Source: an optimization exercise on an open RTL-to-GDS flow (aim: small area and a short achievable clock period). Production flows keep margins and buffers that such runs may drop.
At most, simulation tests tie the RTL to the original design; equivalence was not proved.
The series may have gaps, and a smaller design here may also do less where the tests do not look.
The RTL of runs 3 to 6 was laid out without a check of its function.

**Run 1: nets reached from selected ports**

Scale: 0.5 px per um.
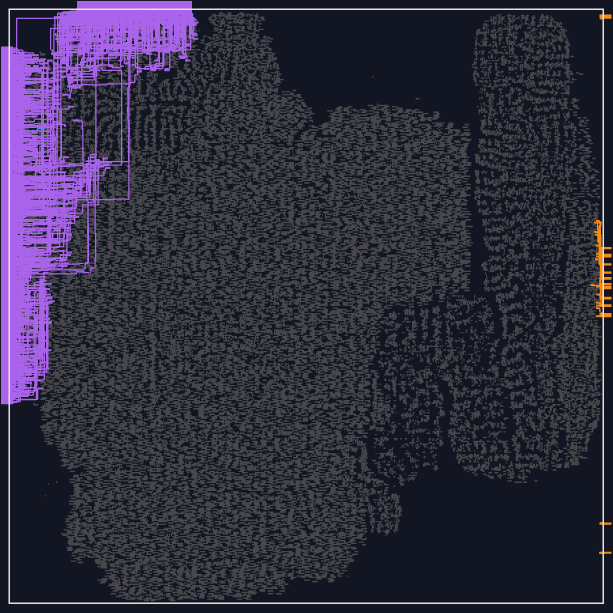
**Run 1: M1 wires**

Scale: 0.5 px per um. Supply wires on this layer in gray.
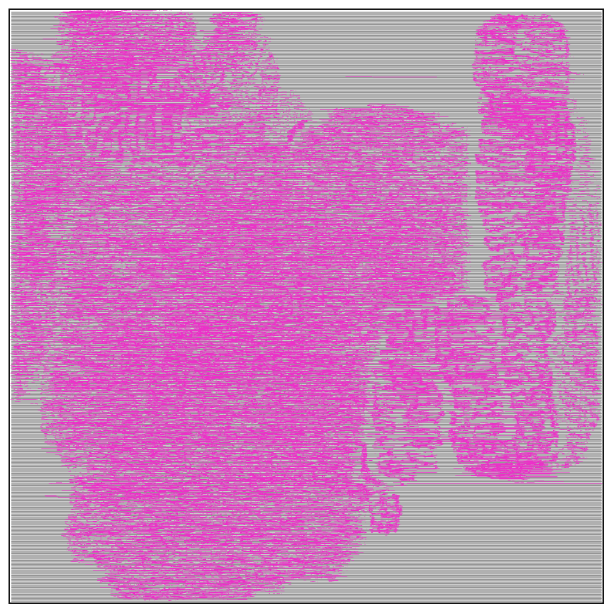
**Run 1: wiring by layer**

Scale: 0.5 px per um. Two of the layers only.
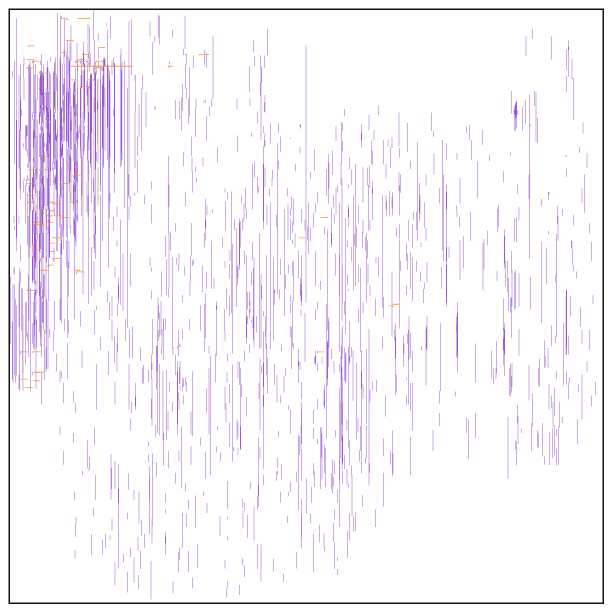
==> design/flow/design.v <==
module hog_fetch #(
    parameter   PIX_W   = 8,
    parameter   CELL_S  = 10,  
    parameter  PIX_N   = CELL_S * CELL_S - 4,  
    parameter  IN_W    = PIX_W * PIX_N,
    parameter  OUT_W   = PIX_W * 4  
) (
    input                       clk,
    input                       rst,
    input                       ready,
    output                      request,
    input   [IN_W - 1   : 0]    i_data,
    output                      i_valid,
    output  [OUT_W - 1  : 0]    o_data  
);
    reg [5 : 0] cnt;  
    reg [IN_W - 1 : 0] i_data_r;
    wire [PIX_W - 1 : 0] top;
    wire [PIX_W - 1 : 0] bot;
    wire [PIX_W - 1 : 0] left;
    wire [PIX_W - 1 : 0] right;
    localparam bias_top = 64;
    localparam bias_bot = 88 - 56;
    localparam bias_left = 72;
    localparam bias_right = 79;
    assign top = (cnt == 0) ? i_data[64 * 8 +: 8] :
        (cnt < PIX_W) ? i_data_r[(cnt + bias_top) * PIX_W +: PIX_W] : i_data_r[(cnt - PIX_W) * PIX_W +: PIX_W];
    assign bot = (cnt == 0) ? i_data[8 * 8 +: 8] :
        (cnt >= PIX_W * (PIX_W - 1)) ? i_data_r[(cnt + bias_bot) * PIX_W +: PIX_W] : i_data_r[(cnt + PIX_W) * PIX_W +: PIX_W];
    assign left = (cnt == 0) ? i_data[72 * 8 +: 8] :
       (cnt % 8 == 0) ? i_data_r[(cnt / 8 + bias_left) * PIX_W +: PIX_W] : i_data_r[(cnt - 1) * PIX_W +: PIX_W];
    assign right = (cnt == 0) ? i_data[1 * 8 +: 8] :
       ((cnt + 1) % 8 == 0) ? i_data_r[((cnt + 1) / 8 + bias_right) * PIX_W +: PIX_W] : i_data_r[(cnt + 1) * PIX_W +: PIX_W];
    assign o_data = {top, bot, left, right};
    assign request = (cnt == 0); 
    always @(posedge clk) begin
        if(~rst)
            cnt <= 0;
        else if(request && ready)
            cnt <= cnt + 1'b1;
        else if(cnt != 0)
            cnt <= cnt + 1'b1;
    end
    always @(posedge clk) begin
        if(request && ready)
            i_data_r <= i_data;
    end
    assign i_valid = (cnt != 0) ? 1 :
        (request && ready) ? 1 : 0;
endmodule
module sum_sq_diff # (
    parameter PIX_W = 8
)(  
    input                                   clk, 
    input               [PIX_W - 1  : 0]    top, 
    input               [PIX_W - 1  : 0]    bot,  
    input               [PIX_W - 1  : 0]    left,  
    input               [PIX_W - 1  : 0]    right,
    output reg signed   [PIX_W      : 0]    ver_diff,  
    output reg signed   [PIX_W      : 0]    hor_diff,  
    output              [2 * PIX_W  : 0]    result
);
    reg [2 * PIX_W : 0]        ver_sq;  
    reg [2 * PIX_W : 0]        hor_sq;  
    reg [2 * PIX_W : 0] sum;  
    always @(posedge clk) begin
        ver_diff <= bot - top;
        hor_diff <= right - left;
        ver_sq <= ver_diff * ver_diff;
        hor_sq <= hor_diff * hor_diff;
        sum <= ver_sq + hor_sq;
    end
    assign result = sum;
endmodule
module sqrt #(
    parameter           IN_W    = 18,
    parameter           OUT_F   = 4,
    parameter integer  OUT_I   = (IN_W + 2 - 1) / 2,  
    parameter          OUT_W   = OUT_I + OUT_F
) (
    input                       clk,
    input  [IN_W - 1    : 0]    in,
    output [OUT_W - 1   : 0]    out
);
    localparam IN_ALI_W = 2 * OUT_W;
    wire [IN_ALI_W - 1 : 0] in_ali;  
    assign in_ali = in << (IN_ALI_W - OUT_I * 2);
    wire [IN_ALI_W - 1 : 0] d_o [0 : OUT_W - 1];
    wire [OUT_W - 1 : 0] q_o [0 : OUT_W - 1];
    genvar i;
    generate
        sqrt_pe #(
            .Q_W     (OUT_W),
            .LOOP    (1)
        ) u_sqrt_pe_0 (
            .clk     (clk),
            .d_i     (in_ali),
            .q_i     ({OUT_W{1'b0}}),
            .d_o     (d_o[0]),
            .q_o     (q_o[0])
        );
        for(i = 2 ; i <= OUT_W; i = i + 1) begin : SQRT_PE_GEN
            if(2 * i < OUT_W + 2) begin
                sqrt_pe #(
                    .Q_W     (OUT_W),
                    .LOOP    (i)
                ) u_sqrt_pe (
                    .clk     (clk),
                    .d_i     (d_o[i - 2]),
                    .q_i     (q_o[i - 2]),
                    .d_o     (d_o[i - 1]),
                    .q_o     (q_o[i - 1])
                );
            end else begin
                sqrt_pe2 #(
                    .Q_W     (OUT_W),
                    .LOOP    (i)
                ) u_sqrt_pe2 (
                    .clk     (clk),
                    .d_i     (d_o[i - 2]),
                    .q_i     (q_o[i - 2]),
                    .d_o     (d_o[i - 1]),
                    .q_o     (q_o[i - 1])
                );
            end
        end
    endgenerate
    assign out = q_o[OUT_W - 1];
endmodule
module sqrt_pe2 #(
    parameter Q_W   = 12,  
    parameter LOOP  = 1,  
    parameter D_W  = 2 * Q_W  
) (
    input                       clk,
    input       [D_W - 1 :  0]  d_i,  
    input       [Q_W - 1 :  0]  q_i,  
    output reg  [D_W - 1 :  0]  d_o,  
    output reg  [Q_W - 1 :  0]  q_o  
);
    localparam CUT = D_W - LOOP * 2;
    wire signed [LOOP * 2 - 1 : 0] ac_d;  
    wire signed [Q_W + 1 : 0] ac_dr;  
    wire sign;
    wire signed [LOOP * 2 : 0] ac_r;  
    assign sign = ac_r[LOOP * 2];
    assign ac_dr = {q_i, 2'b01};
    assign ac_d = d_i[D_W - 1 : CUT];
    assign ac_r = ac_d - ac_dr;
    generate
        if(CUT > 0) begin
            always @(posedge clk) begin
                if (sign) begin
                    d_o <= d_i;
                    q_o <= q_i << 1;
                end else begin
                    d_o <= {ac_r, d_i[CUT - 1 : 0]};
                    q_o <= {q_i, 1'b1};
                end
            end
        end else begin
            always @(posedge clk) begin
                if (sign) begin
                    d_o <= d_i;
                    q_o <= q_i << 1;
                end else begin
                    d_o <= ac_r;
                    q_o <= {q_i, 1'b1};
                end
            end
        end
    endgenerate
endmodule
module sqrt_pe #(
    parameter Q_W   = 12,  
    parameter LOOP  = 1,  
    parameter D_W  = 2 * Q_W  
) (
    input                       clk,
    input       [D_W - 1 :  0]  d_i,  
    input       [Q_W - 1 :  0]  q_i,  
    output reg  [D_W - 1 :  0]  d_o,  
    output reg  [Q_W - 1 :  0]  q_o  
);
    localparam CUT = D_W - LOOP * 2;
    wire [LOOP * 2 - 1 : 0] ac_d;  
    wire signed [Q_W + 1 : 0] ac_dr;  
    wire sign;
    wire signed [Q_W + 2 : 0] ac_r;  
    assign ac_dr = {q_i, 2'b01};
    assign ac_d = d_i[D_W - 1 : CUT];
    assign ac_r = ac_d - ac_dr;
    assign sign = ac_r[Q_W + 2];
    generate
        if(CUT > 0) begin
            always @(posedge clk) begin
                if (sign) begin
                    d_o <= d_i;
                    q_o <= q_i << 1;
                end else begin
                    d_o <= {ac_r, d_i[CUT - 1 : 0]};
                    q_o <= {q_i, 1'b1};
                end
            end
        end else begin
            always @(posedge clk) begin
                if (sign) begin
                    d_o <= d_i;
                    q_o <= q_i << 1;
                end else begin
                    d_o <= ac_r;
                    q_o <= {q_i, 1'b1};
                end
            end
        end
    endgenerate
endmodule
module div #(
    parameter   A_W     = 9,
    parameter   B_W     = 9,
    parameter   O_I_W   = 4,  
    parameter   O_F_W   = 16,  
    parameter  O_W     = O_I_W + O_F_W  
) (
    input clk,
    input signed    [A_W - 1 : 0] a,
    input signed    [B_W - 1 : 0] b,
    output          [O_W - 1 : 0] o
);
    reg [O_W - 1 : 0] o_r;
    wire signed [A_W + O_F_W - 1 : 0] a_w;
    reg signed [A_W + O_F_W - 1 : 0] temp;
    assign a_w = a << O_F_W;
    reg [O_W - 1 : 0] temp2;
    localparam signed [19:0] tan80 = 20'h5ABD9;
    localparam signed [19:0] tan100 = 20'hA5426;
    always @(posedge clk) begin
        if(b == 0 && a[A_W - 1] == 0)
            temp <= {1'b0, {(O_W - 1){1'b1}}};
        else if (b == 0 && a[A_W - 1] == 1)
            temp <= {1'b1, {(O_W - 2){1'b0}}, 1'b1};
        else 
            temp <= a_w / b;
        temp2 <= (temp > tan80) ? tan80 :
            (temp < tan100) ? tan100 : temp;
        o_r <= temp2;
    end
    assign o = o_r;
endmodule
module mag_cal #(
    parameter   PIX_W = 8,  
    parameter   MAG_F = 4, 
    parameter   TAN_I = 4,  
    parameter   TAN_F = 16,  
    parameter  MAG_I = PIX_W + 1,  
    parameter  MAG_W = MAG_I + MAG_F,
    parameter  TAN_W = TAN_I + TAN_F
) (
    input                           clk,
    input                           rst,
    input                           i_valid,
    input   [PIX_W * 4 - 1  : 0]    pixel,
    output  [MAG_W - 1      : 0]    magnitude,
    output  [TAN_W - 1      : 0]    tan,
    output                          o_valid
);
    wire signed [PIX_W - 1 : 0] top;
    wire signed [PIX_W - 1 : 0] bot;
    wire signed [PIX_W - 1 : 0] left;
    wire signed [PIX_W - 1 : 0] right;
    wire [PIX_W : 0] ver_diff;
    wire [PIX_W : 0] hor_diff;
    wire [2 * PIX_W : 0] result;
    assign {top, bot, left, right} = pixel;
    sum_sq_diff #(
        .PIX_W       (PIX_W)
    ) u_sum_sq_diff (
        .clk         (clk),
        .top         (top),
        .bot         (bot),
        .left        (left),
        .right       (right),
        .ver_diff    (ver_diff),
        .hor_diff    (hor_diff),
        .result      (result)
    );
    localparam pi_cycles = 16;  
    localparam pi_remain = pi_cycles - 4;
    wire [TAN_W - 1 : 0] tan_w;
    reg [TAN_W - 1 : 0] tan_r [0 : pi_remain - 1];
    reg valid_r [0 : pi_cycles - 1];
    sqrt #(
        .IN_W     (2 * PIX_W + 1),
        .OUT_F    (MAG_F)
    ) u_sqrt (
        .clk      (clk),
        .in       (result),
        .out      (magnitude)
    );
    div #(
        .A_W      (PIX_W + 1),
        .B_W      (PIX_W + 1),
        .O_I_W    (TAN_I),
        .O_F_W    (TAN_F)
    ) u_div (
        .clk      (clk),
        .a        (ver_diff),
        .b        (hor_diff),
        .o        (tan_w)
    );
    genvar i;
    generate
        always @(posedge clk) begin
            tan_r[0] <= tan_w;
        end
        for(i = 1; i <= pi_remain - 1; i = i + 1) begin : TAN_ASSIGN
            always @(posedge clk) begin
                tan_r[i] <= tan_r[i - 1];
            end
        end
    endgenerate
    generate
        always @(posedge clk) begin
            if(!rst)  valid_r[0] <= 0;
            else valid_r[0] <= i_valid;
        end
        for(i = 1; i <= pi_cycles - 1; i = i + 1) begin : VALID_GEN
            always @(posedge clk) begin
                if(!rst)  valid_r[i] <= 0;
                else valid_r[i] <= valid_r[i - 1];
            end
        end
    endgenerate
    assign o_valid = valid_r[pi_cycles - 1];
    assign tan = tan_r[pi_remain - 1];
endmodule
module bin_ctr #(
    parameter  TAN_W   = 20,
    parameter  CODE_W  = 4,
    parameter  CNT_W   = 6,
    parameter  MAX_CNT = 64
)(
    input                               clk,
    input                               rst,
    input                               i_valid,
    input signed    [TAN_W - 1  : 0]    tan,
    output          [CODE_W - 1 : 0]    code,
    output reg      [CNT_W - 1  : 0]    cnt,
    output reg                          o_valid
);
    localparam signed [19:0] tan0 = 20'h0;
    localparam signed [19:0] tan20 = 20'h5D2D;
    localparam signed [19:0] tan40 = 20'hD6CF;
    localparam signed [19:0] tan60 = 20'h1BB68;
    localparam signed [19:0] tan80 = 20'h5ABD9;
    localparam signed [19:0] tan100 = 20'hA5427;
    localparam signed [19:0] tan120 = 20'hE4498;
    localparam signed [19:0] tan140 = 20'hF2931;
    localparam signed [19:0] tan160 = 20'hFA2D3;
    always @(posedge clk) begin
        if(!rst) begin
            cnt <= 0;
            o_valid <= 0;
        end else if(i_valid) begin
            cnt <= cnt + 1;
            if(cnt == MAX_CNT - 1)
                o_valid <= 1;
            else
                o_valid <= 0;
        end else
            o_valid <= 0;
    end
    assign code = (tan0 <= tan  && tan < tan20) ? 0 :
        (tan20 <= tan && tan < tan40) ? 1 :
        (tan40 <= tan && tan < tan60) ? 2 :
        (tan60 <= tan && tan < tan80) ? 3 :
        (tan80 <= tan || tan < tan100) ? 4 :
        (tan100 <= tan && tan < tan120) ? 5 :
        (tan120 <= tan && tan < tan140) ? 6 :
        (tan140 <= tan && tan < tan160) ? 7 : 8;
endmodule
module bin_cal #(
    parameter   TAN_W   = 12,
    parameter   MAG_I   = 9,
    parameter   MAG_F   = 4,
    parameter   BIN_I   = 16,  
    parameter  BIN_F   = MAG_F,  
    parameter  BIN_W   = BIN_I + BIN_F,  
    parameter  MAG_W   = MAG_I + MAG_F
) (
    input                           clk,
    input                           rst,
    input                           i_valid,
    input   [MAG_W - 1      : 0]    magnitude,
    input   [TAN_W - 1      : 0]    tan,
    output                          o_valid,
    output  [BIN_W * 9 - 1  : 0]    bin
);
    localparam  CODE_W  = 4;
    reg [BIN_W - 1 : 0] bin_r [0 : 8];  
    wire [CODE_W - 1 : 0] code;
    wire [5 : 0] cnt;
    bin_ctr u_bin_ctr (
        .clk        (clk),
        .rst        (rst),
        .i_valid    (i_valid),
        .tan        (tan),
        .code       (code),
        .cnt        (cnt),
        .o_valid    (o_valid)
    );
    integer i;
    always @(posedge clk) begin
        if(i_valid) begin
            if(!cnt) begin
                for(i = 0; i < 9; i = i + 1)
                    bin_r[i] <= 0;
                bin_r[code] <= magnitude;
            end else begin
                bin_r[code] <= bin_r[code] + magnitude;
            end       
        end
    end
    assign bin = {
        bin_r[8],
        bin_r[7],
        bin_r[6],
        bin_r[5],
        bin_r[4],
        bin_r[3],
        bin_r[2],
        bin_r[1],
        bin_r[0]
    };
endmodule
module dp_ram #(
  parameter   DATA_W  = 180,
  parameter   ADDR_W  = 6,
  parameter   MEM_S   = 2 ** ADDR_W
) (
  input                         clk,
  input                         write_en,
  input       [ADDR_W - 1 : 0]  addr_a,
  input       [ADDR_W - 1 : 0]  addr_b,
  input       [DATA_W - 1 : 0]  i_data,
  output reg  [DATA_W - 1 : 0]  o_data
);
  reg [DATA_W - 1 : 0] ram [MEM_S - 1 : 0];
  always @(posedge clk) begin 
    if (write_en)   
      ram[addr_a] <= i_data;
  end
  always @(posedge clk) begin 
    o_data <= ram[addr_b];
  end
endmodule
module div2 #(
    parameter   A_W     = 9,
    parameter   B_W     = 9,
    parameter   O_I_W   = 4,  
    parameter   O_F_W   = 8,  
    parameter  O_W     = O_I_W + O_F_W  
) (
    input                       clk,
    input   [A_W - 1    : 0]    a,
    input   [B_W - 1    : 0]    b,
    output  [O_W - 1    : 0]    o
);
    reg [O_W - 1 : 0] o_r;
    reg  [A_W + O_F_W - 1 : 0] a_w;
    always @(posedge clk) begin
        a_w <= a << O_F_W;
        o_r <= a_w / b;
    end
    assign o = o_r;
endmodule
module normalize #(
    parameter BIN_I     = 16,  
    parameter BIN_F     = 4,  
    parameter FEA_I     = 4,  
    parameter FEA_F     = 8,  
    parameter BIN_W    = BIN_I + BIN_F,  
    parameter FEA_W    = FEA_I + FEA_F  
) (
    input                           clk,
    input                           rst,
    input   [9 * BIN_W - 1  : 0]    bin,
    input                           i_valid,
    output  [FEA_W - 1      : 0]    fea,
    output                          o_valid
);
    localparam SUM_W = BIN_W + 2;
    localparam ADDR_W = 6;
    localparam MAX_ADDR = 42;
    localparam CELL_NUM = 1200;
    localparam CNT_W = 11;  
    localparam QUO_I = 0;
    localparam QUO_F = FEA_F * 2;
    localparam QUO_W = QUO_I + QUO_F;
    localparam LINE = 40;
    localparam epsilon = 12'h1;
    reg [CNT_W - 1 : 0] cnt;
    reg o_valid_r;
    always @(posedge clk) begin
        if(!rst)
            cnt <= 0;
        else if(i_valid) begin
            if(cnt == CELL_NUM)
                cnt <= 0;
            else
                cnt <= cnt + 1;
        end else if(cnt == CELL_NUM && o_valid_r && ~o_valid) begin
                cnt <= 0;
        end
    end
    wire [ADDR_W - 1 : 0] addr_a;
    assign addr_a = cnt % MAX_ADDR;
    reg [6 : 0] cnt_after_valid;
    reg [ADDR_W - 1 : 0] addr_b;
    wire [9 * BIN_W - 1 : 0] o_data;
    always @(posedge clk) begin
        if(!rst)
            cnt_after_valid <= 0;
        else if(i_valid)
            cnt_after_valid <= 1;
        else
            cnt_after_valid <= cnt_after_valid + 1;
    end
    localparam div_with_fea_a = 8;
    localparam div_with_fea_b = div_with_fea_a + 9;
    localparam div_with_fea_c = div_with_fea_b + 9;
    localparam div_with_fea_d = div_with_fea_c + 9;
    always @(*) begin
        if(cnt_after_valid == 1 || (div_with_fea_a <= cnt_after_valid && cnt_after_valid < div_with_fea_b)) begin
            addr_b = addr_a;
        end else if(cnt_after_valid == 2 || (div_with_fea_b <= cnt_after_valid && cnt_after_valid < div_with_fea_c)) begin
            if(addr_a == MAX_ADDR - 1)
                addr_b = 0;
            else
                addr_b = addr_a + 1;
        end else if(cnt_after_valid == 3 || (div_with_fea_c <= cnt_after_valid && cnt_after_valid < div_with_fea_d)) begin
            if (addr_a == 0)
                addr_b = MAX_ADDR - 2;
            else if (addr_a == 1)
                addr_b = MAX_ADDR - 1;
            else
                addr_b = addr_a - 2;
        end else if(cnt_after_valid == 4 || div_with_fea_d <= cnt_after_valid) begin
            if (addr_a == 0)
                addr_b = MAX_ADDR - 1;
            else
                addr_b = addr_a - 1;
        end else
            addr_b = 1;
    end
    wire accumulate;
    assign accumulate = (2 < cnt_after_valid && cnt_after_valid < 6);
    wire save;
    assign save = cnt_after_valid >= 6;
    dp_ram #(
        .DATA_W      (9 * BIN_W),
        .ADDR_W      (ADDR_W),
        .MEM_S       (MAX_ADDR)
    ) u_dp_ram (
        .clk         (clk),
        .write_en    (i_valid),
        .addr_a      (addr_a),
        .addr_b      (addr_b),
        .i_data      (bin),
        .o_data      (o_data)
    );
    wire [SUM_W - 1 : 0] b_sum;
    reg [SUM_W - 1 : 0] sum;
    assign b_sum = bin_sum(o_data);
    always @(posedge clk) begin
        if(save)
            sum <= sum;
        else if(accumulate)
            sum <= sum + b_sum;
        else
            sum <= b_sum + epsilon;
    end
    wire [BIN_W - 1 : 0] dividend;
    assign dividend = (!(cnt_after_valid % 9)) ? o_data[0 +: 20] :
        (cnt_after_valid % 9 == 1) ? o_data[20 +: 20] :
        (cnt_after_valid % 9 == 2) ? o_data[40 +: 20] :
        (cnt_after_valid % 9 == 3) ? o_data[60 +: 20] :
        (cnt_after_valid % 9 == 4) ? o_data[80 +: 20] :
        (cnt_after_valid % 9 == 5) ? o_data[100 +: 20] :
        (cnt_after_valid % 9 == 6) ? o_data[120 +: 20] :
        (cnt_after_valid % 9 == 7) ? o_data[140 +: 20] : o_data[160 +: 20];
    wire [QUO_W - 1 : 0] quotient; 
    div2 #(
        .A_W      (BIN_W),
        .B_W      (SUM_W),
        .O_I_W    (QUO_I),
        .O_F_W    (QUO_F)
    ) u_div2 (
        .clk      (clk),
        .a        (dividend),
        .b        (sum),
        .o        (quotient)
    );
    wire [QUO_W / 2 - 1 : 0] sqrt_q;
    sqrt #(
        .IN_W     (QUO_W),
        .OUT_F    (0)
    ) u_sqrt (
        .clk      (clk),
        .in       (quotient),
        .out      (sqrt_q)
    );
    assign fea = {4'b0, sqrt_q};
    localparam s_valid_time = div_with_fea_a + FEA_F + 3;
    localparam e_valid_time = s_valid_time + 36;
    assign o_valid = (cnt >= MAX_ADDR && s_valid_time <= cnt_after_valid && cnt_after_valid < e_valid_time && cnt % LINE != 1);
    always @(posedge clk) begin
        o_valid_r <= o_valid;
    end
    function [21 : 0] bin_sum(input [179 : 0] bin);
        begin
            bin_sum = bin[0 +: 20] 
                + bin[20 +: 20]
                + bin[40 +: 20]
                + bin[60 +: 20]
                + bin[80 +: 20]
                + bin[100 +: 20]
                + bin[120 +: 20]
                + bin[140 +: 20]
                + bin[160 +: 20];
        end
    endfunction
endmodule
module hog #(
    parameter   PIX_W   = 8,  
    parameter   MAG_F   = 4, 
    parameter   TAN_I   = 4,  
    parameter   TAN_F   = 16,  
    parameter   BIN_I   = 16,  
    parameter   FEA_I   = 4,  
    parameter   FEA_F   = 8,  
    parameter  FEA_W   = FEA_I + FEA_F,
    parameter  IN_W    = PIX_W * 4
) (
    input                       clk,
    input                       rst,
    input                       i_valid,
    input   [IN_W - 1   : 0]    i_data,
    output  [FEA_W - 1  : 0]    fea,
    output                      o_valid
);
    localparam TAN_W = TAN_I + TAN_F;
    localparam MAG_I = PIX_W + 1;
    localparam BIN_F = MAG_F;
    localparam MAG_W = MAG_I + MAG_F;
    localparam BIN_W = BIN_I + BIN_F;
    wire [MAG_W - 1 : 0] magnitude;
    wire [TAN_W - 1 : 0] tan;
    wire [BIN_W * 9 - 1 : 0] bin;
    wire mag_cal_valid;
    wire bin_cal_valid;
    mag_cal #(
        .PIX_W        (PIX_W),
        .MAG_F        (MAG_F),
        .TAN_I        (TAN_I),
        .TAN_F        (TAN_F)
    ) u_mag_cal (
        .clk          (clk),
        .rst          (rst),
        .i_valid      (i_valid),
        .pixel        (i_data),
        .magnitude    (magnitude),
        .tan          (tan),
        .o_valid      (mag_cal_valid)
    );
    bin_cal #(
        .TAN_W        (TAN_W),
        .MAG_I        (MAG_I),
        .MAG_F        (MAG_F),
        .BIN_I        (BIN_I)
    ) u_bin_cal (
        .clk          (clk),
        .rst          (rst),
        .i_valid      (mag_cal_valid),
        .magnitude    (magnitude),
        .tan          (tan),
        .o_valid      (bin_cal_valid),
        .bin          (bin)
    );
    normalize #(
        .BIN_I      (BIN_I),
        .BIN_F      (BIN_F),
        .FEA_I      (FEA_I),
        .FEA_F      (FEA_F)
    ) u_normalize (
        .clk        (clk),
        .rst        (rst),
        .bin        (bin),
        .i_valid    (bin_cal_valid),
        .fea        (fea),
        .o_valid    (o_valid)
    );
endmodule
module hog_top (
    input               clk,
    input               rst,
    input               ready,
    output              request,
    input   [767 : 0]   i_data_fetch,
    output  [19 : 0]    fea,
    output              o_valid
);
    wire            i_valid_hog;
    wire [31 : 0]   i_data_hog;
    hog_fetch #(
        .PIX_W      (8),
        .CELL_S     (10)
    ) u_hog_fetch (
        .clk        (clk),
        .rst        (rst),
        .ready      (ready),
        .request    (request),
        .i_data     (i_data_fetch),
        .i_valid    (i_valid_hog),
        .o_data     (i_data_hog)
    );
    hog #(
        .PIX_W      (8),
        .MAG_F      (4),
        .TAN_I      (4),
        .TAN_F      (16),
        .BIN_I      (16),
        .FEA_I      (4),
        .FEA_F      (16)
    ) u_hog (
        .clk        (clk),
        .rst        (rst),
        .i_valid    (i_valid_hog),
        .i_data     (i_data_hog),
        .fea        (fea),
        .o_valid    (o_valid)
    );
endmodule
==> design/flow/run.sh <==
#!/bin/bash
# synth_recipe.tcl (not shown) runs the flow's synth.tcl, then flattens the netlist and writes it again
# the make line also repeats each setting of config.mk as NAME=value (left out here)
make -C /OpenROAD-flow-scripts/flow DESIGN_CONFIG=/design/flow/config.mk WORK_HOME=/design/flow/orfs CLKGATE_MAP_FILE= SYNTH_SCRIPT=/design/flow/synth_recipe.tcl finish
==> design/flow/config.mk <==
export PLATFORM = sky130hd
export DESIGN_NAME = hog_top
export DESIGN_NICKNAME = hog_top
export VERILOG_FILES = /design/flow/design.v
export SDC_FILE = /design/flow/constraint.sdc
export NUM_CORES = 4
export LEC_CHECK = 0
export CAP_MARGIN = 20
export CORE_MARGIN = 2
export CORE_UTILIZATION = 35
export PLACE_DENSITY = 0.5
export SLEW_MARGIN = 20
export SYNTH_MEMORY_MAX_BITS = 65536
==> design/flow/constraint.sdc <==
create_clock -name core_clock -period 220.0 [get_ports {clk}]
set_input_delay 44.0000 -clock core_clock [delete_from_list [all_inputs] [get_ports {clk}]]
set_output_delay 44.0000 -clock core_clock [all_outputs]
set_load 0.01 [all_outputs]
==> notes.md, run 1 <==
clock buffer count in the final layout=1575; routing usage on met2=39.8%; top-count cell post-synth=edfxtp_1; Synth Instances=34800; Synth area leader=edfxtp_1; status=finished clean; Synth Area in Compound Gates=8.73%; Largest regs=u_hog.u_normalize.u_dp_ram.ram x7560, u_hog_fetch.i_data_r x768; Sinks on Clock Net=10200; Non-clock inverters=948; Seq Cell Count=10200; max reg flops=7560; GR Util All Layers=23.7%; global route overflow=0; FILL cells=128000; Setup Viol. Count Final=0; commonest non-fill, non-tap cell in the layout=edfxtp_1; Die Height=1190 um; initial antenna violation count=219; Worst R2R Start=u_hog.u_normalize.sum[21]; busiest grt layer=met2; DR top layer=met5; Synth cell types=167; GR Util met3=3.79%; Critical Path AT=204.66 ns; Antenna Cells=162; total CTS buffers=1205; most used cell, CP=o21a_1; CP startpoint=u_hog.u_normalize.sum[21]; DRT antenna net count=0; FMAX=4.91 MHz; Layout Cells excl Fill=56200; layout cells sized above 1=17.4%; Vias/cell=5.72
Back to the opening pictures, 'nets reached from selected ports':
request: drawn in blue, bits 1, direction output, end cells 1, buffers 1, wire 85.5 um. fea: drawn in orange, bits 20, direction output, end cells 20, buffers 16, wire 795 um. i_data_fetch: drawn in purple, bits 768, direction input, end cells 800, buffers 768, wire 78.1 mm.

Back to the opening pictures, 'M1 wires':
The layer carries 686 mm of wire. 37805 nets have wire on it. The longest straight run is 391 um.

Back to the opening pictures, 'wiring by layer':
met4: drawn in purple, wire length 81.5 mm. met5: drawn in orange, wire length 897 um.

## Run 2: files that changed since run 1, shown whole
==> design/flow/design.v <==
module hog_top (
    input               clk,
    input               rst,
    input               ready,
    output              request,
    input   [767 : 0]   i_data_fetch,
    output  [19 : 0]    fea,
    output              o_valid
);
    reg  [5:0] fcnt;
    reg        req;
    wire       accept = req & ready;
    assign request = req;
    always @(posedge clk) begin
        if (!rst) begin
            fcnt <= 6'd0;
            req <= 1'b1;
        end else if (accept || !req) begin
            fcnt <= fcnt + 6'd1;
            req <= (fcnt == 6'd63);
        end
    end
    reg [7:0] ch [0:79];
    always @(posedge clk) begin
        ch[0] <= req ? i_data_fetch[512 +: 8] : ch[1];
        ch[1] <= req ? i_data_fetch[520 +: 8] : ch[2];
        ch[2] <= req ? i_data_fetch[528 +: 8] : ch[3];
        ch[3] <= req ? i_data_fetch[536 +: 8] : ch[4];
        ch[4] <= req ? i_data_fetch[544 +: 8] : ch[5];
        ch[5] <= req ? i_data_fetch[552 +: 8] : ch[6];
        ch[6] <= req ? i_data_fetch[560 +: 8] : ch[7];
        ch[7] <= req ? i_data_fetch[568 +: 8] : ch[8];
        ch[8] <= req ? i_data_fetch[0 +: 8] : ch[9];
        ch[9] <= req ? i_data_fetch[8 +: 8] : ch[10];
        ch[10] <= req ? i_data_fetch[16 +: 8] : ch[11];
        ch[11] <= req ? i_data_fetch[24 +: 8] : ch[12];
        ch[12] <= req ? i_data_fetch[32 +: 8] : ch[13];
        ch[13] <= req ? i_data_fetch[40 +: 8] : ch[14];
        ch[14] <= req ? i_data_fetch[48 +: 8] : ch[15];
        ch[15] <= req ? i_data_fetch[56 +: 8] : ch[16];
        ch[16] <= req ? i_data_fetch[64 +: 8] : ch[17];
        ch[17] <= req ? i_data_fetch[72 +: 8] : ch[18];
        ch[18] <= req ? i_data_fetch[80 +: 8] : ch[19];
        ch[19] <= req ? i_data_fetch[88 +: 8] : ch[20];
        ch[20] <= req ? i_data_fetch[96 +: 8] : ch[21];
        ch[21] <= req ? i_data_fetch[104 +: 8] : ch[22];
        ch[22] <= req ? i_data_fetch[112 +: 8] : ch[23];
        ch[23] <= req ? i_data_fetch[120 +: 8] : ch[24];
        ch[24] <= req ? i_data_fetch[128 +: 8] : ch[25];
        ch[25] <= req ? i_data_fetch[136 +: 8] : ch[26];
        ch[26] <= req ? i_data_fetch[144 +: 8] : ch[27];
        ch[27] <= req ? i_data_fetch[152 +: 8] : ch[28];
        ch[28] <= req ? i_data_fetch[160 +: 8] : ch[29];
        ch[29] <= req ? i_data_fetch[168 +: 8] : ch[30];
        ch[30] <= req ? i_data_fetch[176 +: 8] : ch[31];
        ch[31] <= req ? i_data_fetch[184 +: 8] : ch[32];
        ch[32] <= req ? i_data_fetch[192 +: 8] : ch[33];
        ch[33] <= req ? i_data_fetch[200 +: 8] : ch[34];
        ch[34] <= req ? i_data_fetch[208 +: 8] : ch[35];
        ch[35] <= req ? i_data_fetch[216 +: 8] : ch[36];
        ch[36] <= req ? i_data_fetch[224 +: 8] : ch[37];
        ch[37] <= req ? i_data_fetch[232 +: 8] : ch[38];
        ch[38] <= req ? i_data_fetch[240 +: 8] : ch[39];
        ch[39] <= req ? i_data_fetch[248 +: 8] : ch[40];
        ch[40] <= req ? i_data_fetch[256 +: 8] : ch[41];
        ch[41] <= req ? i_data_fetch[264 +: 8] : ch[42];
        ch[42] <= req ? i_data_fetch[272 +: 8] : ch[43];
        ch[43] <= req ? i_data_fetch[280 +: 8] : ch[44];
        ch[44] <= req ? i_data_fetch[288 +: 8] : ch[45];
        ch[45] <= req ? i_data_fetch[296 +: 8] : ch[46];
        ch[46] <= req ? i_data_fetch[304 +: 8] : ch[47];
        ch[47] <= req ? i_data_fetch[312 +: 8] : ch[48];
        ch[48] <= req ? i_data_fetch[320 +: 8] : ch[49];
        ch[49] <= req ? i_data_fetch[328 +: 8] : ch[50];
        ch[50] <= req ? i_data_fetch[336 +: 8] : ch[51];
        ch[51] <= req ? i_data_fetch[344 +: 8] : ch[52];
        ch[52] <= req ? i_data_fetch[352 +: 8] : ch[53];
        ch[53] <= req ? i_data_fetch[360 +: 8] : ch[54];
        ch[54] <= req ? i_data_fetch[368 +: 8] : ch[55];
        ch[55] <= req ? i_data_fetch[376 +: 8] : ch[56];
        ch[56] <= req ? i_data_fetch[384 +: 8] : ch[57];
        ch[57] <= req ? i_data_fetch[392 +: 8] : ch[58];
        ch[58] <= req ? i_data_fetch[400 +: 8] : ch[59];
        ch[59] <= req ? i_data_fetch[408 +: 8] : ch[60];
        ch[60] <= req ? i_data_fetch[416 +: 8] : ch[61];
        ch[61] <= req ? i_data_fetch[424 +: 8] : ch[62];
        ch[62] <= req ? i_data_fetch[432 +: 8] : ch[63];
        ch[63] <= req ? i_data_fetch[440 +: 8] : ch[64];
        ch[64] <= req ? i_data_fetch[448 +: 8] : ch[65];
        ch[65] <= req ? i_data_fetch[456 +: 8] : ch[66];
        ch[66] <= req ? i_data_fetch[464 +: 8] : ch[67];
        ch[67] <= req ? i_data_fetch[472 +: 8] : ch[68];
        ch[68] <= req ? i_data_fetch[480 +: 8] : ch[69];
        ch[69] <= req ? i_data_fetch[488 +: 8] : ch[70];
        ch[70] <= req ? i_data_fetch[496 +: 8] : ch[71];
        ch[71] <= req ? i_data_fetch[504 +: 8] : ch[72];
        ch[72] <= req ? i_data_fetch[704 +: 8] : ch[73];
        ch[73] <= req ? i_data_fetch[712 +: 8] : ch[74];
        ch[74] <= req ? i_data_fetch[720 +: 8] : ch[75];
        ch[75] <= req ? i_data_fetch[728 +: 8] : ch[76];
        ch[76] <= req ? i_data_fetch[736 +: 8] : ch[77];
        ch[77] <= req ? i_data_fetch[744 +: 8] : ch[78];
        ch[78] <= req ? i_data_fetch[752 +: 8] : ch[79];
        ch[79] <= i_data_fetch[760 +: 8];
    end
    reg [63:0] lcol, rcol;
    always @(posedge clk) begin
        if (req) begin
            lcol <= i_data_fetch[72*8 +: 64];
            rcol <= i_data_fetch[80*8 +: 64];
        end
    end
    reg lastpend;
    always @(posedge clk) lastpend <= rst & (fcnt == 6'd63);
    wire [5:0] pix = fcnt - 6'd1;
    wire       pv  = (fcnt != 6'd0) | lastpend;
    wire [7:0] lsel = lcol[pix[5:3]*8 +: 8];
    wire [7:0] rsel = rcol[pix[5:3]*8 +: 8];
    wire [7:0] p_top = ch[0];
    wire [7:0] p_bot = ch[16];
    wire [7:0] p_left  = (pix[2:0] == 3'd0) ? lsel : ch[7];
    wire [7:0] p_right = (pix[2:0] == 3'd7) ? rsel : ch[9];
    wire [8:0] dy = {1'b0, p_bot} - {1'b0, p_top};
    wire [8:0] dx = {1'b0, p_right} - {1'b0, p_left};
    wire [7:0] ay = dy[8] ? (~dy[7:0] + 8'd1) : dy[7:0];
    wire [7:0] ax = dx[8] ? (~dx[7:0] + 8'd1) : dx[7:0];
    wire       neg = (dy != 9'd0) & (dy[8] ^ dx[8]);
    reg  [7:0] s1_a, s1_b;
    reg        s1_neg;
    always @(posedge clk) begin
        s1_a <= ay;
        s1_b <= ax;
        s1_neg <= neg;
    end
    wire c1 = ({s1_a, 11'd0} >= 20'd745   * s1_b);
    wire c2 = ({s1_a, 12'd0} >= 20'd3437  * s1_b);
    wire c3 = ({s1_a, 13'd0} >= 22'd14189 * s1_b);
    wire c4 = ({s1_a,  6'd0} >= 17'd363   * s1_b);
    reg [3:0] code_w;
    always @(*) begin
        if (c4)              code_w = 4'd4;
        else if (!s1_neg) begin
            if (c3)          code_w = 4'd3;
            else if (c2)     code_w = 4'd2;
            else if (c1)     code_w = 4'd1;
            else             code_w = 4'd0;
        end else begin
            if (c3)          code_w = 4'd5;
            else if (c2)     code_w = 4'd6;
            else if (c1)     code_w = 4'd7;
            else             code_w = 4'd8;
        end
    end
    wire [16:0] sq = s1_a * s1_a + s1_b * s1_b;
    reg  [16:0] s2_x;
    reg  [3:0]  s2_code;
    always @(posedge clk) begin
        s2_x <= sq;
        s2_code <= code_w;
    end
    function [13+2:0] mrow;  
        input [14:0] rem;    
        input [12:0] root;   
        input [1:0]  two;
        reg   [16:0] r2, tr, df;
        begin
            r2 = {rem, two};
            tr = {2'b0, root, 2'b01};
            df = r2 - tr;
            if (r2 >= tr) mrow = {df[14:0], 1'b1};
            else          mrow = {r2[14:0], 1'b0};
        end
    endfunction
    wire [25:0] mN = {1'b0, s2_x, 8'b0};
    wire [14:0] mrem [0:13];
    wire [12:0] mroot [0:13];
    assign mrem[0] = 15'd0;
    assign mroot[0] = 13'd0;
    genvar gi;
    generate
        for (gi = 1; gi <= 7; gi = gi + 1) begin : MR1
            wire [15:0] o = mrow(mrem[gi-1], mroot[gi-1], mN[25-2*(gi-1) -: 2]);
            assign mrem[gi] = o[15:1];
            assign mroot[gi] = {mroot[gi-1][11:0], o[0]};
        end
    endgenerate
    reg [14:0] s3_rem;
    reg [6:0]  s3_root;
    reg [11:0] s3_low;   
    reg [3:0]  s3_code;
    always @(posedge clk) begin
        s3_rem <= mrem[7];
        s3_root <= mroot[7][6:0];
        s3_low <= mN[11:0];
        s3_code <= s2_code;
    end
    wire [14:0] mrem2 [7:13];
    wire [12:0] mroot2 [7:13];
    assign mrem2[7] = s3_rem;
    assign mroot2[7] = {6'd0, s3_root};
    generate
        for (gi = 8; gi <= 13; gi = gi + 1) begin : MR2
            wire [15:0] o = mrow(mrem2[gi-1], mroot2[gi-1], s3_low[11-2*(gi-8) -: 2]);
            assign mrem2[gi] = o[15:1];
            assign mroot2[gi] = {mroot2[gi-1][11:0], o[0]};
        end
    endgenerate
    reg [12:0] s4_mag;
    reg [3:0]  s4_code;
    always @(posedge clk) begin
        s4_mag <= mroot2[13];
        s4_code <= s3_code;
    end
    reg [9:1] pvv;
    always @(posedge clk) begin
        if (!rst) pvv <= 9'd0;
        else pvv <= {pvv[8:1], pv};
    end
    reg [12:0] s5_mag; reg [3:0] s5_code;
    always @(posedge clk) begin s5_mag <= s4_mag; s5_code <= s4_code; end
    reg [12:0] s6_mag; reg [3:0] s6_code;
    always @(posedge clk) begin s6_mag <= s5_mag; s6_code <= s5_code; end
    reg [12:0] s7_mag; reg [3:0] s7_code;
    always @(posedge clk) begin s7_mag <= s6_mag; s7_code <= s6_code; end
    reg [12:0] s8_mag; reg [3:0] s8_code;
    always @(posedge clk) begin s8_mag <= s7_mag; s8_code <= s7_code; end
    reg [12:0] s9_mag; reg [3:0] s9_code;
    always @(posedge clk) begin s9_mag <= s8_mag; s9_code <= s8_code; end
    wire [12:0] a_mag = s9_mag;
    wire [3:0]  a_code = s9_code;
    wire        a_v = pvv[9];
    reg [5:0]  acnt;
    reg        xflag;
    reg [18:0] acc [0:8];
    wire       afirst = (acnt == 6'd0);
    wire [18:0] acc_sel = afirst ? 19'd0 : acc[a_code];
    wire [18:0] acc_sum = acc_sel + {6'd0, a_mag};
    always @(posedge clk) begin
        if (!rst) begin
            acnt <= 6'd0;
            xflag <= 1'b0;
        end else begin
            if (a_v) acnt <= acnt + 6'd1;
            xflag <= a_v & (acnt == 6'd63);
        end
    end
    integer ii;
    always @(posedge clk) begin
        if (a_v) begin
            for (ii = 0; ii < 9; ii = ii + 1)
                if (a_code == ii)
                    acc[ii] <= acc_sum;
                else if (afirst)
                    acc[ii] <= 19'd0;
        end
    end
    reg [170:0] st [0:41];
    always @(posedge clk) begin
        if (xflag) begin
            st[0] <= {acc[8], acc[7], acc[6], acc[5], acc[4], acc[3], acc[2], acc[1], acc[0]};
            for (ii = 1; ii < 42; ii = ii + 1)
                st[ii] <= st[ii-1];
        end
    end
    reg [5:0] wp;
    always @(posedge clk) begin
        if (!rst) wp <= 6'd0;
        else wp <= {wp[4:0], xflag};
    end
    wire wflag = wp[5];
    reg [10:0] ncnt;
    reg [6:0]  tcnt;
    reg [5:0]  m40;       
    reg        ge42;      
    reg        ov, ovr;
    reg [10:0] ncnt_n;
    reg [5:0]  m40_n;
    reg        ge42_n;
    wire [6:0] tcnt_nr = wflag ? 7'd1 : tcnt + 7'd1;
    wire       frame_end = (ncnt == 11'd1200);
    always @(*) begin
        ncnt_n = ncnt;
        m40_n = m40;
        ge42_n = ge42;
        if (wflag) begin
            if (frame_end) begin
                ncnt_n = 11'd0; m40_n = 6'd0; ge42_n = 1'b0;
            end else begin
                ncnt_n = ncnt + 11'd1;
                m40_n = (m40 == 6'd39) ? 6'd0 : m40 + 6'd1;
                ge42_n = ge42 | (ncnt == 11'd41);
            end
        end else if (frame_end && ovr && !ov) begin
            ncnt_n = 11'd0; m40_n = 6'd0; ge42_n = 1'b0;
        end
    end
    wire ov_n = ge42_n && (tcnt_nr >= 7'd27) && (tcnt_nr < 7'd63) && (m40_n != 6'd1);
    always @(posedge clk) begin
        ncnt <= rst ? ncnt_n : 11'd0;
        m40 <= rst ? m40_n : 6'd0;
        ge42 <= rst & ge42_n;
        tcnt <= rst ? tcnt_nr : 7'd0;
        ov <= rst & ov_n;
        ovr <= ov;
    end
    assign o_valid = ov;
    localparam integer LL = 6;
    reg [3:0] rbin;      
    reg [2:0] rgrp;      
    reg       ract;
    reg       fresh;
    wire [6:0] rofs = tcnt_nr - (7'd9 - LL);
    always @(posedge clk) begin
        ract <= (rofs < 7'd54);
        rgrp <= rofs / 9;
        rbin <= rofs % 9;
        if (!rst) fresh <= 1'b0;
        else if (wflag) fresh <= 1'b1;
        else if (tcnt == 7'd127) fresh <= 1'b0;
    end
    reg [170:0] rcell;
    always @(*) begin
        case (rgrp)
            3'd0: rcell = st[40];
            3'd1: rcell = st[0];
            3'd2: rcell = st[41];
            3'd3: rcell = st[40];
            3'd4: rcell = st[1];
            default: rcell = st[0];
        endcase
    end
    wire [18:0] rdat = rcell[rbin*19 +: 19];
    reg [20:0] dsum;
    reg [19:0] psum;
    always @(posedge clk) begin
        if (ract && fresh && rgrp == 3'd0 && rbin == 4'd0)
            dsum <= {1'b0, psum} + {2'b0, rdat} + 21'd1;
        else if (ract && fresh && rgrp <= 3'd1)
            dsum <= dsum + {2'b0, rdat};
        if (ract && fresh && rgrp == 3'd3 && rbin == 4'd0)
            psum <= {1'b0, rdat};
        else if (ract && fresh && (rgrp == 3'd3 || rgrp == 3'd5))
            psum <= psum + {1'b0, rdat};
    end
    function [21:0] drow;    
        input [20:0] r;
        input [20:0] d;
        reg   [22:0] df;
        begin
            df = {1'b0, r, 1'b0} - {2'b0, d};
            if (!df[22]) drow = {df[20:0], 1'b1};
            else         drow = {r[19:0], 1'b0, 1'b0};
        end
    endfunction
    function [18:0] srow;    
        input [17:0] rem;
        input [15:0] root;
        input [1:0]  two;
        reg   [19:0] r2, tr, df;
        begin
            r2 = {rem, two};
            tr = {2'b0, root, 2'b01};
            df = r2 - tr;
            if (r2 >= tr) srow = {df[17:0], 1'b1};
            else          srow = {r2[17:0], 1'b0};
        end
    endfunction
    wire [20:0] dv_r0 = {2'b0, rdat};
    wire [21:0] dr1 = drow(dv_r0, dsum);
    wire [21:0] dr2 = drow(dr1[21:1], dsum);
    wire [18:0] sr1 = srow(18'd0, 16'd0, {dr1[0], dr2[0]});
    wire [15:0] sr1_rt = {15'd0, sr1[0]};
    wire [21:0] dr3 = drow(dr2[21:1], dsum);
    wire [21:0] dr4 = drow(dr3[21:1], dsum);
    wire [18:0] sr2 = srow(sr1[18:1], sr1_rt, {dr3[0], dr4[0]});
    wire [15:0] sr2_rt = {sr1_rt[14:0], sr2[0]};
    wire [21:0] dr5 = drow(dr4[21:1], dsum);
    reg [20:0] p0_r; reg [17:0] p0_srem; reg [15:0] p0_root;
    reg [0:0] p0_q;
    always @(posedge clk) begin
        p0_r <= dr5[21:1]; p0_srem <= sr2[18:1]; p0_root <= sr2_rt;
        p0_q <= {dr5[0]};
    end
    wire [21:0] dr6 = drow(p0_r, dsum);
    wire [18:0] sr3 = srow(p0_srem, p0_root, {p0_q[0], dr6[0]});
    wire [15:0] sr3_rt = {p0_root[14:0], sr3[0]};
    wire [21:0] dr7 = drow(dr6[21:1], dsum);
    wire [21:0] dr8 = drow(dr7[21:1], dsum);
    wire [18:0] sr4 = srow(sr3[18:1], sr3_rt, {dr7[0], dr8[0]});
    wire [15:0] sr4_rt = {sr3_rt[14:0], sr4[0]};
    wire [21:0] dr9 = drow(dr8[21:1], dsum);
    wire [21:0] dr10 = drow(dr9[21:1], dsum);
    wire [18:0] sr5 = srow(sr4[18:1], sr4_rt, {dr9[0], dr10[0]});
    wire [15:0] sr5_rt = {sr4_rt[14:0], sr5[0]};
    reg [20:0] p1_r; reg [17:0] p1_srem; reg [15:0] p1_root;
    always @(posedge clk) begin
        p1_r <= dr10[21:1]; p1_srem <= sr5[18:1]; p1_root <= sr5_rt;
    end
    wire [21:0] dr11 = drow(p1_r, dsum);
    wire [21:0] dr12 = drow(dr11[21:1], dsum);
    wire [18:0] sr6 = srow(p1_srem, p1_root, {dr11[0], dr12[0]});
    wire [15:0] sr6_rt = {p1_root[14:0], sr6[0]};
    wire [21:0] dr13 = drow(dr12[21:1], dsum);
    wire [21:0] dr14 = drow(dr13[21:1], dsum);
    wire [18:0] sr7 = srow(sr6[18:1], sr6_rt, {dr13[0], dr14[0]});
    wire [15:0] sr7_rt = {sr6_rt[14:0], sr7[0]};
    wire [21:0] dr15 = drow(dr14[21:1], dsum);
    reg [20:0] p2_r; reg [17:0] p2_srem; reg [15:0] p2_root;
    reg [0:0] p2_q;
    always @(posedge clk) begin
        p2_r <= dr15[21:1]; p2_srem <= sr7[18:1]; p2_root <= sr7_rt;
        p2_q <= {dr15[0]};
    end
    wire [21:0] dr16 = drow(p2_r, dsum);
    wire [18:0] sr8 = srow(p2_srem, p2_root, {p2_q[0], dr16[0]});
    wire [15:0] sr8_rt = {p2_root[14:0], sr8[0]};
    wire [21:0] dr17 = drow(dr16[21:1], dsum);
    wire [21:0] dr18 = drow(dr17[21:1], dsum);
    wire [18:0] sr9 = srow(sr8[18:1], sr8_rt, {dr17[0], dr18[0]});
    wire [15:0] sr9_rt = {sr8_rt[14:0], sr9[0]};
    wire [21:0] dr19 = drow(dr18[21:1], dsum);
    wire [21:0] dr20 = drow(dr19[21:1], dsum);
    wire [18:0] sr10 = srow(sr9[18:1], sr9_rt, {dr19[0], dr20[0]});
    wire [15:0] sr10_rt = {sr9_rt[14:0], sr10[0]};
    reg [20:0] p3_r; reg [17:0] p3_srem; reg [15:0] p3_root;
    always @(posedge clk) begin
        p3_r <= dr20[21:1]; p3_srem <= sr10[18:1]; p3_root <= sr10_rt;
    end
    wire [21:0] dr21 = drow(p3_r, dsum);
    wire [21:0] dr22 = drow(dr21[21:1], dsum);
    wire [18:0] sr11 = srow(p3_srem, p3_root, {dr21[0], dr22[0]});
    wire [15:0] sr11_rt = {p3_root[14:0], sr11[0]};
    wire [21:0] dr23 = drow(dr22[21:1], dsum);
    wire [21:0] dr24 = drow(dr23[21:1], dsum);
    wire [18:0] sr12 = srow(sr11[18:1], sr11_rt, {dr23[0], dr24[0]});
    wire [15:0] sr12_rt = {sr11_rt[14:0], sr12[0]};
    wire [21:0] dr25 = drow(dr24[21:1], dsum);
    wire [21:0] dr26 = drow(dr25[21:1], dsum);
    wire [18:0] sr13 = srow(sr12[18:1], sr12_rt, {dr25[0], dr26[0]});
    wire [15:0] sr13_rt = {sr12_rt[14:0], sr13[0]};
    reg [20:0] p4_r; reg [17:0] p4_srem; reg [15:0] p4_root;
    always @(posedge clk) begin
        p4_r <= dr26[21:1]; p4_srem <= sr13[18:1]; p4_root <= sr13_rt;
    end
    wire [21:0] dr27 = drow(p4_r, dsum);
    wire [21:0] dr28 = drow(dr27[21:1], dsum);
    wire [18:0] sr14 = srow(p4_srem, p4_root, {dr27[0], dr28[0]});
    wire [15:0] sr14_rt = {p4_root[14:0], sr14[0]};
    wire [21:0] dr29 = drow(dr28[21:1], dsum);
    wire [21:0] dr30 = drow(dr29[21:1], dsum);
    wire [18:0] sr15 = srow(sr14[18:1], sr14_rt, {dr29[0], dr30[0]});
    wire [15:0] sr15_rt = {sr14_rt[14:0], sr15[0]};
    wire [21:0] dr31 = drow(dr30[21:1], dsum);
    wire [21:0] dr32 = drow(dr31[21:1], dsum);
    wire [18:0] sr16 = srow(sr15[18:1], sr15_rt, {dr31[0], dr32[0]});
    wire [15:0] sr16_rt = {sr15_rt[14:0], sr16[0]};
    reg [15:0] fea_r;
    always @(posedge clk) fea_r <= sr16_rt;
    assign fea = {4'b0, fea_r};
endmodule
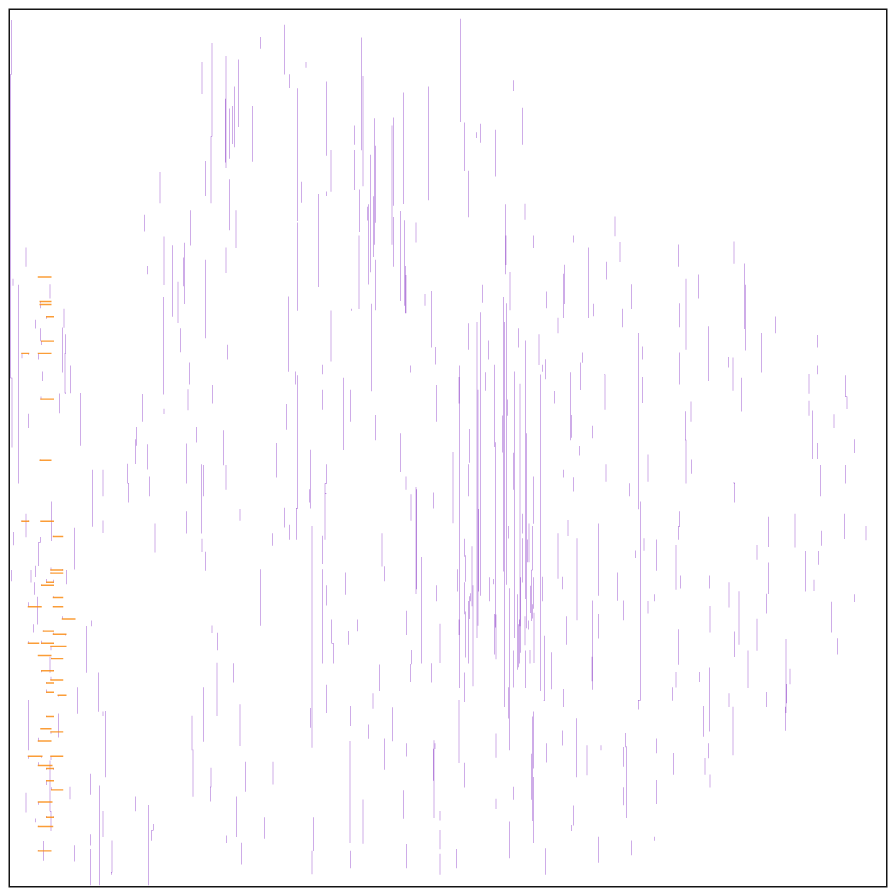
**Above:** run 2 (wiring by layer).
Two of the layers only.
met4: drawn in purple, wire length 22.1 mm. met5: drawn in orange, wire length 535 um.

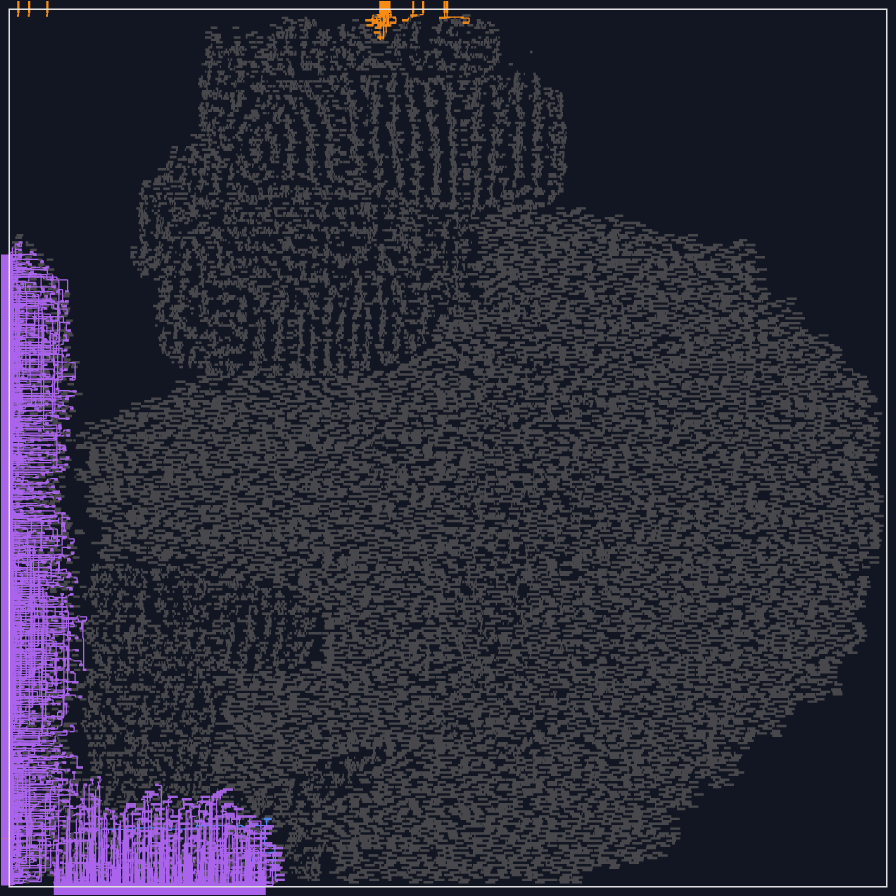
**Above:** run 2 (nets reached from selected ports).
i_data_fetch: drawn in purple, bits 768, direction input, end cells 768, buffers 768, wire 41.2 mm. request: drawn in blue, bits 1, direction output, end cells 1, buffers 1, wire 435 um. fea: drawn in orange, bits 20, direction output, end cells 20, buffers 16, wire 346 um.

==> notes.md, run 2 <==
Layout Cells excl Fill=34800; Worst R2R Start=dsum[2]; Biggest register=st; total CTS buffers=886; DR top layer=met5; DRT antenna net count=0; top-count cell post-synth=edfxtp_1; Largest regs=st x7182, ch x640, acc x171; global route overflow=0; initial antenna violation count=128; Synth Instances=19900; clock buffer count in the final layout=1119; CP startpoint=req; Synth cell types=112; Synth Area in Compound Gates=6.70%; Die Height=976 um; Synth area leader=edfxtp_1; number of synthesized flops with an enable pin=7521; Critical Path AT=2.29 ns; Sinks on Clock Net=8641; FILL cells=84600; routing usage on met2=21.8%; Largest cell class=registers; post-synth top area share=68.3%; starting density of the core=35.1%; FFs w/ async S/R, synth=0%; hold path cells=0; GR Util met3=2.89%; CP Buf/Inv Count=1; Setup Crit Path Kind=reg -> out; Setup Viol. Count Final=0; status=finished clean; busiest grt layer=met2; layout cells sized above 1=12.9%; DRC viols=0; Seq Cell Count=8641; GR Util All Layers=14.4%; Worst Skew=0.128 ns; commonest non-fill, non-tap cell in the layout=edfxtp_1
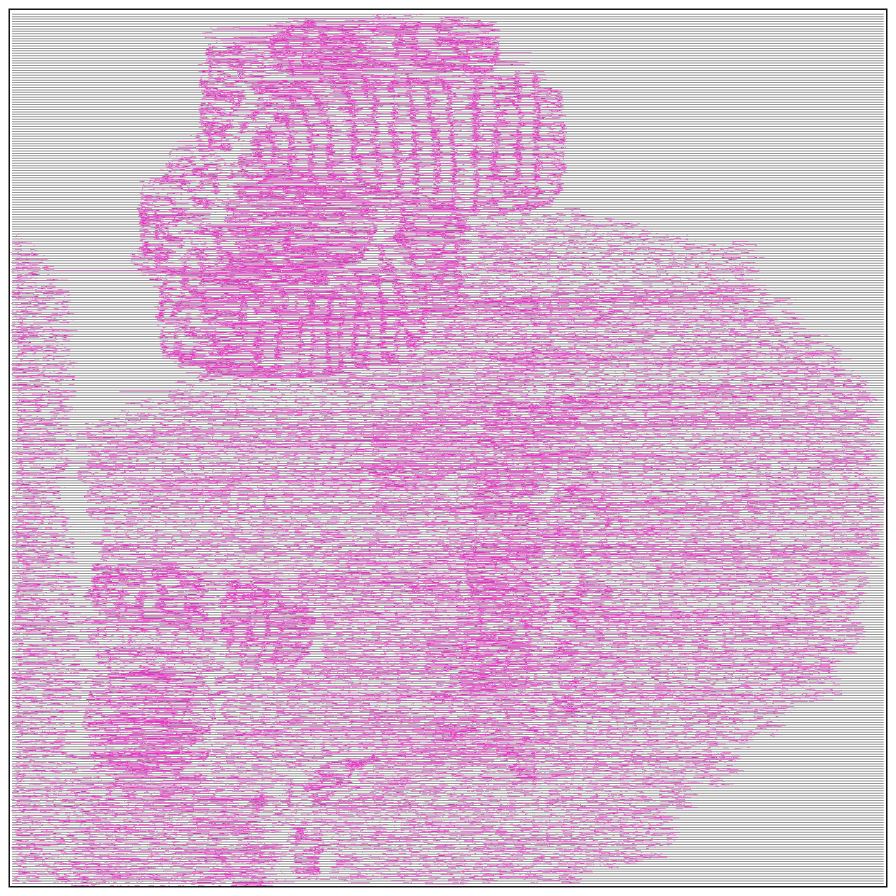
**Above:** run 2 (M1 wires).
Supply wires on this layer in gray.
22812 nets have wire on it. The longest straight run is 217 um.

## Run 3: files that changed since run 2, shown whole
==> design/flow/design.v <==
module magcode (
    input             clk,
    input      [7:0]  p_top,
    input      [7:0]  p_bot,
    input      [7:0]  p_left,
    input      [7:0]  p_right,
    output reg [12:0] mag,
    output reg [3:0]  code
);
    wire [8:0] dy = {1'b0, p_bot} - {1'b0, p_top};
    wire [8:0] dx = {1'b0, p_right} - {1'b0, p_left};
    wire [7:0] ay = dy[8] ? (~dy[7:0] + 8'd1) : dy[7:0];
    wire [7:0] ax = dx[8] ? (~dx[7:0] + 8'd1) : dx[7:0];
    wire       neg = (dy != 9'd0) & (dy[8] ^ dx[8]);
    reg  [7:0] s1_a, s1_b;
    reg        s1_neg;
    always @(posedge clk) begin
        s1_a <= ay;
        s1_b <= ax;
        s1_neg <= neg;
    end
    wire signed [23:0] e1 = $signed({1'b0, s1_a, 11'd0})
        - $signed({1'b0, s1_b})
        - $signed({1'b0, s1_b, 3'd0})
        + $signed({1'b0, s1_b, 5'd0})
        + $signed({1'b0, s1_b, 8'd0})
        - $signed({1'b0, s1_b, 10'd0});
    wire c1 = ~e1[23];
    wire signed [23:0] e2 = $signed({1'b0, s1_a, 12'd0})
        - $signed({1'b0, s1_b})
        + $signed({1'b0, s1_b, 2'd0})
        + $signed({1'b0, s1_b, 4'd0})
        + $signed({1'b0, s1_b, 7'd0})
        + $signed({1'b0, s1_b, 9'd0})
        - $signed({1'b0, s1_b, 12'd0});
    wire c2 = ~e2[23];
    wire signed [23:0] e3 = $signed({1'b0, s1_a, 13'd0})
        - $signed({1'b0, s1_b})
        + $signed({1'b0, s1_b, 2'd0})
        + $signed({1'b0, s1_b, 4'd0})
        + $signed({1'b0, s1_b, 7'd0})
        + $signed({1'b0, s1_b, 11'd0})
        - $signed({1'b0, s1_b, 14'd0});
    wire c3 = ~e3[23];
    wire signed [23:0] e4 = $signed({1'b0, s1_a, 6'd0})
        + $signed({1'b0, s1_b})
        + $signed({1'b0, s1_b, 2'd0})
        + $signed({1'b0, s1_b, 4'd0})
        + $signed({1'b0, s1_b, 7'd0})
        - $signed({1'b0, s1_b, 9'd0});
    wire c4 = ~e4[23];
    reg [3:0] code_w;
    always @(*) begin
        if (c4)              code_w = 4'd4;
        else if (!s1_neg) begin
            if (c3)          code_w = 4'd3;
            else if (c2)     code_w = 4'd2;
            else if (c1)     code_w = 4'd1;
            else             code_w = 4'd0;
        end else begin
            if (c3)          code_w = 4'd5;
            else if (c2)     code_w = 4'd6;
            else if (c1)     code_w = 4'd7;
            else             code_w = 4'd8;
        end
    end
    wire [16:0] sq = s1_a * s1_a + s1_b * s1_b;
    reg  [16:0] s2_x;
    reg  [3:0]  s2_code;
    always @(posedge clk) begin
        s2_x <= sq;
        s2_code <= code_w;
    end
    function [13+2:0] mrow;  
        input [14:0] rem;    
        input [12:0] root;   
        input [1:0]  two;
        reg   [16:0] r2, tr, df;
        reg          bw;
        integer k;
        begin
            r2 = {rem, two};
            tr = {2'b0, root, 2'b01};
            bw = 1'b0;
            for (k = 0; k < 17; k = k + 1) begin
                df[k] = r2[k] ^ tr[k] ^ bw;
                bw = (~r2[k] & tr[k]) | (~(r2[k] ^ tr[k]) & bw);
            end
            if (!bw) mrow = {df[14:0], 1'b1};
            else     mrow = {r2[14:0], 1'b0};
        end
    endfunction
    wire [25:0] mN = {1'b0, s2_x, 8'b0};
    wire [14:0] mrem [0:13];
    wire [12:0] mroot [0:13];
    assign mrem[0] = 15'd0;
    assign mroot[0] = 13'd0;
    genvar gi;
    generate
        for (gi = 1; gi <= 7; gi = gi + 1) begin : MR1
            wire [15:0] o = mrow(mrem[gi-1], mroot[gi-1], mN[25-2*(gi-1) -: 2]);
            assign mrem[gi] = o[15:1];
            assign mroot[gi] = {mroot[gi-1][11:0], o[0]};
        end
    endgenerate
    reg [14:0] s3_rem;
    reg [6:0]  s3_root;
    reg [11:0] s3_low;   
    reg [3:0]  s3_code;
    always @(posedge clk) begin
        s3_rem <= mrem[7];
        s3_root <= mroot[7][6:0];
        s3_low <= mN[11:0];
        s3_code <= s2_code;
    end
    wire [14:0] mrem2 [7:13];
    wire [12:0] mroot2 [7:13];
    assign mrem2[7] = s3_rem;
    assign mroot2[7] = {6'd0, s3_root};
    generate
        for (gi = 8; gi <= 13; gi = gi + 1) begin : MR2
            wire [15:0] o = mrow(mrem2[gi-1], mroot2[gi-1], s3_low[11-2*(gi-8) -: 2]);
            assign mrem2[gi] = o[15:1];
            assign mroot2[gi] = {mroot2[gi-1][11:0], o[0]};
        end
    endgenerate
    always @(posedge clk) begin
        mag <= mroot2[13];
        code <= s3_code;
    end
endmodule
module divsqrt (
    input             clk,
    input      [18:0] rdat,
    input      [20:0] dsum,
    output reg [15:0] fea
);
    function [21:0] drow;    
        input [20:0] r;
        input [20:0] d;
        reg   [21:0] a, b, df;
        reg          bw;
        integer k;
        begin
            a = {r, 1'b0};
            b = {1'b0, d};
            bw = 1'b0;
            for (k = 0; k < 22; k = k + 1) begin
                df[k] = a[k] ^ b[k] ^ bw;
                bw = (~a[k] & b[k]) | (~(a[k] ^ b[k]) & bw);
            end
            if (!bw) drow = {df[20:0], 1'b1};
            else     drow = {a[20:0], 1'b0};
        end
    endfunction
    function [18:0] srow;    
        input [17:0] rem;
        input [15:0] root;
        input [1:0]  two;
        reg   [19:0] r2, tr, df;
        reg          bw;
        integer k;
        begin
            r2 = {rem, two};
            tr = {2'b0, root, 2'b01};
            bw = 1'b0;
            for (k = 0; k < 20; k = k + 1) begin
                df[k] = r2[k] ^ tr[k] ^ bw;
                bw = (~r2[k] & tr[k]) | (~(r2[k] ^ tr[k]) & bw);
            end
            if (!bw) srow = {df[17:0], 1'b1};
            else     srow = {r2[17:0], 1'b0};
        end
    endfunction
    wire [20:0] dv_r0 = {2'b0, rdat};
    wire [21:0] dr1 = drow(dv_r0, dsum);
    wire [21:0] dr2 = drow(dr1[21:1], dsum);
    wire [21:0] dr3 = drow(dr2[21:1], dsum);
    wire [21:0] dr4 = drow(dr3[21:1], dsum);
    reg [20:0] p0_r;
    reg [3:0] p0_q;
    always @(posedge clk) begin
        p0_r <= dr4[21:1];
        p0_q <= {dr1[0], dr2[0], dr3[0], dr4[0]};
    end
    wire [18:0] sr1 = srow(18'd0, 16'd0, {p0_q[3], p0_q[2]});
    wire [1:0] sr1_rem = sr1[2:1];
    wire [0:0] sr1_rt = sr1[0];
    wire [18:0] sr2 = srow(sr1_rem, sr1_rt, {p0_q[1], p0_q[0]});
    wire [2:0] sr2_rem = sr2[3:1];
    wire [1:0] sr2_rt = {sr1_rt, sr2[0]};
    wire [21:0] dr5 = drow(p0_r, dsum);
    wire [21:0] dr6 = drow(dr5[21:1], dsum);
    wire [21:0] dr7 = drow(dr6[21:1], dsum);
    wire [21:0] dr8 = drow(dr7[21:1], dsum);
    reg [20:0] p1_r;
    reg [2:0] p1_srem;
    reg [1:0] p1_root;
    reg [3:0] p1_q;
    always @(posedge clk) begin
        p1_r <= dr8[21:1];
        p1_srem <= sr2_rem;
        p1_root <= sr2_rt;
        p1_q <= {dr5[0], dr6[0], dr7[0], dr8[0]};
    end
    wire [18:0] sr3 = srow(p1_srem, p1_root, {p1_q[3], p1_q[2]});
    wire [3:0] sr3_rem = sr3[4:1];
    wire [2:0] sr3_rt = {p1_root, sr3[0]};
    wire [18:0] sr4 = srow(sr3_rem, sr3_rt, {p1_q[1], p1_q[0]});
    wire [4:0] sr4_rem = sr4[5:1];
    wire [3:0] sr4_rt = {sr3_rt, sr4[0]};
    wire [21:0] dr9 = drow(p1_r, dsum);
    wire [21:0] dr10 = drow(dr9[21:1], dsum);
    wire [21:0] dr11 = drow(dr10[21:1], dsum);
    wire [21:0] dr12 = drow(dr11[21:1], dsum);
    reg [20:0] p2_r;
    reg [4:0] p2_srem;
    reg [3:0] p2_root;
    reg [3:0] p2_q;
    always @(posedge clk) begin
        p2_r <= dr12[21:1];
        p2_srem <= sr4_rem;
        p2_root <= sr4_rt;
        p2_q <= {dr9[0], dr10[0], dr11[0], dr12[0]};
    end
    wire [18:0] sr5 = srow(p2_srem, p2_root, {p2_q[3], p2_q[2]});
    wire [5:0] sr5_rem = sr5[6:1];
    wire [4:0] sr5_rt = {p2_root, sr5[0]};
    wire [18:0] sr6 = srow(sr5_rem, sr5_rt, {p2_q[1], p2_q[0]});
    wire [6:0] sr6_rem = sr6[7:1];
    wire [5:0] sr6_rt = {sr5_rt, sr6[0]};
    wire [21:0] dr13 = drow(p2_r, dsum);
    wire [21:0] dr14 = drow(dr13[21:1], dsum);
    wire [21:0] dr15 = drow(dr14[21:1], dsum);
    wire [21:0] dr16 = drow(dr15[21:1], dsum);
    reg [20:0] p3_r;
    reg [6:0] p3_srem;
    reg [5:0] p3_root;
    reg [3:0] p3_q;
    always @(posedge clk) begin
        p3_r <= dr16[21:1];
        p3_srem <= sr6_rem;
        p3_root <= sr6_rt;
        p3_q <= {dr13[0], dr14[0], dr15[0], dr16[0]};
    end
    wire [18:0] sr7 = srow(p3_srem, p3_root, {p3_q[3], p3_q[2]});
    wire [7:0] sr7_rem = sr7[8:1];
    wire [6:0] sr7_rt = {p3_root, sr7[0]};
    wire [18:0] sr8 = srow(sr7_rem, sr7_rt, {p3_q[1], p3_q[0]});
    wire [8:0] sr8_rem = sr8[9:1];
    wire [7:0] sr8_rt = {sr7_rt, sr8[0]};
    wire [21:0] dr17 = drow(p3_r, dsum);
    wire [21:0] dr18 = drow(dr17[21:1], dsum);
    wire [21:0] dr19 = drow(dr18[21:1], dsum);
    wire [21:0] dr20 = drow(dr19[21:1], dsum);
    reg [20:0] p4_r;
    reg [8:0] p4_srem;
    reg [7:0] p4_root;
    reg [3:0] p4_q;
    always @(posedge clk) begin
        p4_r <= dr20[21:1];
        p4_srem <= sr8_rem;
        p4_root <= sr8_rt;
        p4_q <= {dr17[0], dr18[0], dr19[0], dr20[0]};
    end
    wire [18:0] sr9 = srow(p4_srem, p4_root, {p4_q[3], p4_q[2]});
    wire [9:0] sr9_rem = sr9[10:1];
    wire [8:0] sr9_rt = {p4_root, sr9[0]};
    wire [18:0] sr10 = srow(sr9_rem, sr9_rt, {p4_q[1], p4_q[0]});
    wire [10:0] sr10_rem = sr10[11:1];
    wire [9:0] sr10_rt = {sr9_rt, sr10[0]};
    wire [21:0] dr21 = drow(p4_r, dsum);
    wire [21:0] dr22 = drow(dr21[21:1], dsum);
    wire [21:0] dr23 = drow(dr22[21:1], dsum);
    wire [21:0] dr24 = drow(dr23[21:1], dsum);
    reg [20:0] p5_r;
    reg [10:0] p5_srem;
    reg [9:0] p5_root;
    reg [3:0] p5_q;
    always @(posedge clk) begin
        p5_r <= dr24[21:1];
        p5_srem <= sr10_rem;
        p5_root <= sr10_rt;
        p5_q <= {dr21[0], dr22[0], dr23[0], dr24[0]};
    end
    wire [18:0] sr11 = srow(p5_srem, p5_root, {p5_q[3], p5_q[2]});
    wire [11:0] sr11_rem = sr11[12:1];
    wire [10:0] sr11_rt = {p5_root, sr11[0]};
    wire [18:0] sr12 = srow(sr11_rem, sr11_rt, {p5_q[1], p5_q[0]});
    wire [12:0] sr12_rem = sr12[13:1];
    wire [11:0] sr12_rt = {sr11_rt, sr12[0]};
    wire [21:0] dr25 = drow(p5_r, dsum);
    wire [21:0] dr26 = drow(dr25[21:1], dsum);
    wire [21:0] dr27 = drow(dr26[21:1], dsum);
    wire [21:0] dr28 = drow(dr27[21:1], dsum);
    reg [20:0] p6_r;
    reg [12:0] p6_srem;
    reg [11:0] p6_root;
    reg [3:0] p6_q;
    always @(posedge clk) begin
        p6_r <= dr28[21:1];
        p6_srem <= sr12_rem;
        p6_root <= sr12_rt;
        p6_q <= {dr25[0], dr26[0], dr27[0], dr28[0]};
    end
    wire [18:0] sr13 = srow(p6_srem, p6_root, {p6_q[3], p6_q[2]});
    wire [13:0] sr13_rem = sr13[14:1];
    wire [12:0] sr13_rt = {p6_root, sr13[0]};
    wire [18:0] sr14 = srow(sr13_rem, sr13_rt, {p6_q[1], p6_q[0]});
    wire [14:0] sr14_rem = sr14[15:1];
    wire [13:0] sr14_rt = {sr13_rt, sr14[0]};
    wire [21:0] dr29 = drow(p6_r, dsum);
    wire [21:0] dr30 = drow(dr29[21:1], dsum);
    wire [21:0] dr31 = drow(dr30[21:1], dsum);
    wire [21:0] dr32 = drow(dr31[21:1], dsum);
    reg [14:0] p7_srem;
    reg [13:0] p7_root;
    reg [3:0] p7_q;
    always @(posedge clk) begin
        p7_srem <= sr14_rem;
        p7_root <= sr14_rt;
        p7_q <= {dr29[0], dr30[0], dr31[0], dr32[0]};
    end
    wire [18:0] sr15 = srow(p7_srem, p7_root, {p7_q[3], p7_q[2]});
    wire [15:0] sr15_rem = sr15[16:1];
    wire [14:0] sr15_rt = {p7_root, sr15[0]};
    wire [18:0] sr16 = srow(sr15_rem, sr15_rt, {p7_q[1], p7_q[0]});
    wire [16:0] sr16_rem = sr16[17:1];
    wire [15:0] sr16_rt = {sr15_rt, sr16[0]};
    always @(posedge clk) fea <= sr16_rt;
endmodule
module hog_top (
    input               clk,
    input               rst,
    input               ready,
    output              request,
    input   [767 : 0]   i_data_fetch,
    output  [19 : 0]    fea,
    output              o_valid
);
    reg  [5:0] fcnt;
    reg        req;
    wire       accept = req & ready;
    assign request = req;
    always @(posedge clk) begin
        if (!rst) begin
            fcnt <= 6'd0;
            req <= 1'b1;
        end else if (accept || !req) begin
            fcnt <= fcnt + 6'd1;
            req <= (fcnt == 6'd63);
        end
    end
    reg [7:0] ch [0:79];
    always @(posedge clk) begin
        ch[0] <= req ? i_data_fetch[512 +: 8] : ch[1];
        ch[1] <= req ? i_data_fetch[520 +: 8] : ch[2];
        ch[2] <= req ? i_data_fetch[528 +: 8] : ch[3];
        ch[3] <= req ? i_data_fetch[536 +: 8] : ch[4];
        ch[4] <= req ? i_data_fetch[544 +: 8] : ch[5];
        ch[5] <= req ? i_data_fetch[552 +: 8] : ch[6];
        ch[6] <= req ? i_data_fetch[560 +: 8] : ch[7];
        ch[7] <= req ? i_data_fetch[568 +: 8] : ch[8];
        ch[8] <= req ? i_data_fetch[0 +: 8] : ch[9];
        ch[9] <= req ? i_data_fetch[8 +: 8] : ch[10];
        ch[10] <= req ? i_data_fetch[16 +: 8] : ch[11];
        ch[11] <= req ? i_data_fetch[24 +: 8] : ch[12];
        ch[12] <= req ? i_data_fetch[32 +: 8] : ch[13];
        ch[13] <= req ? i_data_fetch[40 +: 8] : ch[14];
        ch[14] <= req ? i_data_fetch[48 +: 8] : ch[15];
        ch[15] <= req ? i_data_fetch[56 +: 8] : ch[16];
        ch[16] <= req ? i_data_fetch[64 +: 8] : ch[17];
        ch[17] <= req ? i_data_fetch[72 +: 8] : ch[18];
        ch[18] <= req ? i_data_fetch[80 +: 8] : ch[19];
        ch[19] <= req ? i_data_fetch[88 +: 8] : ch[20];
        ch[20] <= req ? i_data_fetch[96 +: 8] : ch[21];
        ch[21] <= req ? i_data_fetch[104 +: 8] : ch[22];
        ch[22] <= req ? i_data_fetch[112 +: 8] : ch[23];
        ch[23] <= req ? i_data_fetch[120 +: 8] : ch[24];
        ch[24] <= req ? i_data_fetch[128 +: 8] : ch[25];
        ch[25] <= req ? i_data_fetch[136 +: 8] : ch[26];
        ch[26] <= req ? i_data_fetch[144 +: 8] : ch[27];
        ch[27] <= req ? i_data_fetch[152 +: 8] : ch[28];
        ch[28] <= req ? i_data_fetch[160 +: 8] : ch[29];
        ch[29] <= req ? i_data_fetch[168 +: 8] : ch[30];
        ch[30] <= req ? i_data_fetch[176 +: 8] : ch[31];
        ch[31] <= req ? i_data_fetch[184 +: 8] : ch[32];
        ch[32] <= req ? i_data_fetch[192 +: 8] : ch[33];
        ch[33] <= req ? i_data_fetch[200 +: 8] : ch[34];
        ch[34] <= req ? i_data_fetch[208 +: 8] : ch[35];
        ch[35] <= req ? i_data_fetch[216 +: 8] : ch[36];
        ch[36] <= req ? i_data_fetch[224 +: 8] : ch[37];
        ch[37] <= req ? i_data_fetch[232 +: 8] : ch[38];
        ch[38] <= req ? i_data_fetch[240 +: 8] : ch[39];
        ch[39] <= req ? i_data_fetch[248 +: 8] : ch[40];
        ch[40] <= req ? i_data_fetch[256 +: 8] : ch[41];
        ch[41] <= req ? i_data_fetch[264 +: 8] : ch[42];
        ch[42] <= req ? i_data_fetch[272 +: 8] : ch[43];
        ch[43] <= req ? i_data_fetch[280 +: 8] : ch[44];
        ch[44] <= req ? i_data_fetch[288 +: 8] : ch[45];
        ch[45] <= req ? i_data_fetch[296 +: 8] : ch[46];
        ch[46] <= req ? i_data_fetch[304 +: 8] : ch[47];
        ch[47] <= req ? i_data_fetch[312 +: 8] : ch[48];
        ch[48] <= req ? i_data_fetch[320 +: 8] : ch[49];
        ch[49] <= req ? i_data_fetch[328 +: 8] : ch[50];
        ch[50] <= req ? i_data_fetch[336 +: 8] : ch[51];
        ch[51] <= req ? i_data_fetch[344 +: 8] : ch[52];
        ch[52] <= req ? i_data_fetch[352 +: 8] : ch[53];
        ch[53] <= req ? i_data_fetch[360 +: 8] : ch[54];
        ch[54] <= req ? i_data_fetch[368 +: 8] : ch[55];
        ch[55] <= req ? i_data_fetch[376 +: 8] : ch[56];
        ch[56] <= req ? i_data_fetch[384 +: 8] : ch[57];
        ch[57] <= req ? i_data_fetch[392 +: 8] : ch[58];
        ch[58] <= req ? i_data_fetch[400 +: 8] : ch[59];
        ch[59] <= req ? i_data_fetch[408 +: 8] : ch[60];
        ch[60] <= req ? i_data_fetch[416 +: 8] : ch[61];
        ch[61] <= req ? i_data_fetch[424 +: 8] : ch[62];
        ch[62] <= req ? i_data_fetch[432 +: 8] : ch[63];
        ch[63] <= req ? i_data_fetch[440 +: 8] : ch[64];
        ch[64] <= req ? i_data_fetch[448 +: 8] : ch[65];
        ch[65] <= req ? i_data_fetch[456 +: 8] : ch[66];
        ch[66] <= req ? i_data_fetch[464 +: 8] : ch[67];
        ch[67] <= req ? i_data_fetch[472 +: 8] : ch[68];
        ch[68] <= req ? i_data_fetch[480 +: 8] : ch[69];
        ch[69] <= req ? i_data_fetch[488 +: 8] : ch[70];
        ch[70] <= req ? i_data_fetch[496 +: 8] : ch[71];
        ch[71] <= req ? i_data_fetch[504 +: 8] : ch[72];
        ch[72] <= req ? i_data_fetch[704 +: 8] : ch[73];
        ch[73] <= req ? i_data_fetch[712 +: 8] : ch[74];
        ch[74] <= req ? i_data_fetch[720 +: 8] : ch[75];
        ch[75] <= req ? i_data_fetch[728 +: 8] : ch[76];
        ch[76] <= req ? i_data_fetch[736 +: 8] : ch[77];
        ch[77] <= req ? i_data_fetch[744 +: 8] : ch[78];
        ch[78] <= req ? i_data_fetch[752 +: 8] : ch[79];
        ch[79] <= i_data_fetch[760 +: 8];
    end
    reg [63:0] lcol, rcol;
    always @(posedge clk) begin
        if (req) begin
            lcol <= i_data_fetch[72*8 +: 64];
            rcol <= i_data_fetch[80*8 +: 64];
        end
    end
    reg lastpend;
    always @(posedge clk) lastpend <= rst & (fcnt == 6'd63);
    wire [5:0] pix = fcnt - 6'd1;
    wire       pv  = (fcnt != 6'd0) | lastpend;
    wire [7:0] lsel = lcol[pix[5:3]*8 +: 8];
    wire [7:0] rsel = rcol[pix[5:3]*8 +: 8];
    wire [7:0] p_top = ch[0];
    wire [7:0] p_bot = ch[16];
    wire [7:0] p_left  = (pix[2:0] == 3'd0) ? lsel : ch[7];
    wire [7:0] p_right = (pix[2:0] == 3'd7) ? rsel : ch[9];
    wire [12:0] s4_mag;
    wire [3:0]  s4_code;
    magcode u_magcode (.clk(clk), .p_top(p_top), .p_bot(p_bot), .p_left(p_left),
        .p_right(p_right), .mag(s4_mag), .code(s4_code));
    reg [6:1] pvv;
    always @(posedge clk) begin
        if (!rst) pvv <= 6'd0;
        else pvv <= {pvv[5:1], pv};
    end
    reg [12:0] s5_mag; reg [3:0] s5_code;
    always @(posedge clk) begin s5_mag <= s4_mag; s5_code <= s4_code; end
    reg [12:0] s6_mag; reg [3:0] s6_code;
    always @(posedge clk) begin s6_mag <= s5_mag; s6_code <= s5_code; end
    wire [12:0] a_mag = s6_mag;
    wire [3:0]  a_code = s6_code;
    wire        a_v = pvv[6];
    reg [5:0]  acnt;
    reg        xflag;
    reg [18:0] acc [0:8];
    wire       afirst = (acnt == 6'd0);
    wire [18:0] acc_sel = afirst ? 19'd0 : acc[a_code];
    wire [18:0] acc_sum = acc_sel + {6'd0, a_mag};
    always @(posedge clk) begin
        if (!rst) begin
            acnt <= 6'd0;
            xflag <= 1'b0;
        end else begin
            if (a_v) acnt <= acnt + 6'd1;
            xflag <= a_v & (acnt == 6'd63);
        end
    end
    integer ii;
    always @(posedge clk) begin
        if (a_v) begin
            for (ii = 0; ii < 9; ii = ii + 1)
                if (a_code == ii)
                    acc[ii] <= acc_sum;
                else if (afirst)
                    acc[ii] <= 19'd0;
        end
    end
    reg [170:0] st [0:41];
    always @(posedge clk) begin
        if (xflag) begin
            st[0] <= {acc[8], acc[7], acc[6], acc[5], acc[4], acc[3], acc[2], acc[1], acc[0]};
            for (ii = 1; ii < 42; ii = ii + 1)
                st[ii] <= st[ii-1];
        end
    end
    reg [8:0] wp;
    always @(posedge clk) begin
        if (!rst) wp <= 9'd0;
        else wp <= {wp[7:0], xflag};
    end
    wire wflag = wp[8];
    reg [10:0] ncnt;
    reg [6:0]  tcnt;
    reg [5:0]  m40;       
    reg        ge42;      
    reg        ov, ovr;
    reg [10:0] ncnt_n;
    reg [5:0]  m40_n;
    reg        ge42_n;
    wire [6:0] tcnt_nr = wflag ? 7'd1 : tcnt + 7'd1;
    wire       frame_end = (ncnt == 11'd1200);
    always @(*) begin
        ncnt_n = ncnt;
        m40_n = m40;
        ge42_n = ge42;
        if (wflag) begin
            if (frame_end) begin
                ncnt_n = 11'd0; m40_n = 6'd0; ge42_n = 1'b0;
            end else begin
                ncnt_n = ncnt + 11'd1;
                m40_n = (m40 == 6'd39) ? 6'd0 : m40 + 6'd1;
                ge42_n = ge42 | (ncnt == 11'd41);
            end
        end else if (frame_end && ovr && !ov) begin
            ncnt_n = 11'd0; m40_n = 6'd0; ge42_n = 1'b0;
        end
    end
    wire ov_n = ge42_n && (tcnt_nr >= 7'd27) && (tcnt_nr < 7'd63) && (m40_n != 6'd1);
    always @(posedge clk) begin
        ncnt <= rst ? ncnt_n : 11'd0;
        m40 <= rst ? m40_n : 6'd0;
        ge42 <= rst & ge42_n;
        tcnt <= rst ? tcnt_nr : 7'd0;
        ov <= rst & ov_n;
        ovr <= ov;
    end
    assign o_valid = ov;
    localparam integer LL = 9;
    reg [3:0] rbin;      
    reg [2:0] rgrp;      
    reg       ract;      
    reg [4:0] scnt;      
    reg       fresh;
    wire [4:0] scnt_n = xflag ? 5'd1 : (scnt != 5'd0 && scnt != 5'd18) ? scnt + 5'd1 : 5'd0;
    wire [6:0] rofs = tcnt_nr - (7'd27 - LL);
    always @(posedge clk) begin
        scnt <= rst ? scnt_n : 5'd0;
        if (scnt_n != 5'd0) begin
            ract <= 1'b0;
            rgrp <= (scnt_n <= 5'd9) ? 3'd0 : 3'd1;
            rbin <= (scnt_n <= 5'd9) ? scnt_n - 5'd1 : scnt_n - 5'd10;
        end else begin
            ract <= (rofs < 7'd36);
            rgrp <= 3'd2 + rofs / 9;
            rbin <= rofs % 9;
        end
        if (!rst) fresh <= 1'b0;
        else if (wflag) fresh <= 1'b1;
        else if (tcnt == 7'd127) fresh <= 1'b0;
    end
    reg [170:0] rcell;
    always @(*) begin
        case (rgrp)
            3'd0: rcell = st[40];
            3'd1: rcell = st[0];
            3'd2: rcell = st[41];
            3'd3: rcell = st[40];
            3'd4: rcell = st[1];
            default: rcell = st[0];
        endcase
    end
    wire [18:0] rdat = rcell[rbin*19 +: 19];
    reg [20:0] sacc, dsum;
    reg [19:0] psum;
    always @(posedge clk) begin
        if (scnt == 5'd1)
            sacc <= {1'b0, psum} + {2'b0, rdat} + 21'd1;
        else if (scnt != 5'd0)
            sacc <= sacc + {2'b0, rdat};
        if (fresh && tcnt == 7'd26 - LL)
            dsum <= sacc;
        if (ract && fresh && rgrp == 3'd3 && rbin == 4'd0)
            psum <= {1'b0, rdat};
        else if (ract && fresh && (rgrp == 3'd3 || rgrp == 3'd5))
            psum <= psum + {1'b0, rdat};
    end
    wire [15:0] fea_r;
    divsqrt u_divsqrt (.clk(clk), .rdat(rdat), .dsum(dsum), .fea(fea_r));
    assign fea = {4'b0, fea_r};
endmodule
==> design/flow/config.mk <==
export PLATFORM = sky130hd
export DESIGN_NAME = hog_top
export DESIGN_NICKNAME = hog_top
export VERILOG_FILES = /design/flow/design.v
export SDC_FILE = /design/flow/constraint.sdc
export NUM_CORES = 4
export LEC_CHECK = 0
export CAP_MARGIN = 20
export CORE_MARGIN = 2
export CORE_UTILIZATION = 55
export PLACE_DENSITY = 0.65
export SLEW_MARGIN = 20
export SYNTH_MEMORY_MAX_BITS = 65536
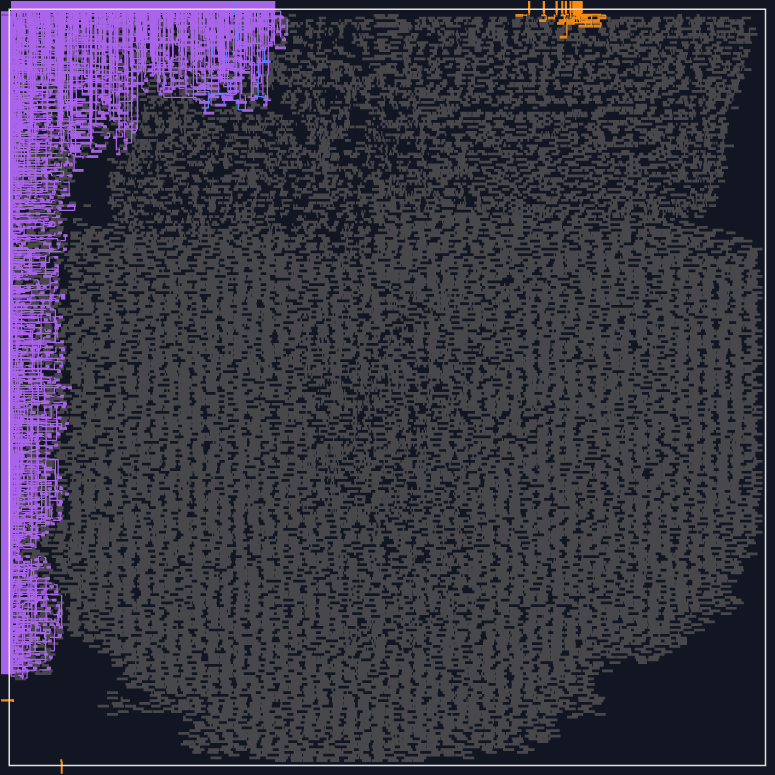
**Above:** run 3 (nets reached from selected ports).
Scale: 1 px per um.
request: drawn in blue, bits 1, direction output, end cells 1, buffers 1, wire 537 um. i_data_fetch: drawn in purple, bits 768, direction input, end cells 768, buffers 768, wire 40.6 mm. fea: drawn in orange, bits 20, direction output, end cells 20, buffers 16, wire 362 um.

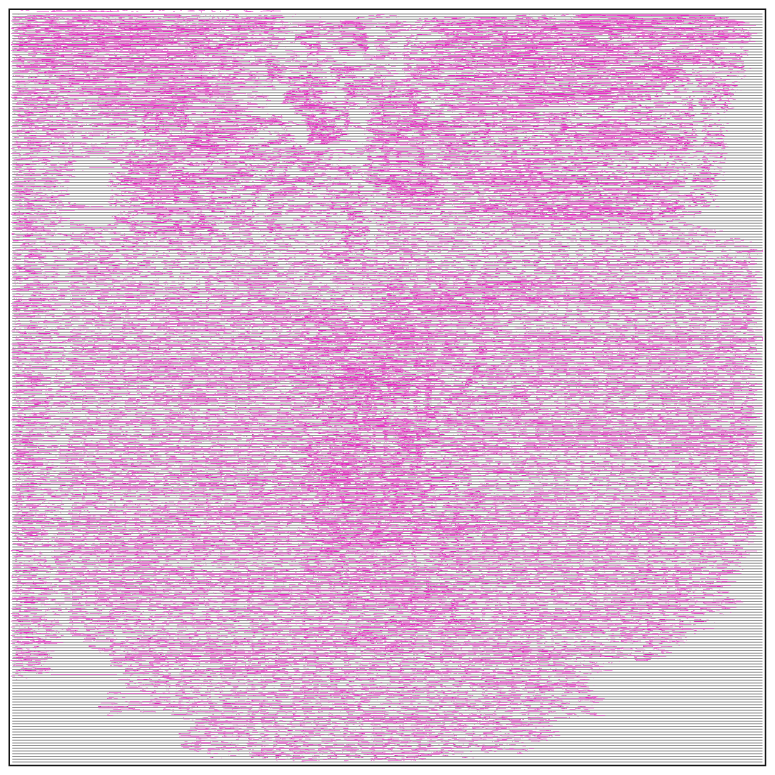
**Above:** run 3 (M1 wires).
Scale: 1 px per um. Supply wires on this layer in gray.
The layer carries 261 mm of wire. The layer holds 46% of the routed length.

==> notes.md, run 3 <==
Critical Path AT=2.55 ns; clock buffer count in the final layout=987; clock-pin slew on the worst setup and hold paths=0.06 ns; busiest grt layer=met1; top-count cell post-synth=edfxtp_1; commonest non-fill, non-tap cell in the layout=edfxtp_1; layout cells sized above 1=15.4%; Antenna Cells=23; total CTS buffers=807; Largest cell class=registers; Synth Instances=15200; DRC viols=0; DRT antenna net count=0; Synth Area in Compound Gates=2.67%; CP startpoint=req; Non-clock buffer share=2.88%; FILL cells=38100; Worst R2R Start=rgrp[0]; max reg flops=7182; global route overflow=0; worst hold path startpoint=u_magcode.code[2]; Setup Viol. Count Final=0; Vias/cell=5.36; adder-cell share of the synthesized area=7.66%; Seq Cell Count=8685; FFs w/ async S/R, synth=0%; # Taps=7479; Crit. End Element=primary output; Setup Crit Path Kind=reg -> out; Die Height=755 um; drt wl/cell=22.7 um; routing usage on met2=28.3%; post-route setup TNS=0 ns; GR Util All Layers=19.6%; Biggest register=st; number of synthesized flops with an enable pin=7542; Non-clock inverters=527; Hold-fix buffers, CTS=0; GR Util met3=3.70%; Largest regs=st x7182, ch x640, acc x171; Critical-path top delay cell=dfxtp_4; FMAX=21.5 MHz; CP Buf/Inv Count=1; Layout Cells excl Fill=24900; starting density of the core=55.2%; hold path cells=0; initial antenna violation count=96; Sinks on Clock Net=8685; DR top layer=met5; post-synth top area share=73.1%; Worst Skew=0.0716 ns; status=finished clean
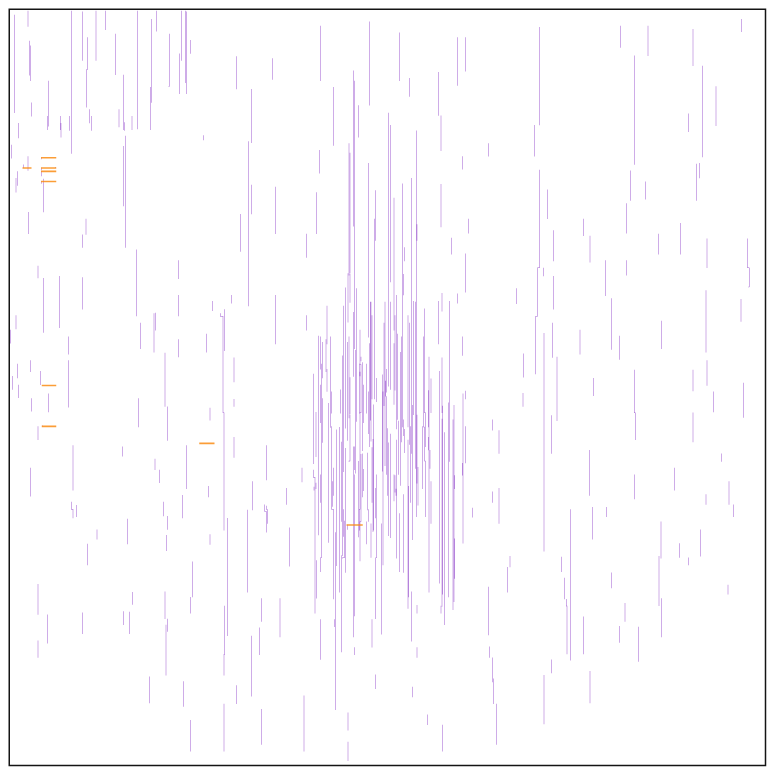
**Above:** run 3 (wiring by layer).
Scale: 1 px per um. Two of the layers only.
met5: drawn in orange, wire length 117 um. met4: drawn in purple, wire length 22.8 mm.

==> run 3 -> run 4 <==
--- a/design/flow/config.mk
+++ b/design/flow/config.mk
@@ -9,4 +9,6 @@
 export CORE_MARGIN = 2
 export CORE_UTILIZATION = 55
+export CTS_BUF_LIST = sky130_fd_sc_hd__clkbuf_8
+export CTS_CLUSTER_SIZE = 25
 export PLACE_DENSITY = 0.65
 export SLEW_MARGIN = 20
==> notes.md, run 4 <==
top-count cell post-synth=edfxtp_1; number of synthesized flops with an enable pin=7542; FFs w/ async S/R, synth=0%; Largest regs=st x7182, ch x640, acc x171; busiest grt layer=met1; drt wl/cell=22.2 um; initial antenna violation count=108; Critical-path top delay cell=dfxtp_4; Vias/cell=5.30; Worst R2R Start=rgrp[0]; worst hold path startpoint=s5_mag[8]; starting density of the core=55.2%; Synth Instances=15200; clock buffer count in the final layout=1467; Hold-fix buffers, CTS=0; clock-pin slew on the worst setup and hold paths=0.06 ns; FMAX=21.4 MHz; DR top layer=met5; Synth cell types=105; status=finished clean; Setup Viol. Count Final=0; Worst Skew=0.130 ns; Antenna Cells=31; Seq Cell Count=8685; max reg flops=7182; Setup Crit Path Kind=reg -> out; post-synth top area share=73.1%
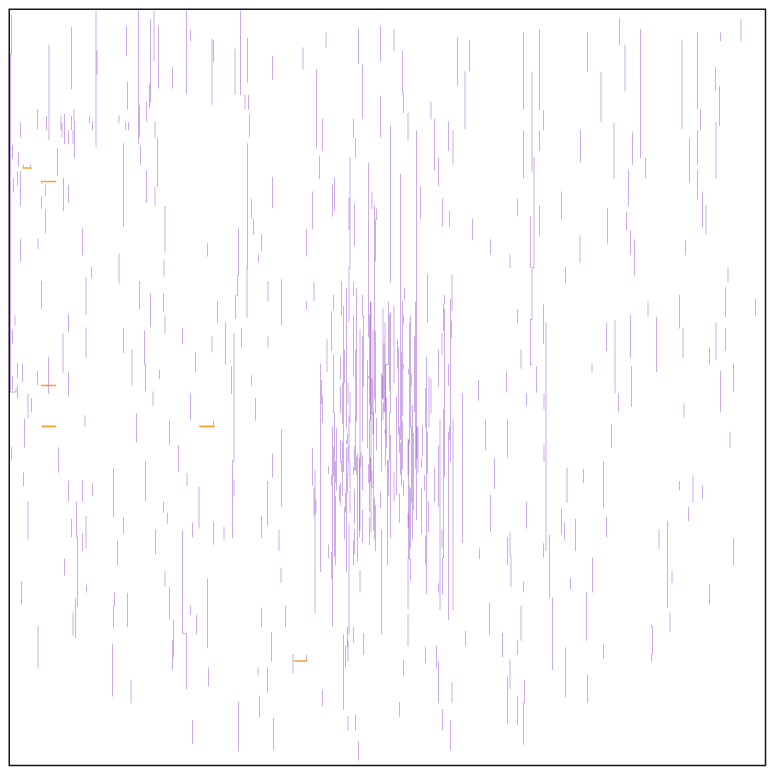
**Above:** run 4 (wiring by layer).
Scale: 1 px per um. Two of the layers only.
met5: drawn in orange, wire length 73.6 um. met4: drawn in purple, wire length 22.9 mm.

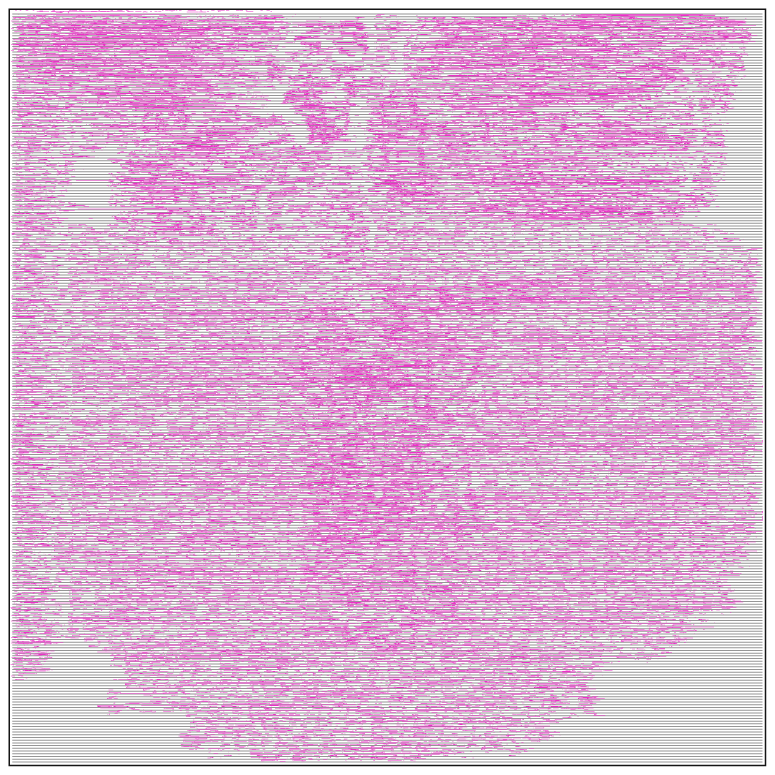
**Above:** run 4 (M1 wires).
Scale: 1 px per um. Supply wires on this layer in gray.
The wires run mostly horizontal. 18740 nets have wire on it.

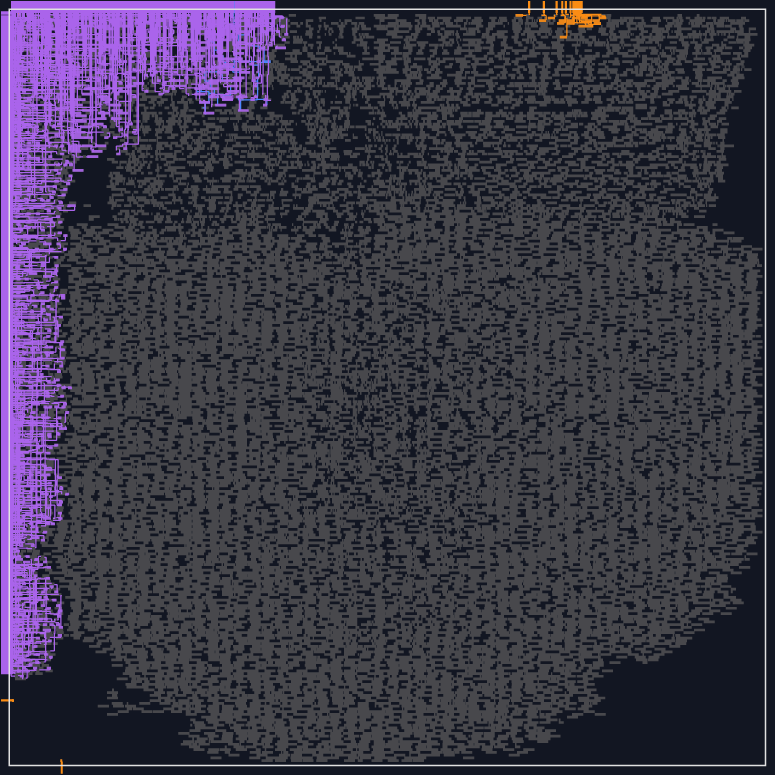
**Above:** run 4 (nets reached from selected ports).
Scale: 1 px per um.
request: drawn in blue, bits 1, direction output, end cells 1, buffers 1, wire 529 um. i_data_fetch: drawn in purple, bits 768, direction input, end cells 768, buffers 768, wire 40.7 mm. fea: drawn in orange, bits 20, direction output, end cells 20, buffers 16, wire 362 um.

==> run 4 -> run 5 <==
--- a/design/flow/design.v
+++ b/design/flow/design.v
@@ -104,21 +104,22 @@
         end
     endgenerate
-    reg [14:0] s3_rem;
+    reg [7:0]  s3_rem;    
     reg [6:0]  s3_root;
-    reg [11:0] s3_low;   
+    reg [3:0]  s3_low;   
     reg [3:0]  s3_code;
     always @(posedge clk) begin
-        s3_rem <= mrem[7];
+        s3_rem <= mrem[7][7:0];
         s3_root <= mroot[7][6:0];
-        s3_low <= mN[11:0];
+        s3_low <= mN[11:8];
         s3_code <= s2_code;
     end
     wire [14:0] mrem2 [7:13];
     wire [12:0] mroot2 [7:13];
-    assign mrem2[7] = s3_rem;
+    assign mrem2[7] = {7'd0, s3_rem};
+    wire [11:0] mlow = {s3_low, 8'd0};
     assign mroot2[7] = {6'd0, s3_root};
     generate
         for (gi = 8; gi <= 13; gi = gi + 1) begin : MR2
-            wire [15:0] o = mrow(mrem2[gi-1], mroot2[gi-1], s3_low[11-2*(gi-8) -: 2]);
+            wire [15:0] o = mrow(mrem2[gi-1], mroot2[gi-1], mlow[11-2*(gi-8) -: 2]);
             assign mrem2[gi] = o[15:1];
             assign mroot2[gi] = {mroot2[gi-1][11:0], o[0]};
@@ -341,13 +342,16 @@
     reg  [5:0] fcnt;
     reg        req;
+    reg        req_o;    
     wire       accept = req & ready;
-    assign request = req;
+    assign request = req_o;
     always @(posedge clk) begin
         if (!rst) begin
             fcnt <= 6'd0;
             req <= 1'b1;
+            req_o <= 1'b1;
         end else if (accept || !req) begin
             fcnt <= fcnt + 6'd1;
             req <= (fcnt == 6'd63);
+            req_o <= ((fcnt + 6'd1) == 6'd0);
         end
     end
@@ -512,4 +516,5 @@
     reg        ge42;      
     reg        ov, ovr;
+    reg        ov_o;     
     reg [10:0] ncnt_n;
     reg [5:0]  m40_n;
@@ -533,4 +538,6 @@
         end
     end
+    wire [6:0] tw = tcnt_nr - 7'd27;
+    wire ov_n2 = ge42_n && (tw < 7'd36) && (m40_n != 6'd1);
     wire ov_n = ge42_n && (tcnt_nr >= 7'd27) && (tcnt_nr < 7'd63) && (m40_n != 6'd1);
     always @(posedge clk) begin
@@ -540,7 +547,8 @@
         tcnt <= rst ? tcnt_nr : 7'd0;
         ov <= rst & ov_n;
+        ov_o <= rst & ov_n2;
         ovr <= ov;
     end
-    assign o_valid = ov;
+    assign o_valid = ov_o;
     localparam integer LL = 9;
     reg [3:0] rbin;      
--- a/design/flow/config.mk
+++ b/design/flow/config.mk
@@ -9,6 +9,7 @@
 export CORE_MARGIN = 2
 export CORE_UTILIZATION = 55
-export CTS_BUF_LIST = sky130_fd_sc_hd__clkbuf_8
-export CTS_CLUSTER_SIZE = 25
+export CTS_BUF_LIST = sky130_fd_sc_hd__clkbuf_16
+export CTS_CLUSTER_DIAMETER = 50
+export CTS_CLUSTER_SIZE = 30
 export PLACE_DENSITY = 0.65
 export SLEW_MARGIN = 20
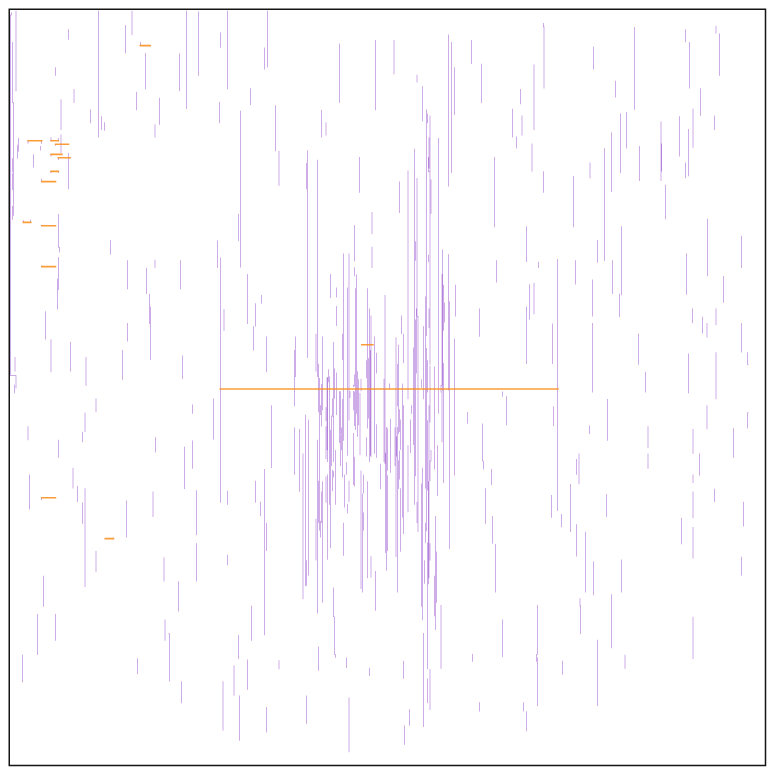
**Above:** run 5 (wiring by layer).
Scale: 1 px per um. Two of the layers only.
met4: drawn in purple, wire length 21.6 mm. met5: drawn in orange, wire length 494 um.

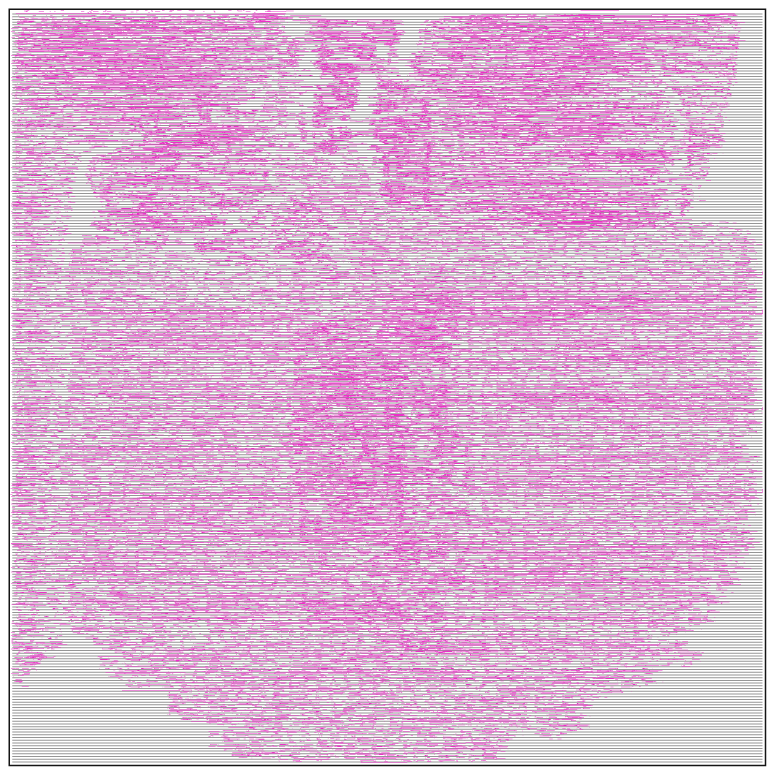
**Above:** run 5 (M1 wires).
Scale: 1 px per um. Supply wires on this layer in gray.
The wires run mostly horizontal. The layer carries 261 mm of wire. The longest straight run is 219 um. 18057 nets have wire on it. The layer holds 47% of the routed length.

==> notes.md, run 5 <==
final worst path period need=45.95 ns; Critical-path top delay cell=clkdlybuf4s50_1; Non-clock inverters=510; CP Buf/Inv Count=1; Largest regs=st x7182, ch x640, acc x171; FFs w/ async S/R, synth=0%; starting density of the core=55.2%; CP startpoint=req_o; global route overflow=0; FILL cells=38600; DRC viols=0; post-synth top area share=73.1%; hold path cells=0; busiest grt layer=met1; Non-clock buffer share=2.93%; Crit. End Element=primary output; post-route setup TNS=0 ns; Sinks on Clock Net=8682; GR Util All Layers=19.4%; DRT antenna net count=0; clock buffer count in the final layout=623; DR top layer=met5; adder-cell share of the synthesized area=7.60%; top-count cell post-synth=edfxtp_1; Seq Cell Count=8682; number of synthesized flops with an enable pin=7542; Synth area leader=edfxtp_1; Setup Viol. Count Final=0; Biggest register=st; initial antenna violation count=97; Synth cell types=111; Critical Path AT=1.95 ns; Layout Cells excl Fill=24600; Largest cell class=registers; GR Util met3=3.57%; Synth Area in Compound Gates=2.71%; worst hold path startpoint=u_magcode.mag[9]; Setup Crit Path Kind=reg -> out; Synth Instances=15300; Antenna Cells=32; max reg flops=7182; commonest non-fill, non-tap cell in the layout=edfxtp_1; drt wl/cell=22.8 um; placed inst area=328000 um^2; # Taps=7479; critical path peak fanout=2; Die Height=755 um; clock-pin slew on the worst setup and hold paths=0.07 ns; routing usage on met2=27.8%; Hold-fix buffers, CTS=0; status=finished clean
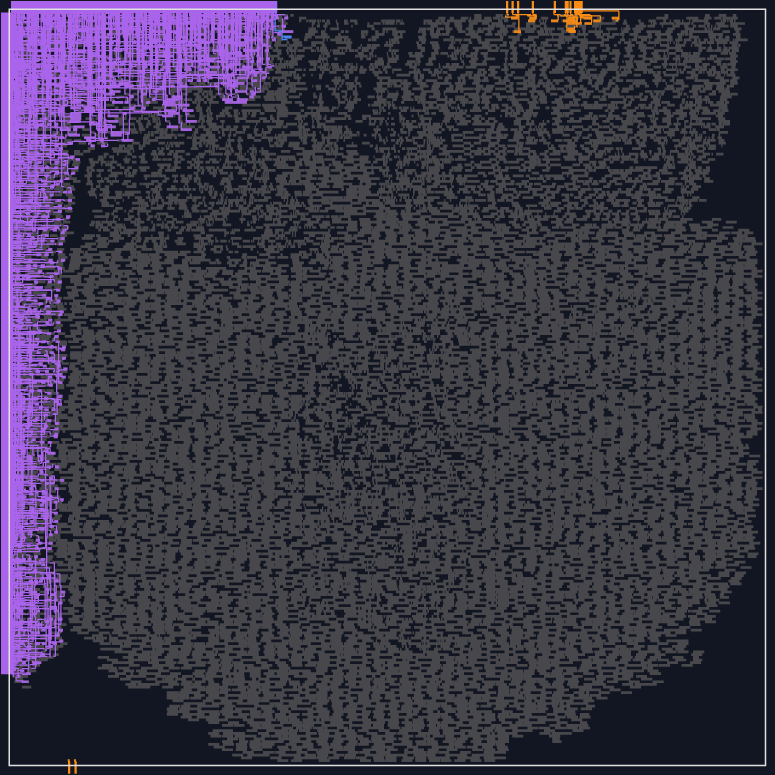
**Above:** run 5 (nets reached from selected ports).
Scale: 1 px per um.
request: drawn in blue, bits 1, direction output, end cells 1, buffers 1, wire 52.5 um. i_data_fetch: drawn in purple, bits 768, direction input, end cells 768, buffers 768, wire 43.2 mm. fea: drawn in orange, bits 20, direction output, end cells 20, buffers 16, wire 394 um.

==> run 5 -> run 6 <==
--- a/design/flow/config.mk
+++ b/design/flow/config.mk
@@ -10,6 +10,6 @@
 export CORE_UTILIZATION = 55
 export CTS_BUF_LIST = sky130_fd_sc_hd__clkbuf_16
-export CTS_CLUSTER_DIAMETER = 50
-export CTS_CLUSTER_SIZE = 30
+export CTS_CLUSTER_DIAMETER = 80
+export CTS_CLUSTER_SIZE = 24
 export PLACE_DENSITY = 0.65
 export SLEW_MARGIN = 20
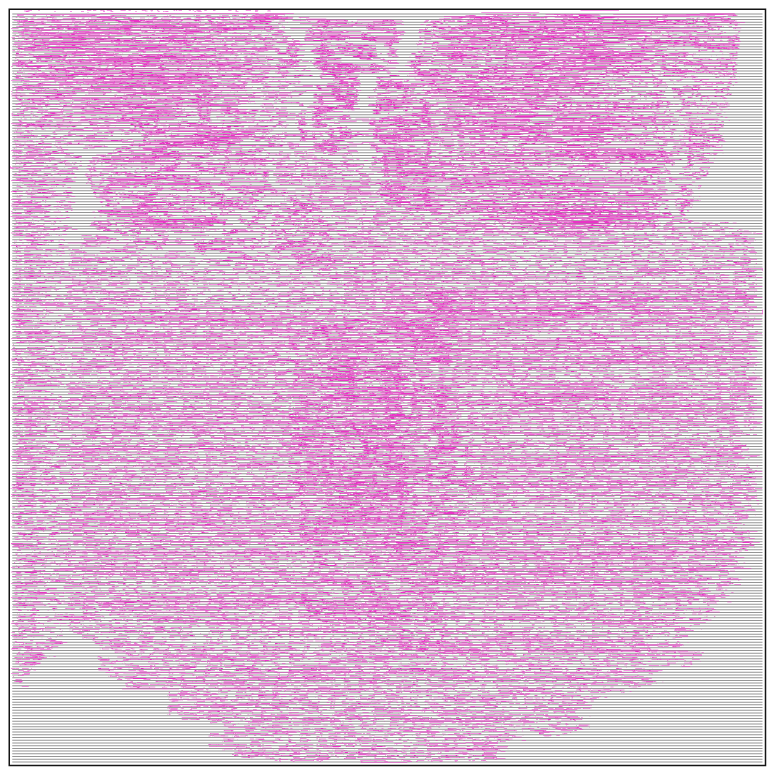
**Above:** run 6 (M1 wires).
Scale: 1 px per um. Supply wires on this layer in gray.
The longest straight run is 204 um. The layer carries 262 mm of wire. 17891 nets have wire on it. The wires run mostly horizontal.

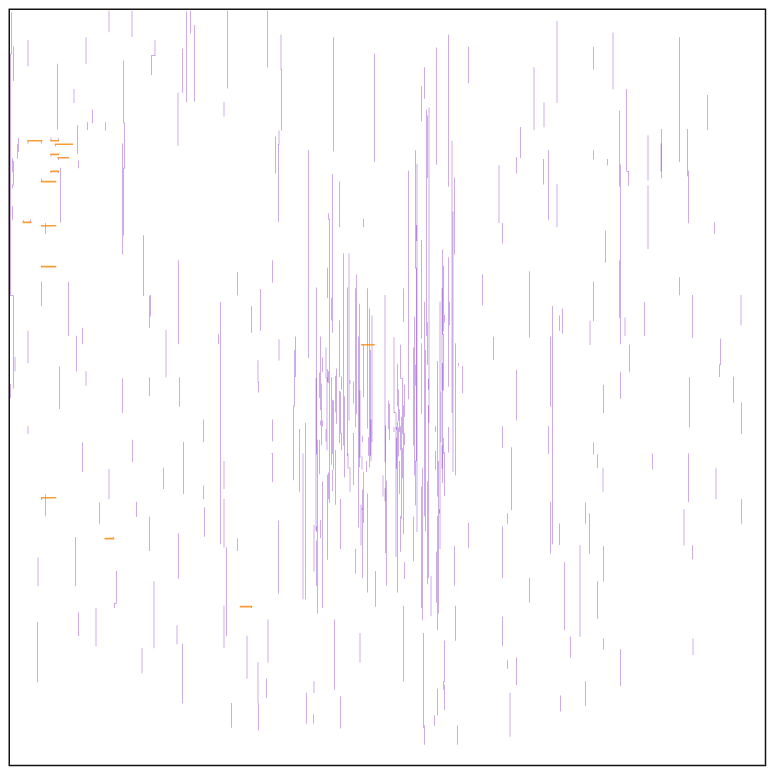
**Above:** run 6 (wiring by layer).
Scale: 1 px per um. Two of the layers only.
met4: drawn in purple, wire length 21.2 mm. met5: drawn in orange, wire length 156 um.

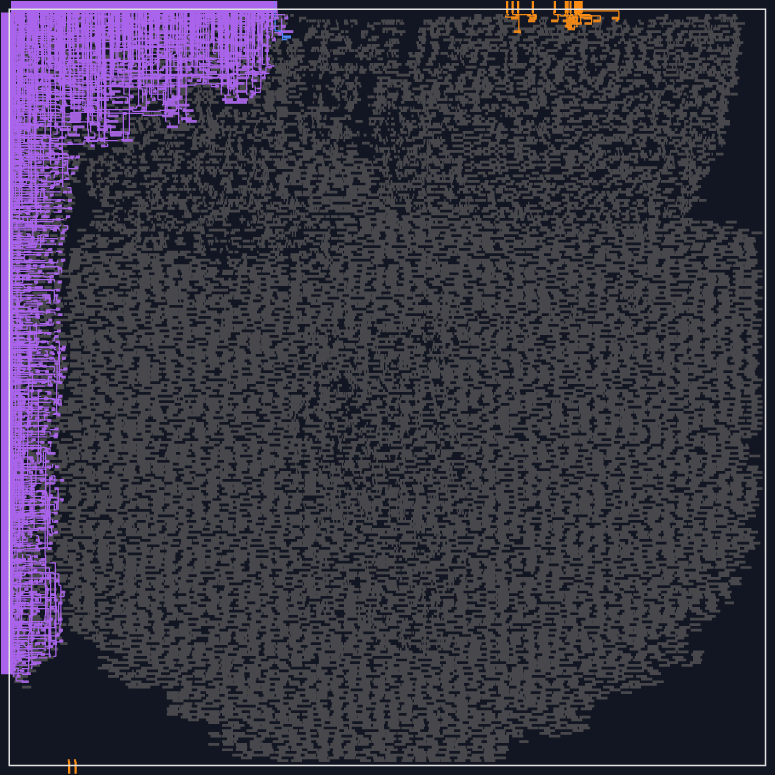
**Above:** run 6 (nets reached from selected ports).
Scale: 1 px per um.
i_data_fetch: drawn in purple, bits 768, direction input, end cells 768, buffers 768, wire 43.0 mm. request: drawn in blue, bits 1, direction output, end cells 1, buffers 1, wire 51.6 um. fea: drawn in orange, bits 20, direction output, end cells 20, buffers 16, wire 387 um.

==> notes.md, run 6 <==
status=finished clean; Synth Instances=15300; DR top layer=met5; clock buffer count in the final layout=436; Setup Crit Path Kind=reg -> out; Synth cell types=111; worst hold path startpoint=u_magcode.code[0]; max reg flops=7182; commonest non-fill, non-tap cell in the layout=edfxtp_1; # Taps=7479; drt wl/cell=23.1 um; post-synth top area share=73.1%; layout cells sized above 1=12.3%; final worst path period need=45.98 ns; critical path peak fanout=1; Largest regs=st x7182, ch x640, acc x171; busiest grt layer=met1; adder-cell share of the synthesized area=7.60%; routing usage on met2=27.7%; FILL cells=39500; Setup Viol. Count Final=0; top-count cell post-synth=edfxtp_1; post-route setup TNS=0 ns; Synth Area in Compound Gates=2.71%; hold path cells=0; Die Height=755 um; total CTS buffers=432; FMAX=21.7 MHz; CP startpoint=ov_o; FFs w/ async S/R, synth=0%; Non-clock buffer share=3.02%; starting density of the core=55.2%; Critical Path AT=1.98 ns; Worst Skew=0.0770 ns; Synth area leader=edfxtp_1; Vias/cell=5.44; Worst R2R Start=rgrp[2]; global route overflow=0; Crit. End Element=primary output; Critical-path top delay cell=clkdlybuf4s50_1; placed inst area=328000 um^2; GR Util met3=3.15%; Largest cell class=registers; DRC viols=0
==> run 6 -> run 7 <==
--- a/design/flow/design.v
+++ b/design/flow/design.v
@@ -20,33 +20,33 @@
         s1_neg <= neg;
     end
-    wire signed [23:0] e1 = $signed({1'b0, s1_a, 11'd0})
-        - $signed({1'b0, s1_b})
-        - $signed({1'b0, s1_b, 3'd0})
-        + $signed({1'b0, s1_b, 5'd0})
-        + $signed({1'b0, s1_b, 8'd0})
-        - $signed({1'b0, s1_b, 10'd0});
+    wire signed [23:0] e1 = ({1'b0, s1_a, 11'd0})
+        - ({1'b0, s1_b})
+        - ({1'b0, s1_b, 3'd0})
+        + ({1'b0, s1_b, 5'd0})
+        + ({1'b0, s1_b, 8'd0})
+        - ({1'b0, s1_b, 10'd0});
     wire c1 = ~e1[23];
-    wire signed [23:0] e2 = $signed({1'b0, s1_a, 12'd0})
-        - $signed({1'b0, s1_b})
-        + $signed({1'b0, s1_b, 2'd0})
-        + $signed({1'b0, s1_b, 4'd0})
-        + $signed({1'b0, s1_b, 7'd0})
-        + $signed({1'b0, s1_b, 9'd0})
-        - $signed({1'b0, s1_b, 12'd0});
+    wire signed [23:0] e2 = ({1'b0, s1_a, 12'd0})
+        - ({1'b0, s1_b})
+        + ({1'b0, s1_b, 2'd0})
+        + ({1'b0, s1_b, 4'd0})
+        + ({1'b0, s1_b, 7'd0})
+        + ({1'b0, s1_b, 9'd0})
+        - ({1'b0, s1_b, 12'd0});
     wire c2 = ~e2[23];
-    wire signed [23:0] e3 = $signed({1'b0, s1_a, 13'd0})
-        - $signed({1'b0, s1_b})
-        + $signed({1'b0, s1_b, 2'd0})
-        + $signed({1'b0, s1_b, 4'd0})
-        + $signed({1'b0, s1_b, 7'd0})
-        + $signed({1'b0, s1_b, 11'd0})
-        - $signed({1'b0, s1_b, 14'd0});
+    wire signed [23:0] e3 = ({1'b0, s1_a, 13'd0})
+        - ({1'b0, s1_b})
+        + ({1'b0, s1_b, 2'd0})
+        + ({1'b0, s1_b, 4'd0})
+        + ({1'b0, s1_b, 7'd0})
+        + ({1'b0, s1_b, 11'd0})
+        - ({1'b0, s1_b, 14'd0});
     wire c3 = ~e3[23];
-    wire signed [23:0] e4 = $signed({1'b0, s1_a, 6'd0})
-        + $signed({1'b0, s1_b})
-        + $signed({1'b0, s1_b, 2'd0})
-        + $signed({1'b0, s1_b, 4'd0})
-        + $signed({1'b0, s1_b, 7'd0})
-        - $signed({1'b0, s1_b, 9'd0});
+    wire signed [23:0] e4 = ({1'b0, s1_a, 6'd0})
+        + ({1'b0, s1_b})
+        + ({1'b0, s1_b, 2'd0})
+        + ({1'b0, s1_b, 4'd0})
+        + ({1'b0, s1_b, 7'd0})
+        - ({1'b0, s1_b, 9'd0});
     wire c4 = ~e4[23];
     reg [3:0] code_w;
==> notes.md, run 7 <==
CP Buf/Inv Count=1; layout cells sized above 1=12.3%; GR Util All Layers=19.2%; Largest regs=st x7182, ch x640, acc x171; Hold-fix buffers, CTS=0; FILL cells=39500; status=finished clean; total CTS buffers=432; hold path cells=0; adder-cell share of the synthesized area=7.60%; Synth cell types=111; drt wl/cell=23.1 um; DRT antenna net count=0; initial antenna violation count=87; Setup Viol. Count Final=0; DRC viols=0; Synth Instances=15300; global route overflow=0; Non-clock inverters=510; post-route setup TNS=0 ns; Largest cell class=registers; starting density of the core=55.2%; busiest grt layer=met1; worst hold path startpoint=u_magcode.code[0]; Worst R2R Start=rgrp[2]; critical path peak fanout=1; Antenna Cells=33; Layout Cells excl Fill=24100; final worst path period need=45.98 ns; top-count cell post-synth=edfxtp_1; Vias/cell=5.44; GR Util met3=3.15%; Biggest register=st; clock buffer count in the final layout=436; Synth area leader=edfxtp_1; commonest non-fill, non-tap cell in the layout=edfxtp_1

==> afterwards: timing with drivers on the ports <==
How much do the figures lean on ideal ports? The routed layouts below were timed once more, with nothing changed but the port constraints. Step 1, drivers: a clkbuf_16 drives clk and a buf_2 each remaining input, both assumed. Step 2 also shifts input and output timing later by t, the mid clock arrival at the registers, as if the neighbouring blocks saw the same clock. Slacks: no drivers / after step 1 / after step 2; pairs: no drivers / after step 1.
| run | shift t [ns] | slack for setup (ns) | worst setup path after step 2 | slew at the worst register clock pin (ns) | pins driven straight from the clock port |
|---|---|---|---|---|---|
| run 1 | 1.434 | 16.427 / 16.427 / 16.427 | register to register | 0.07 / 0.07 | 1 |
| run 2 | 1.206 | 173.705 / 173.554 / 174.112 | input to register | 0.07 / 0.07 | 1 |
| run 3 | 1.220 | 173.454 / 173.307 / 174.064 | input to register | 0.07 / 0.07 | 1 |
| run 4 | 1.435 | 173.248 / 173.110 / 174.057 | input to register | 0.07 / 0.07 | 1 |
| run 5 | 1.214 | 174.046 / 173.901 / 173.583 | input to register | 0.10 / 0.10 | 1 |
| run 6 | 1.169 | 174.023 / 173.877 / 173.627 | input to register | 0.11 / 0.11 | 1 |
| run 7 | 1.169 | 174.023 / 173.877 / 173.627 | input to register | 0.11 / 0.11 | 1 |
After both steps setup and hold are still met in every run listed. For run 5, which loses most, drivers alone change the setup slack by -0.145 ns; drivers and shift together by -0.463 ns.
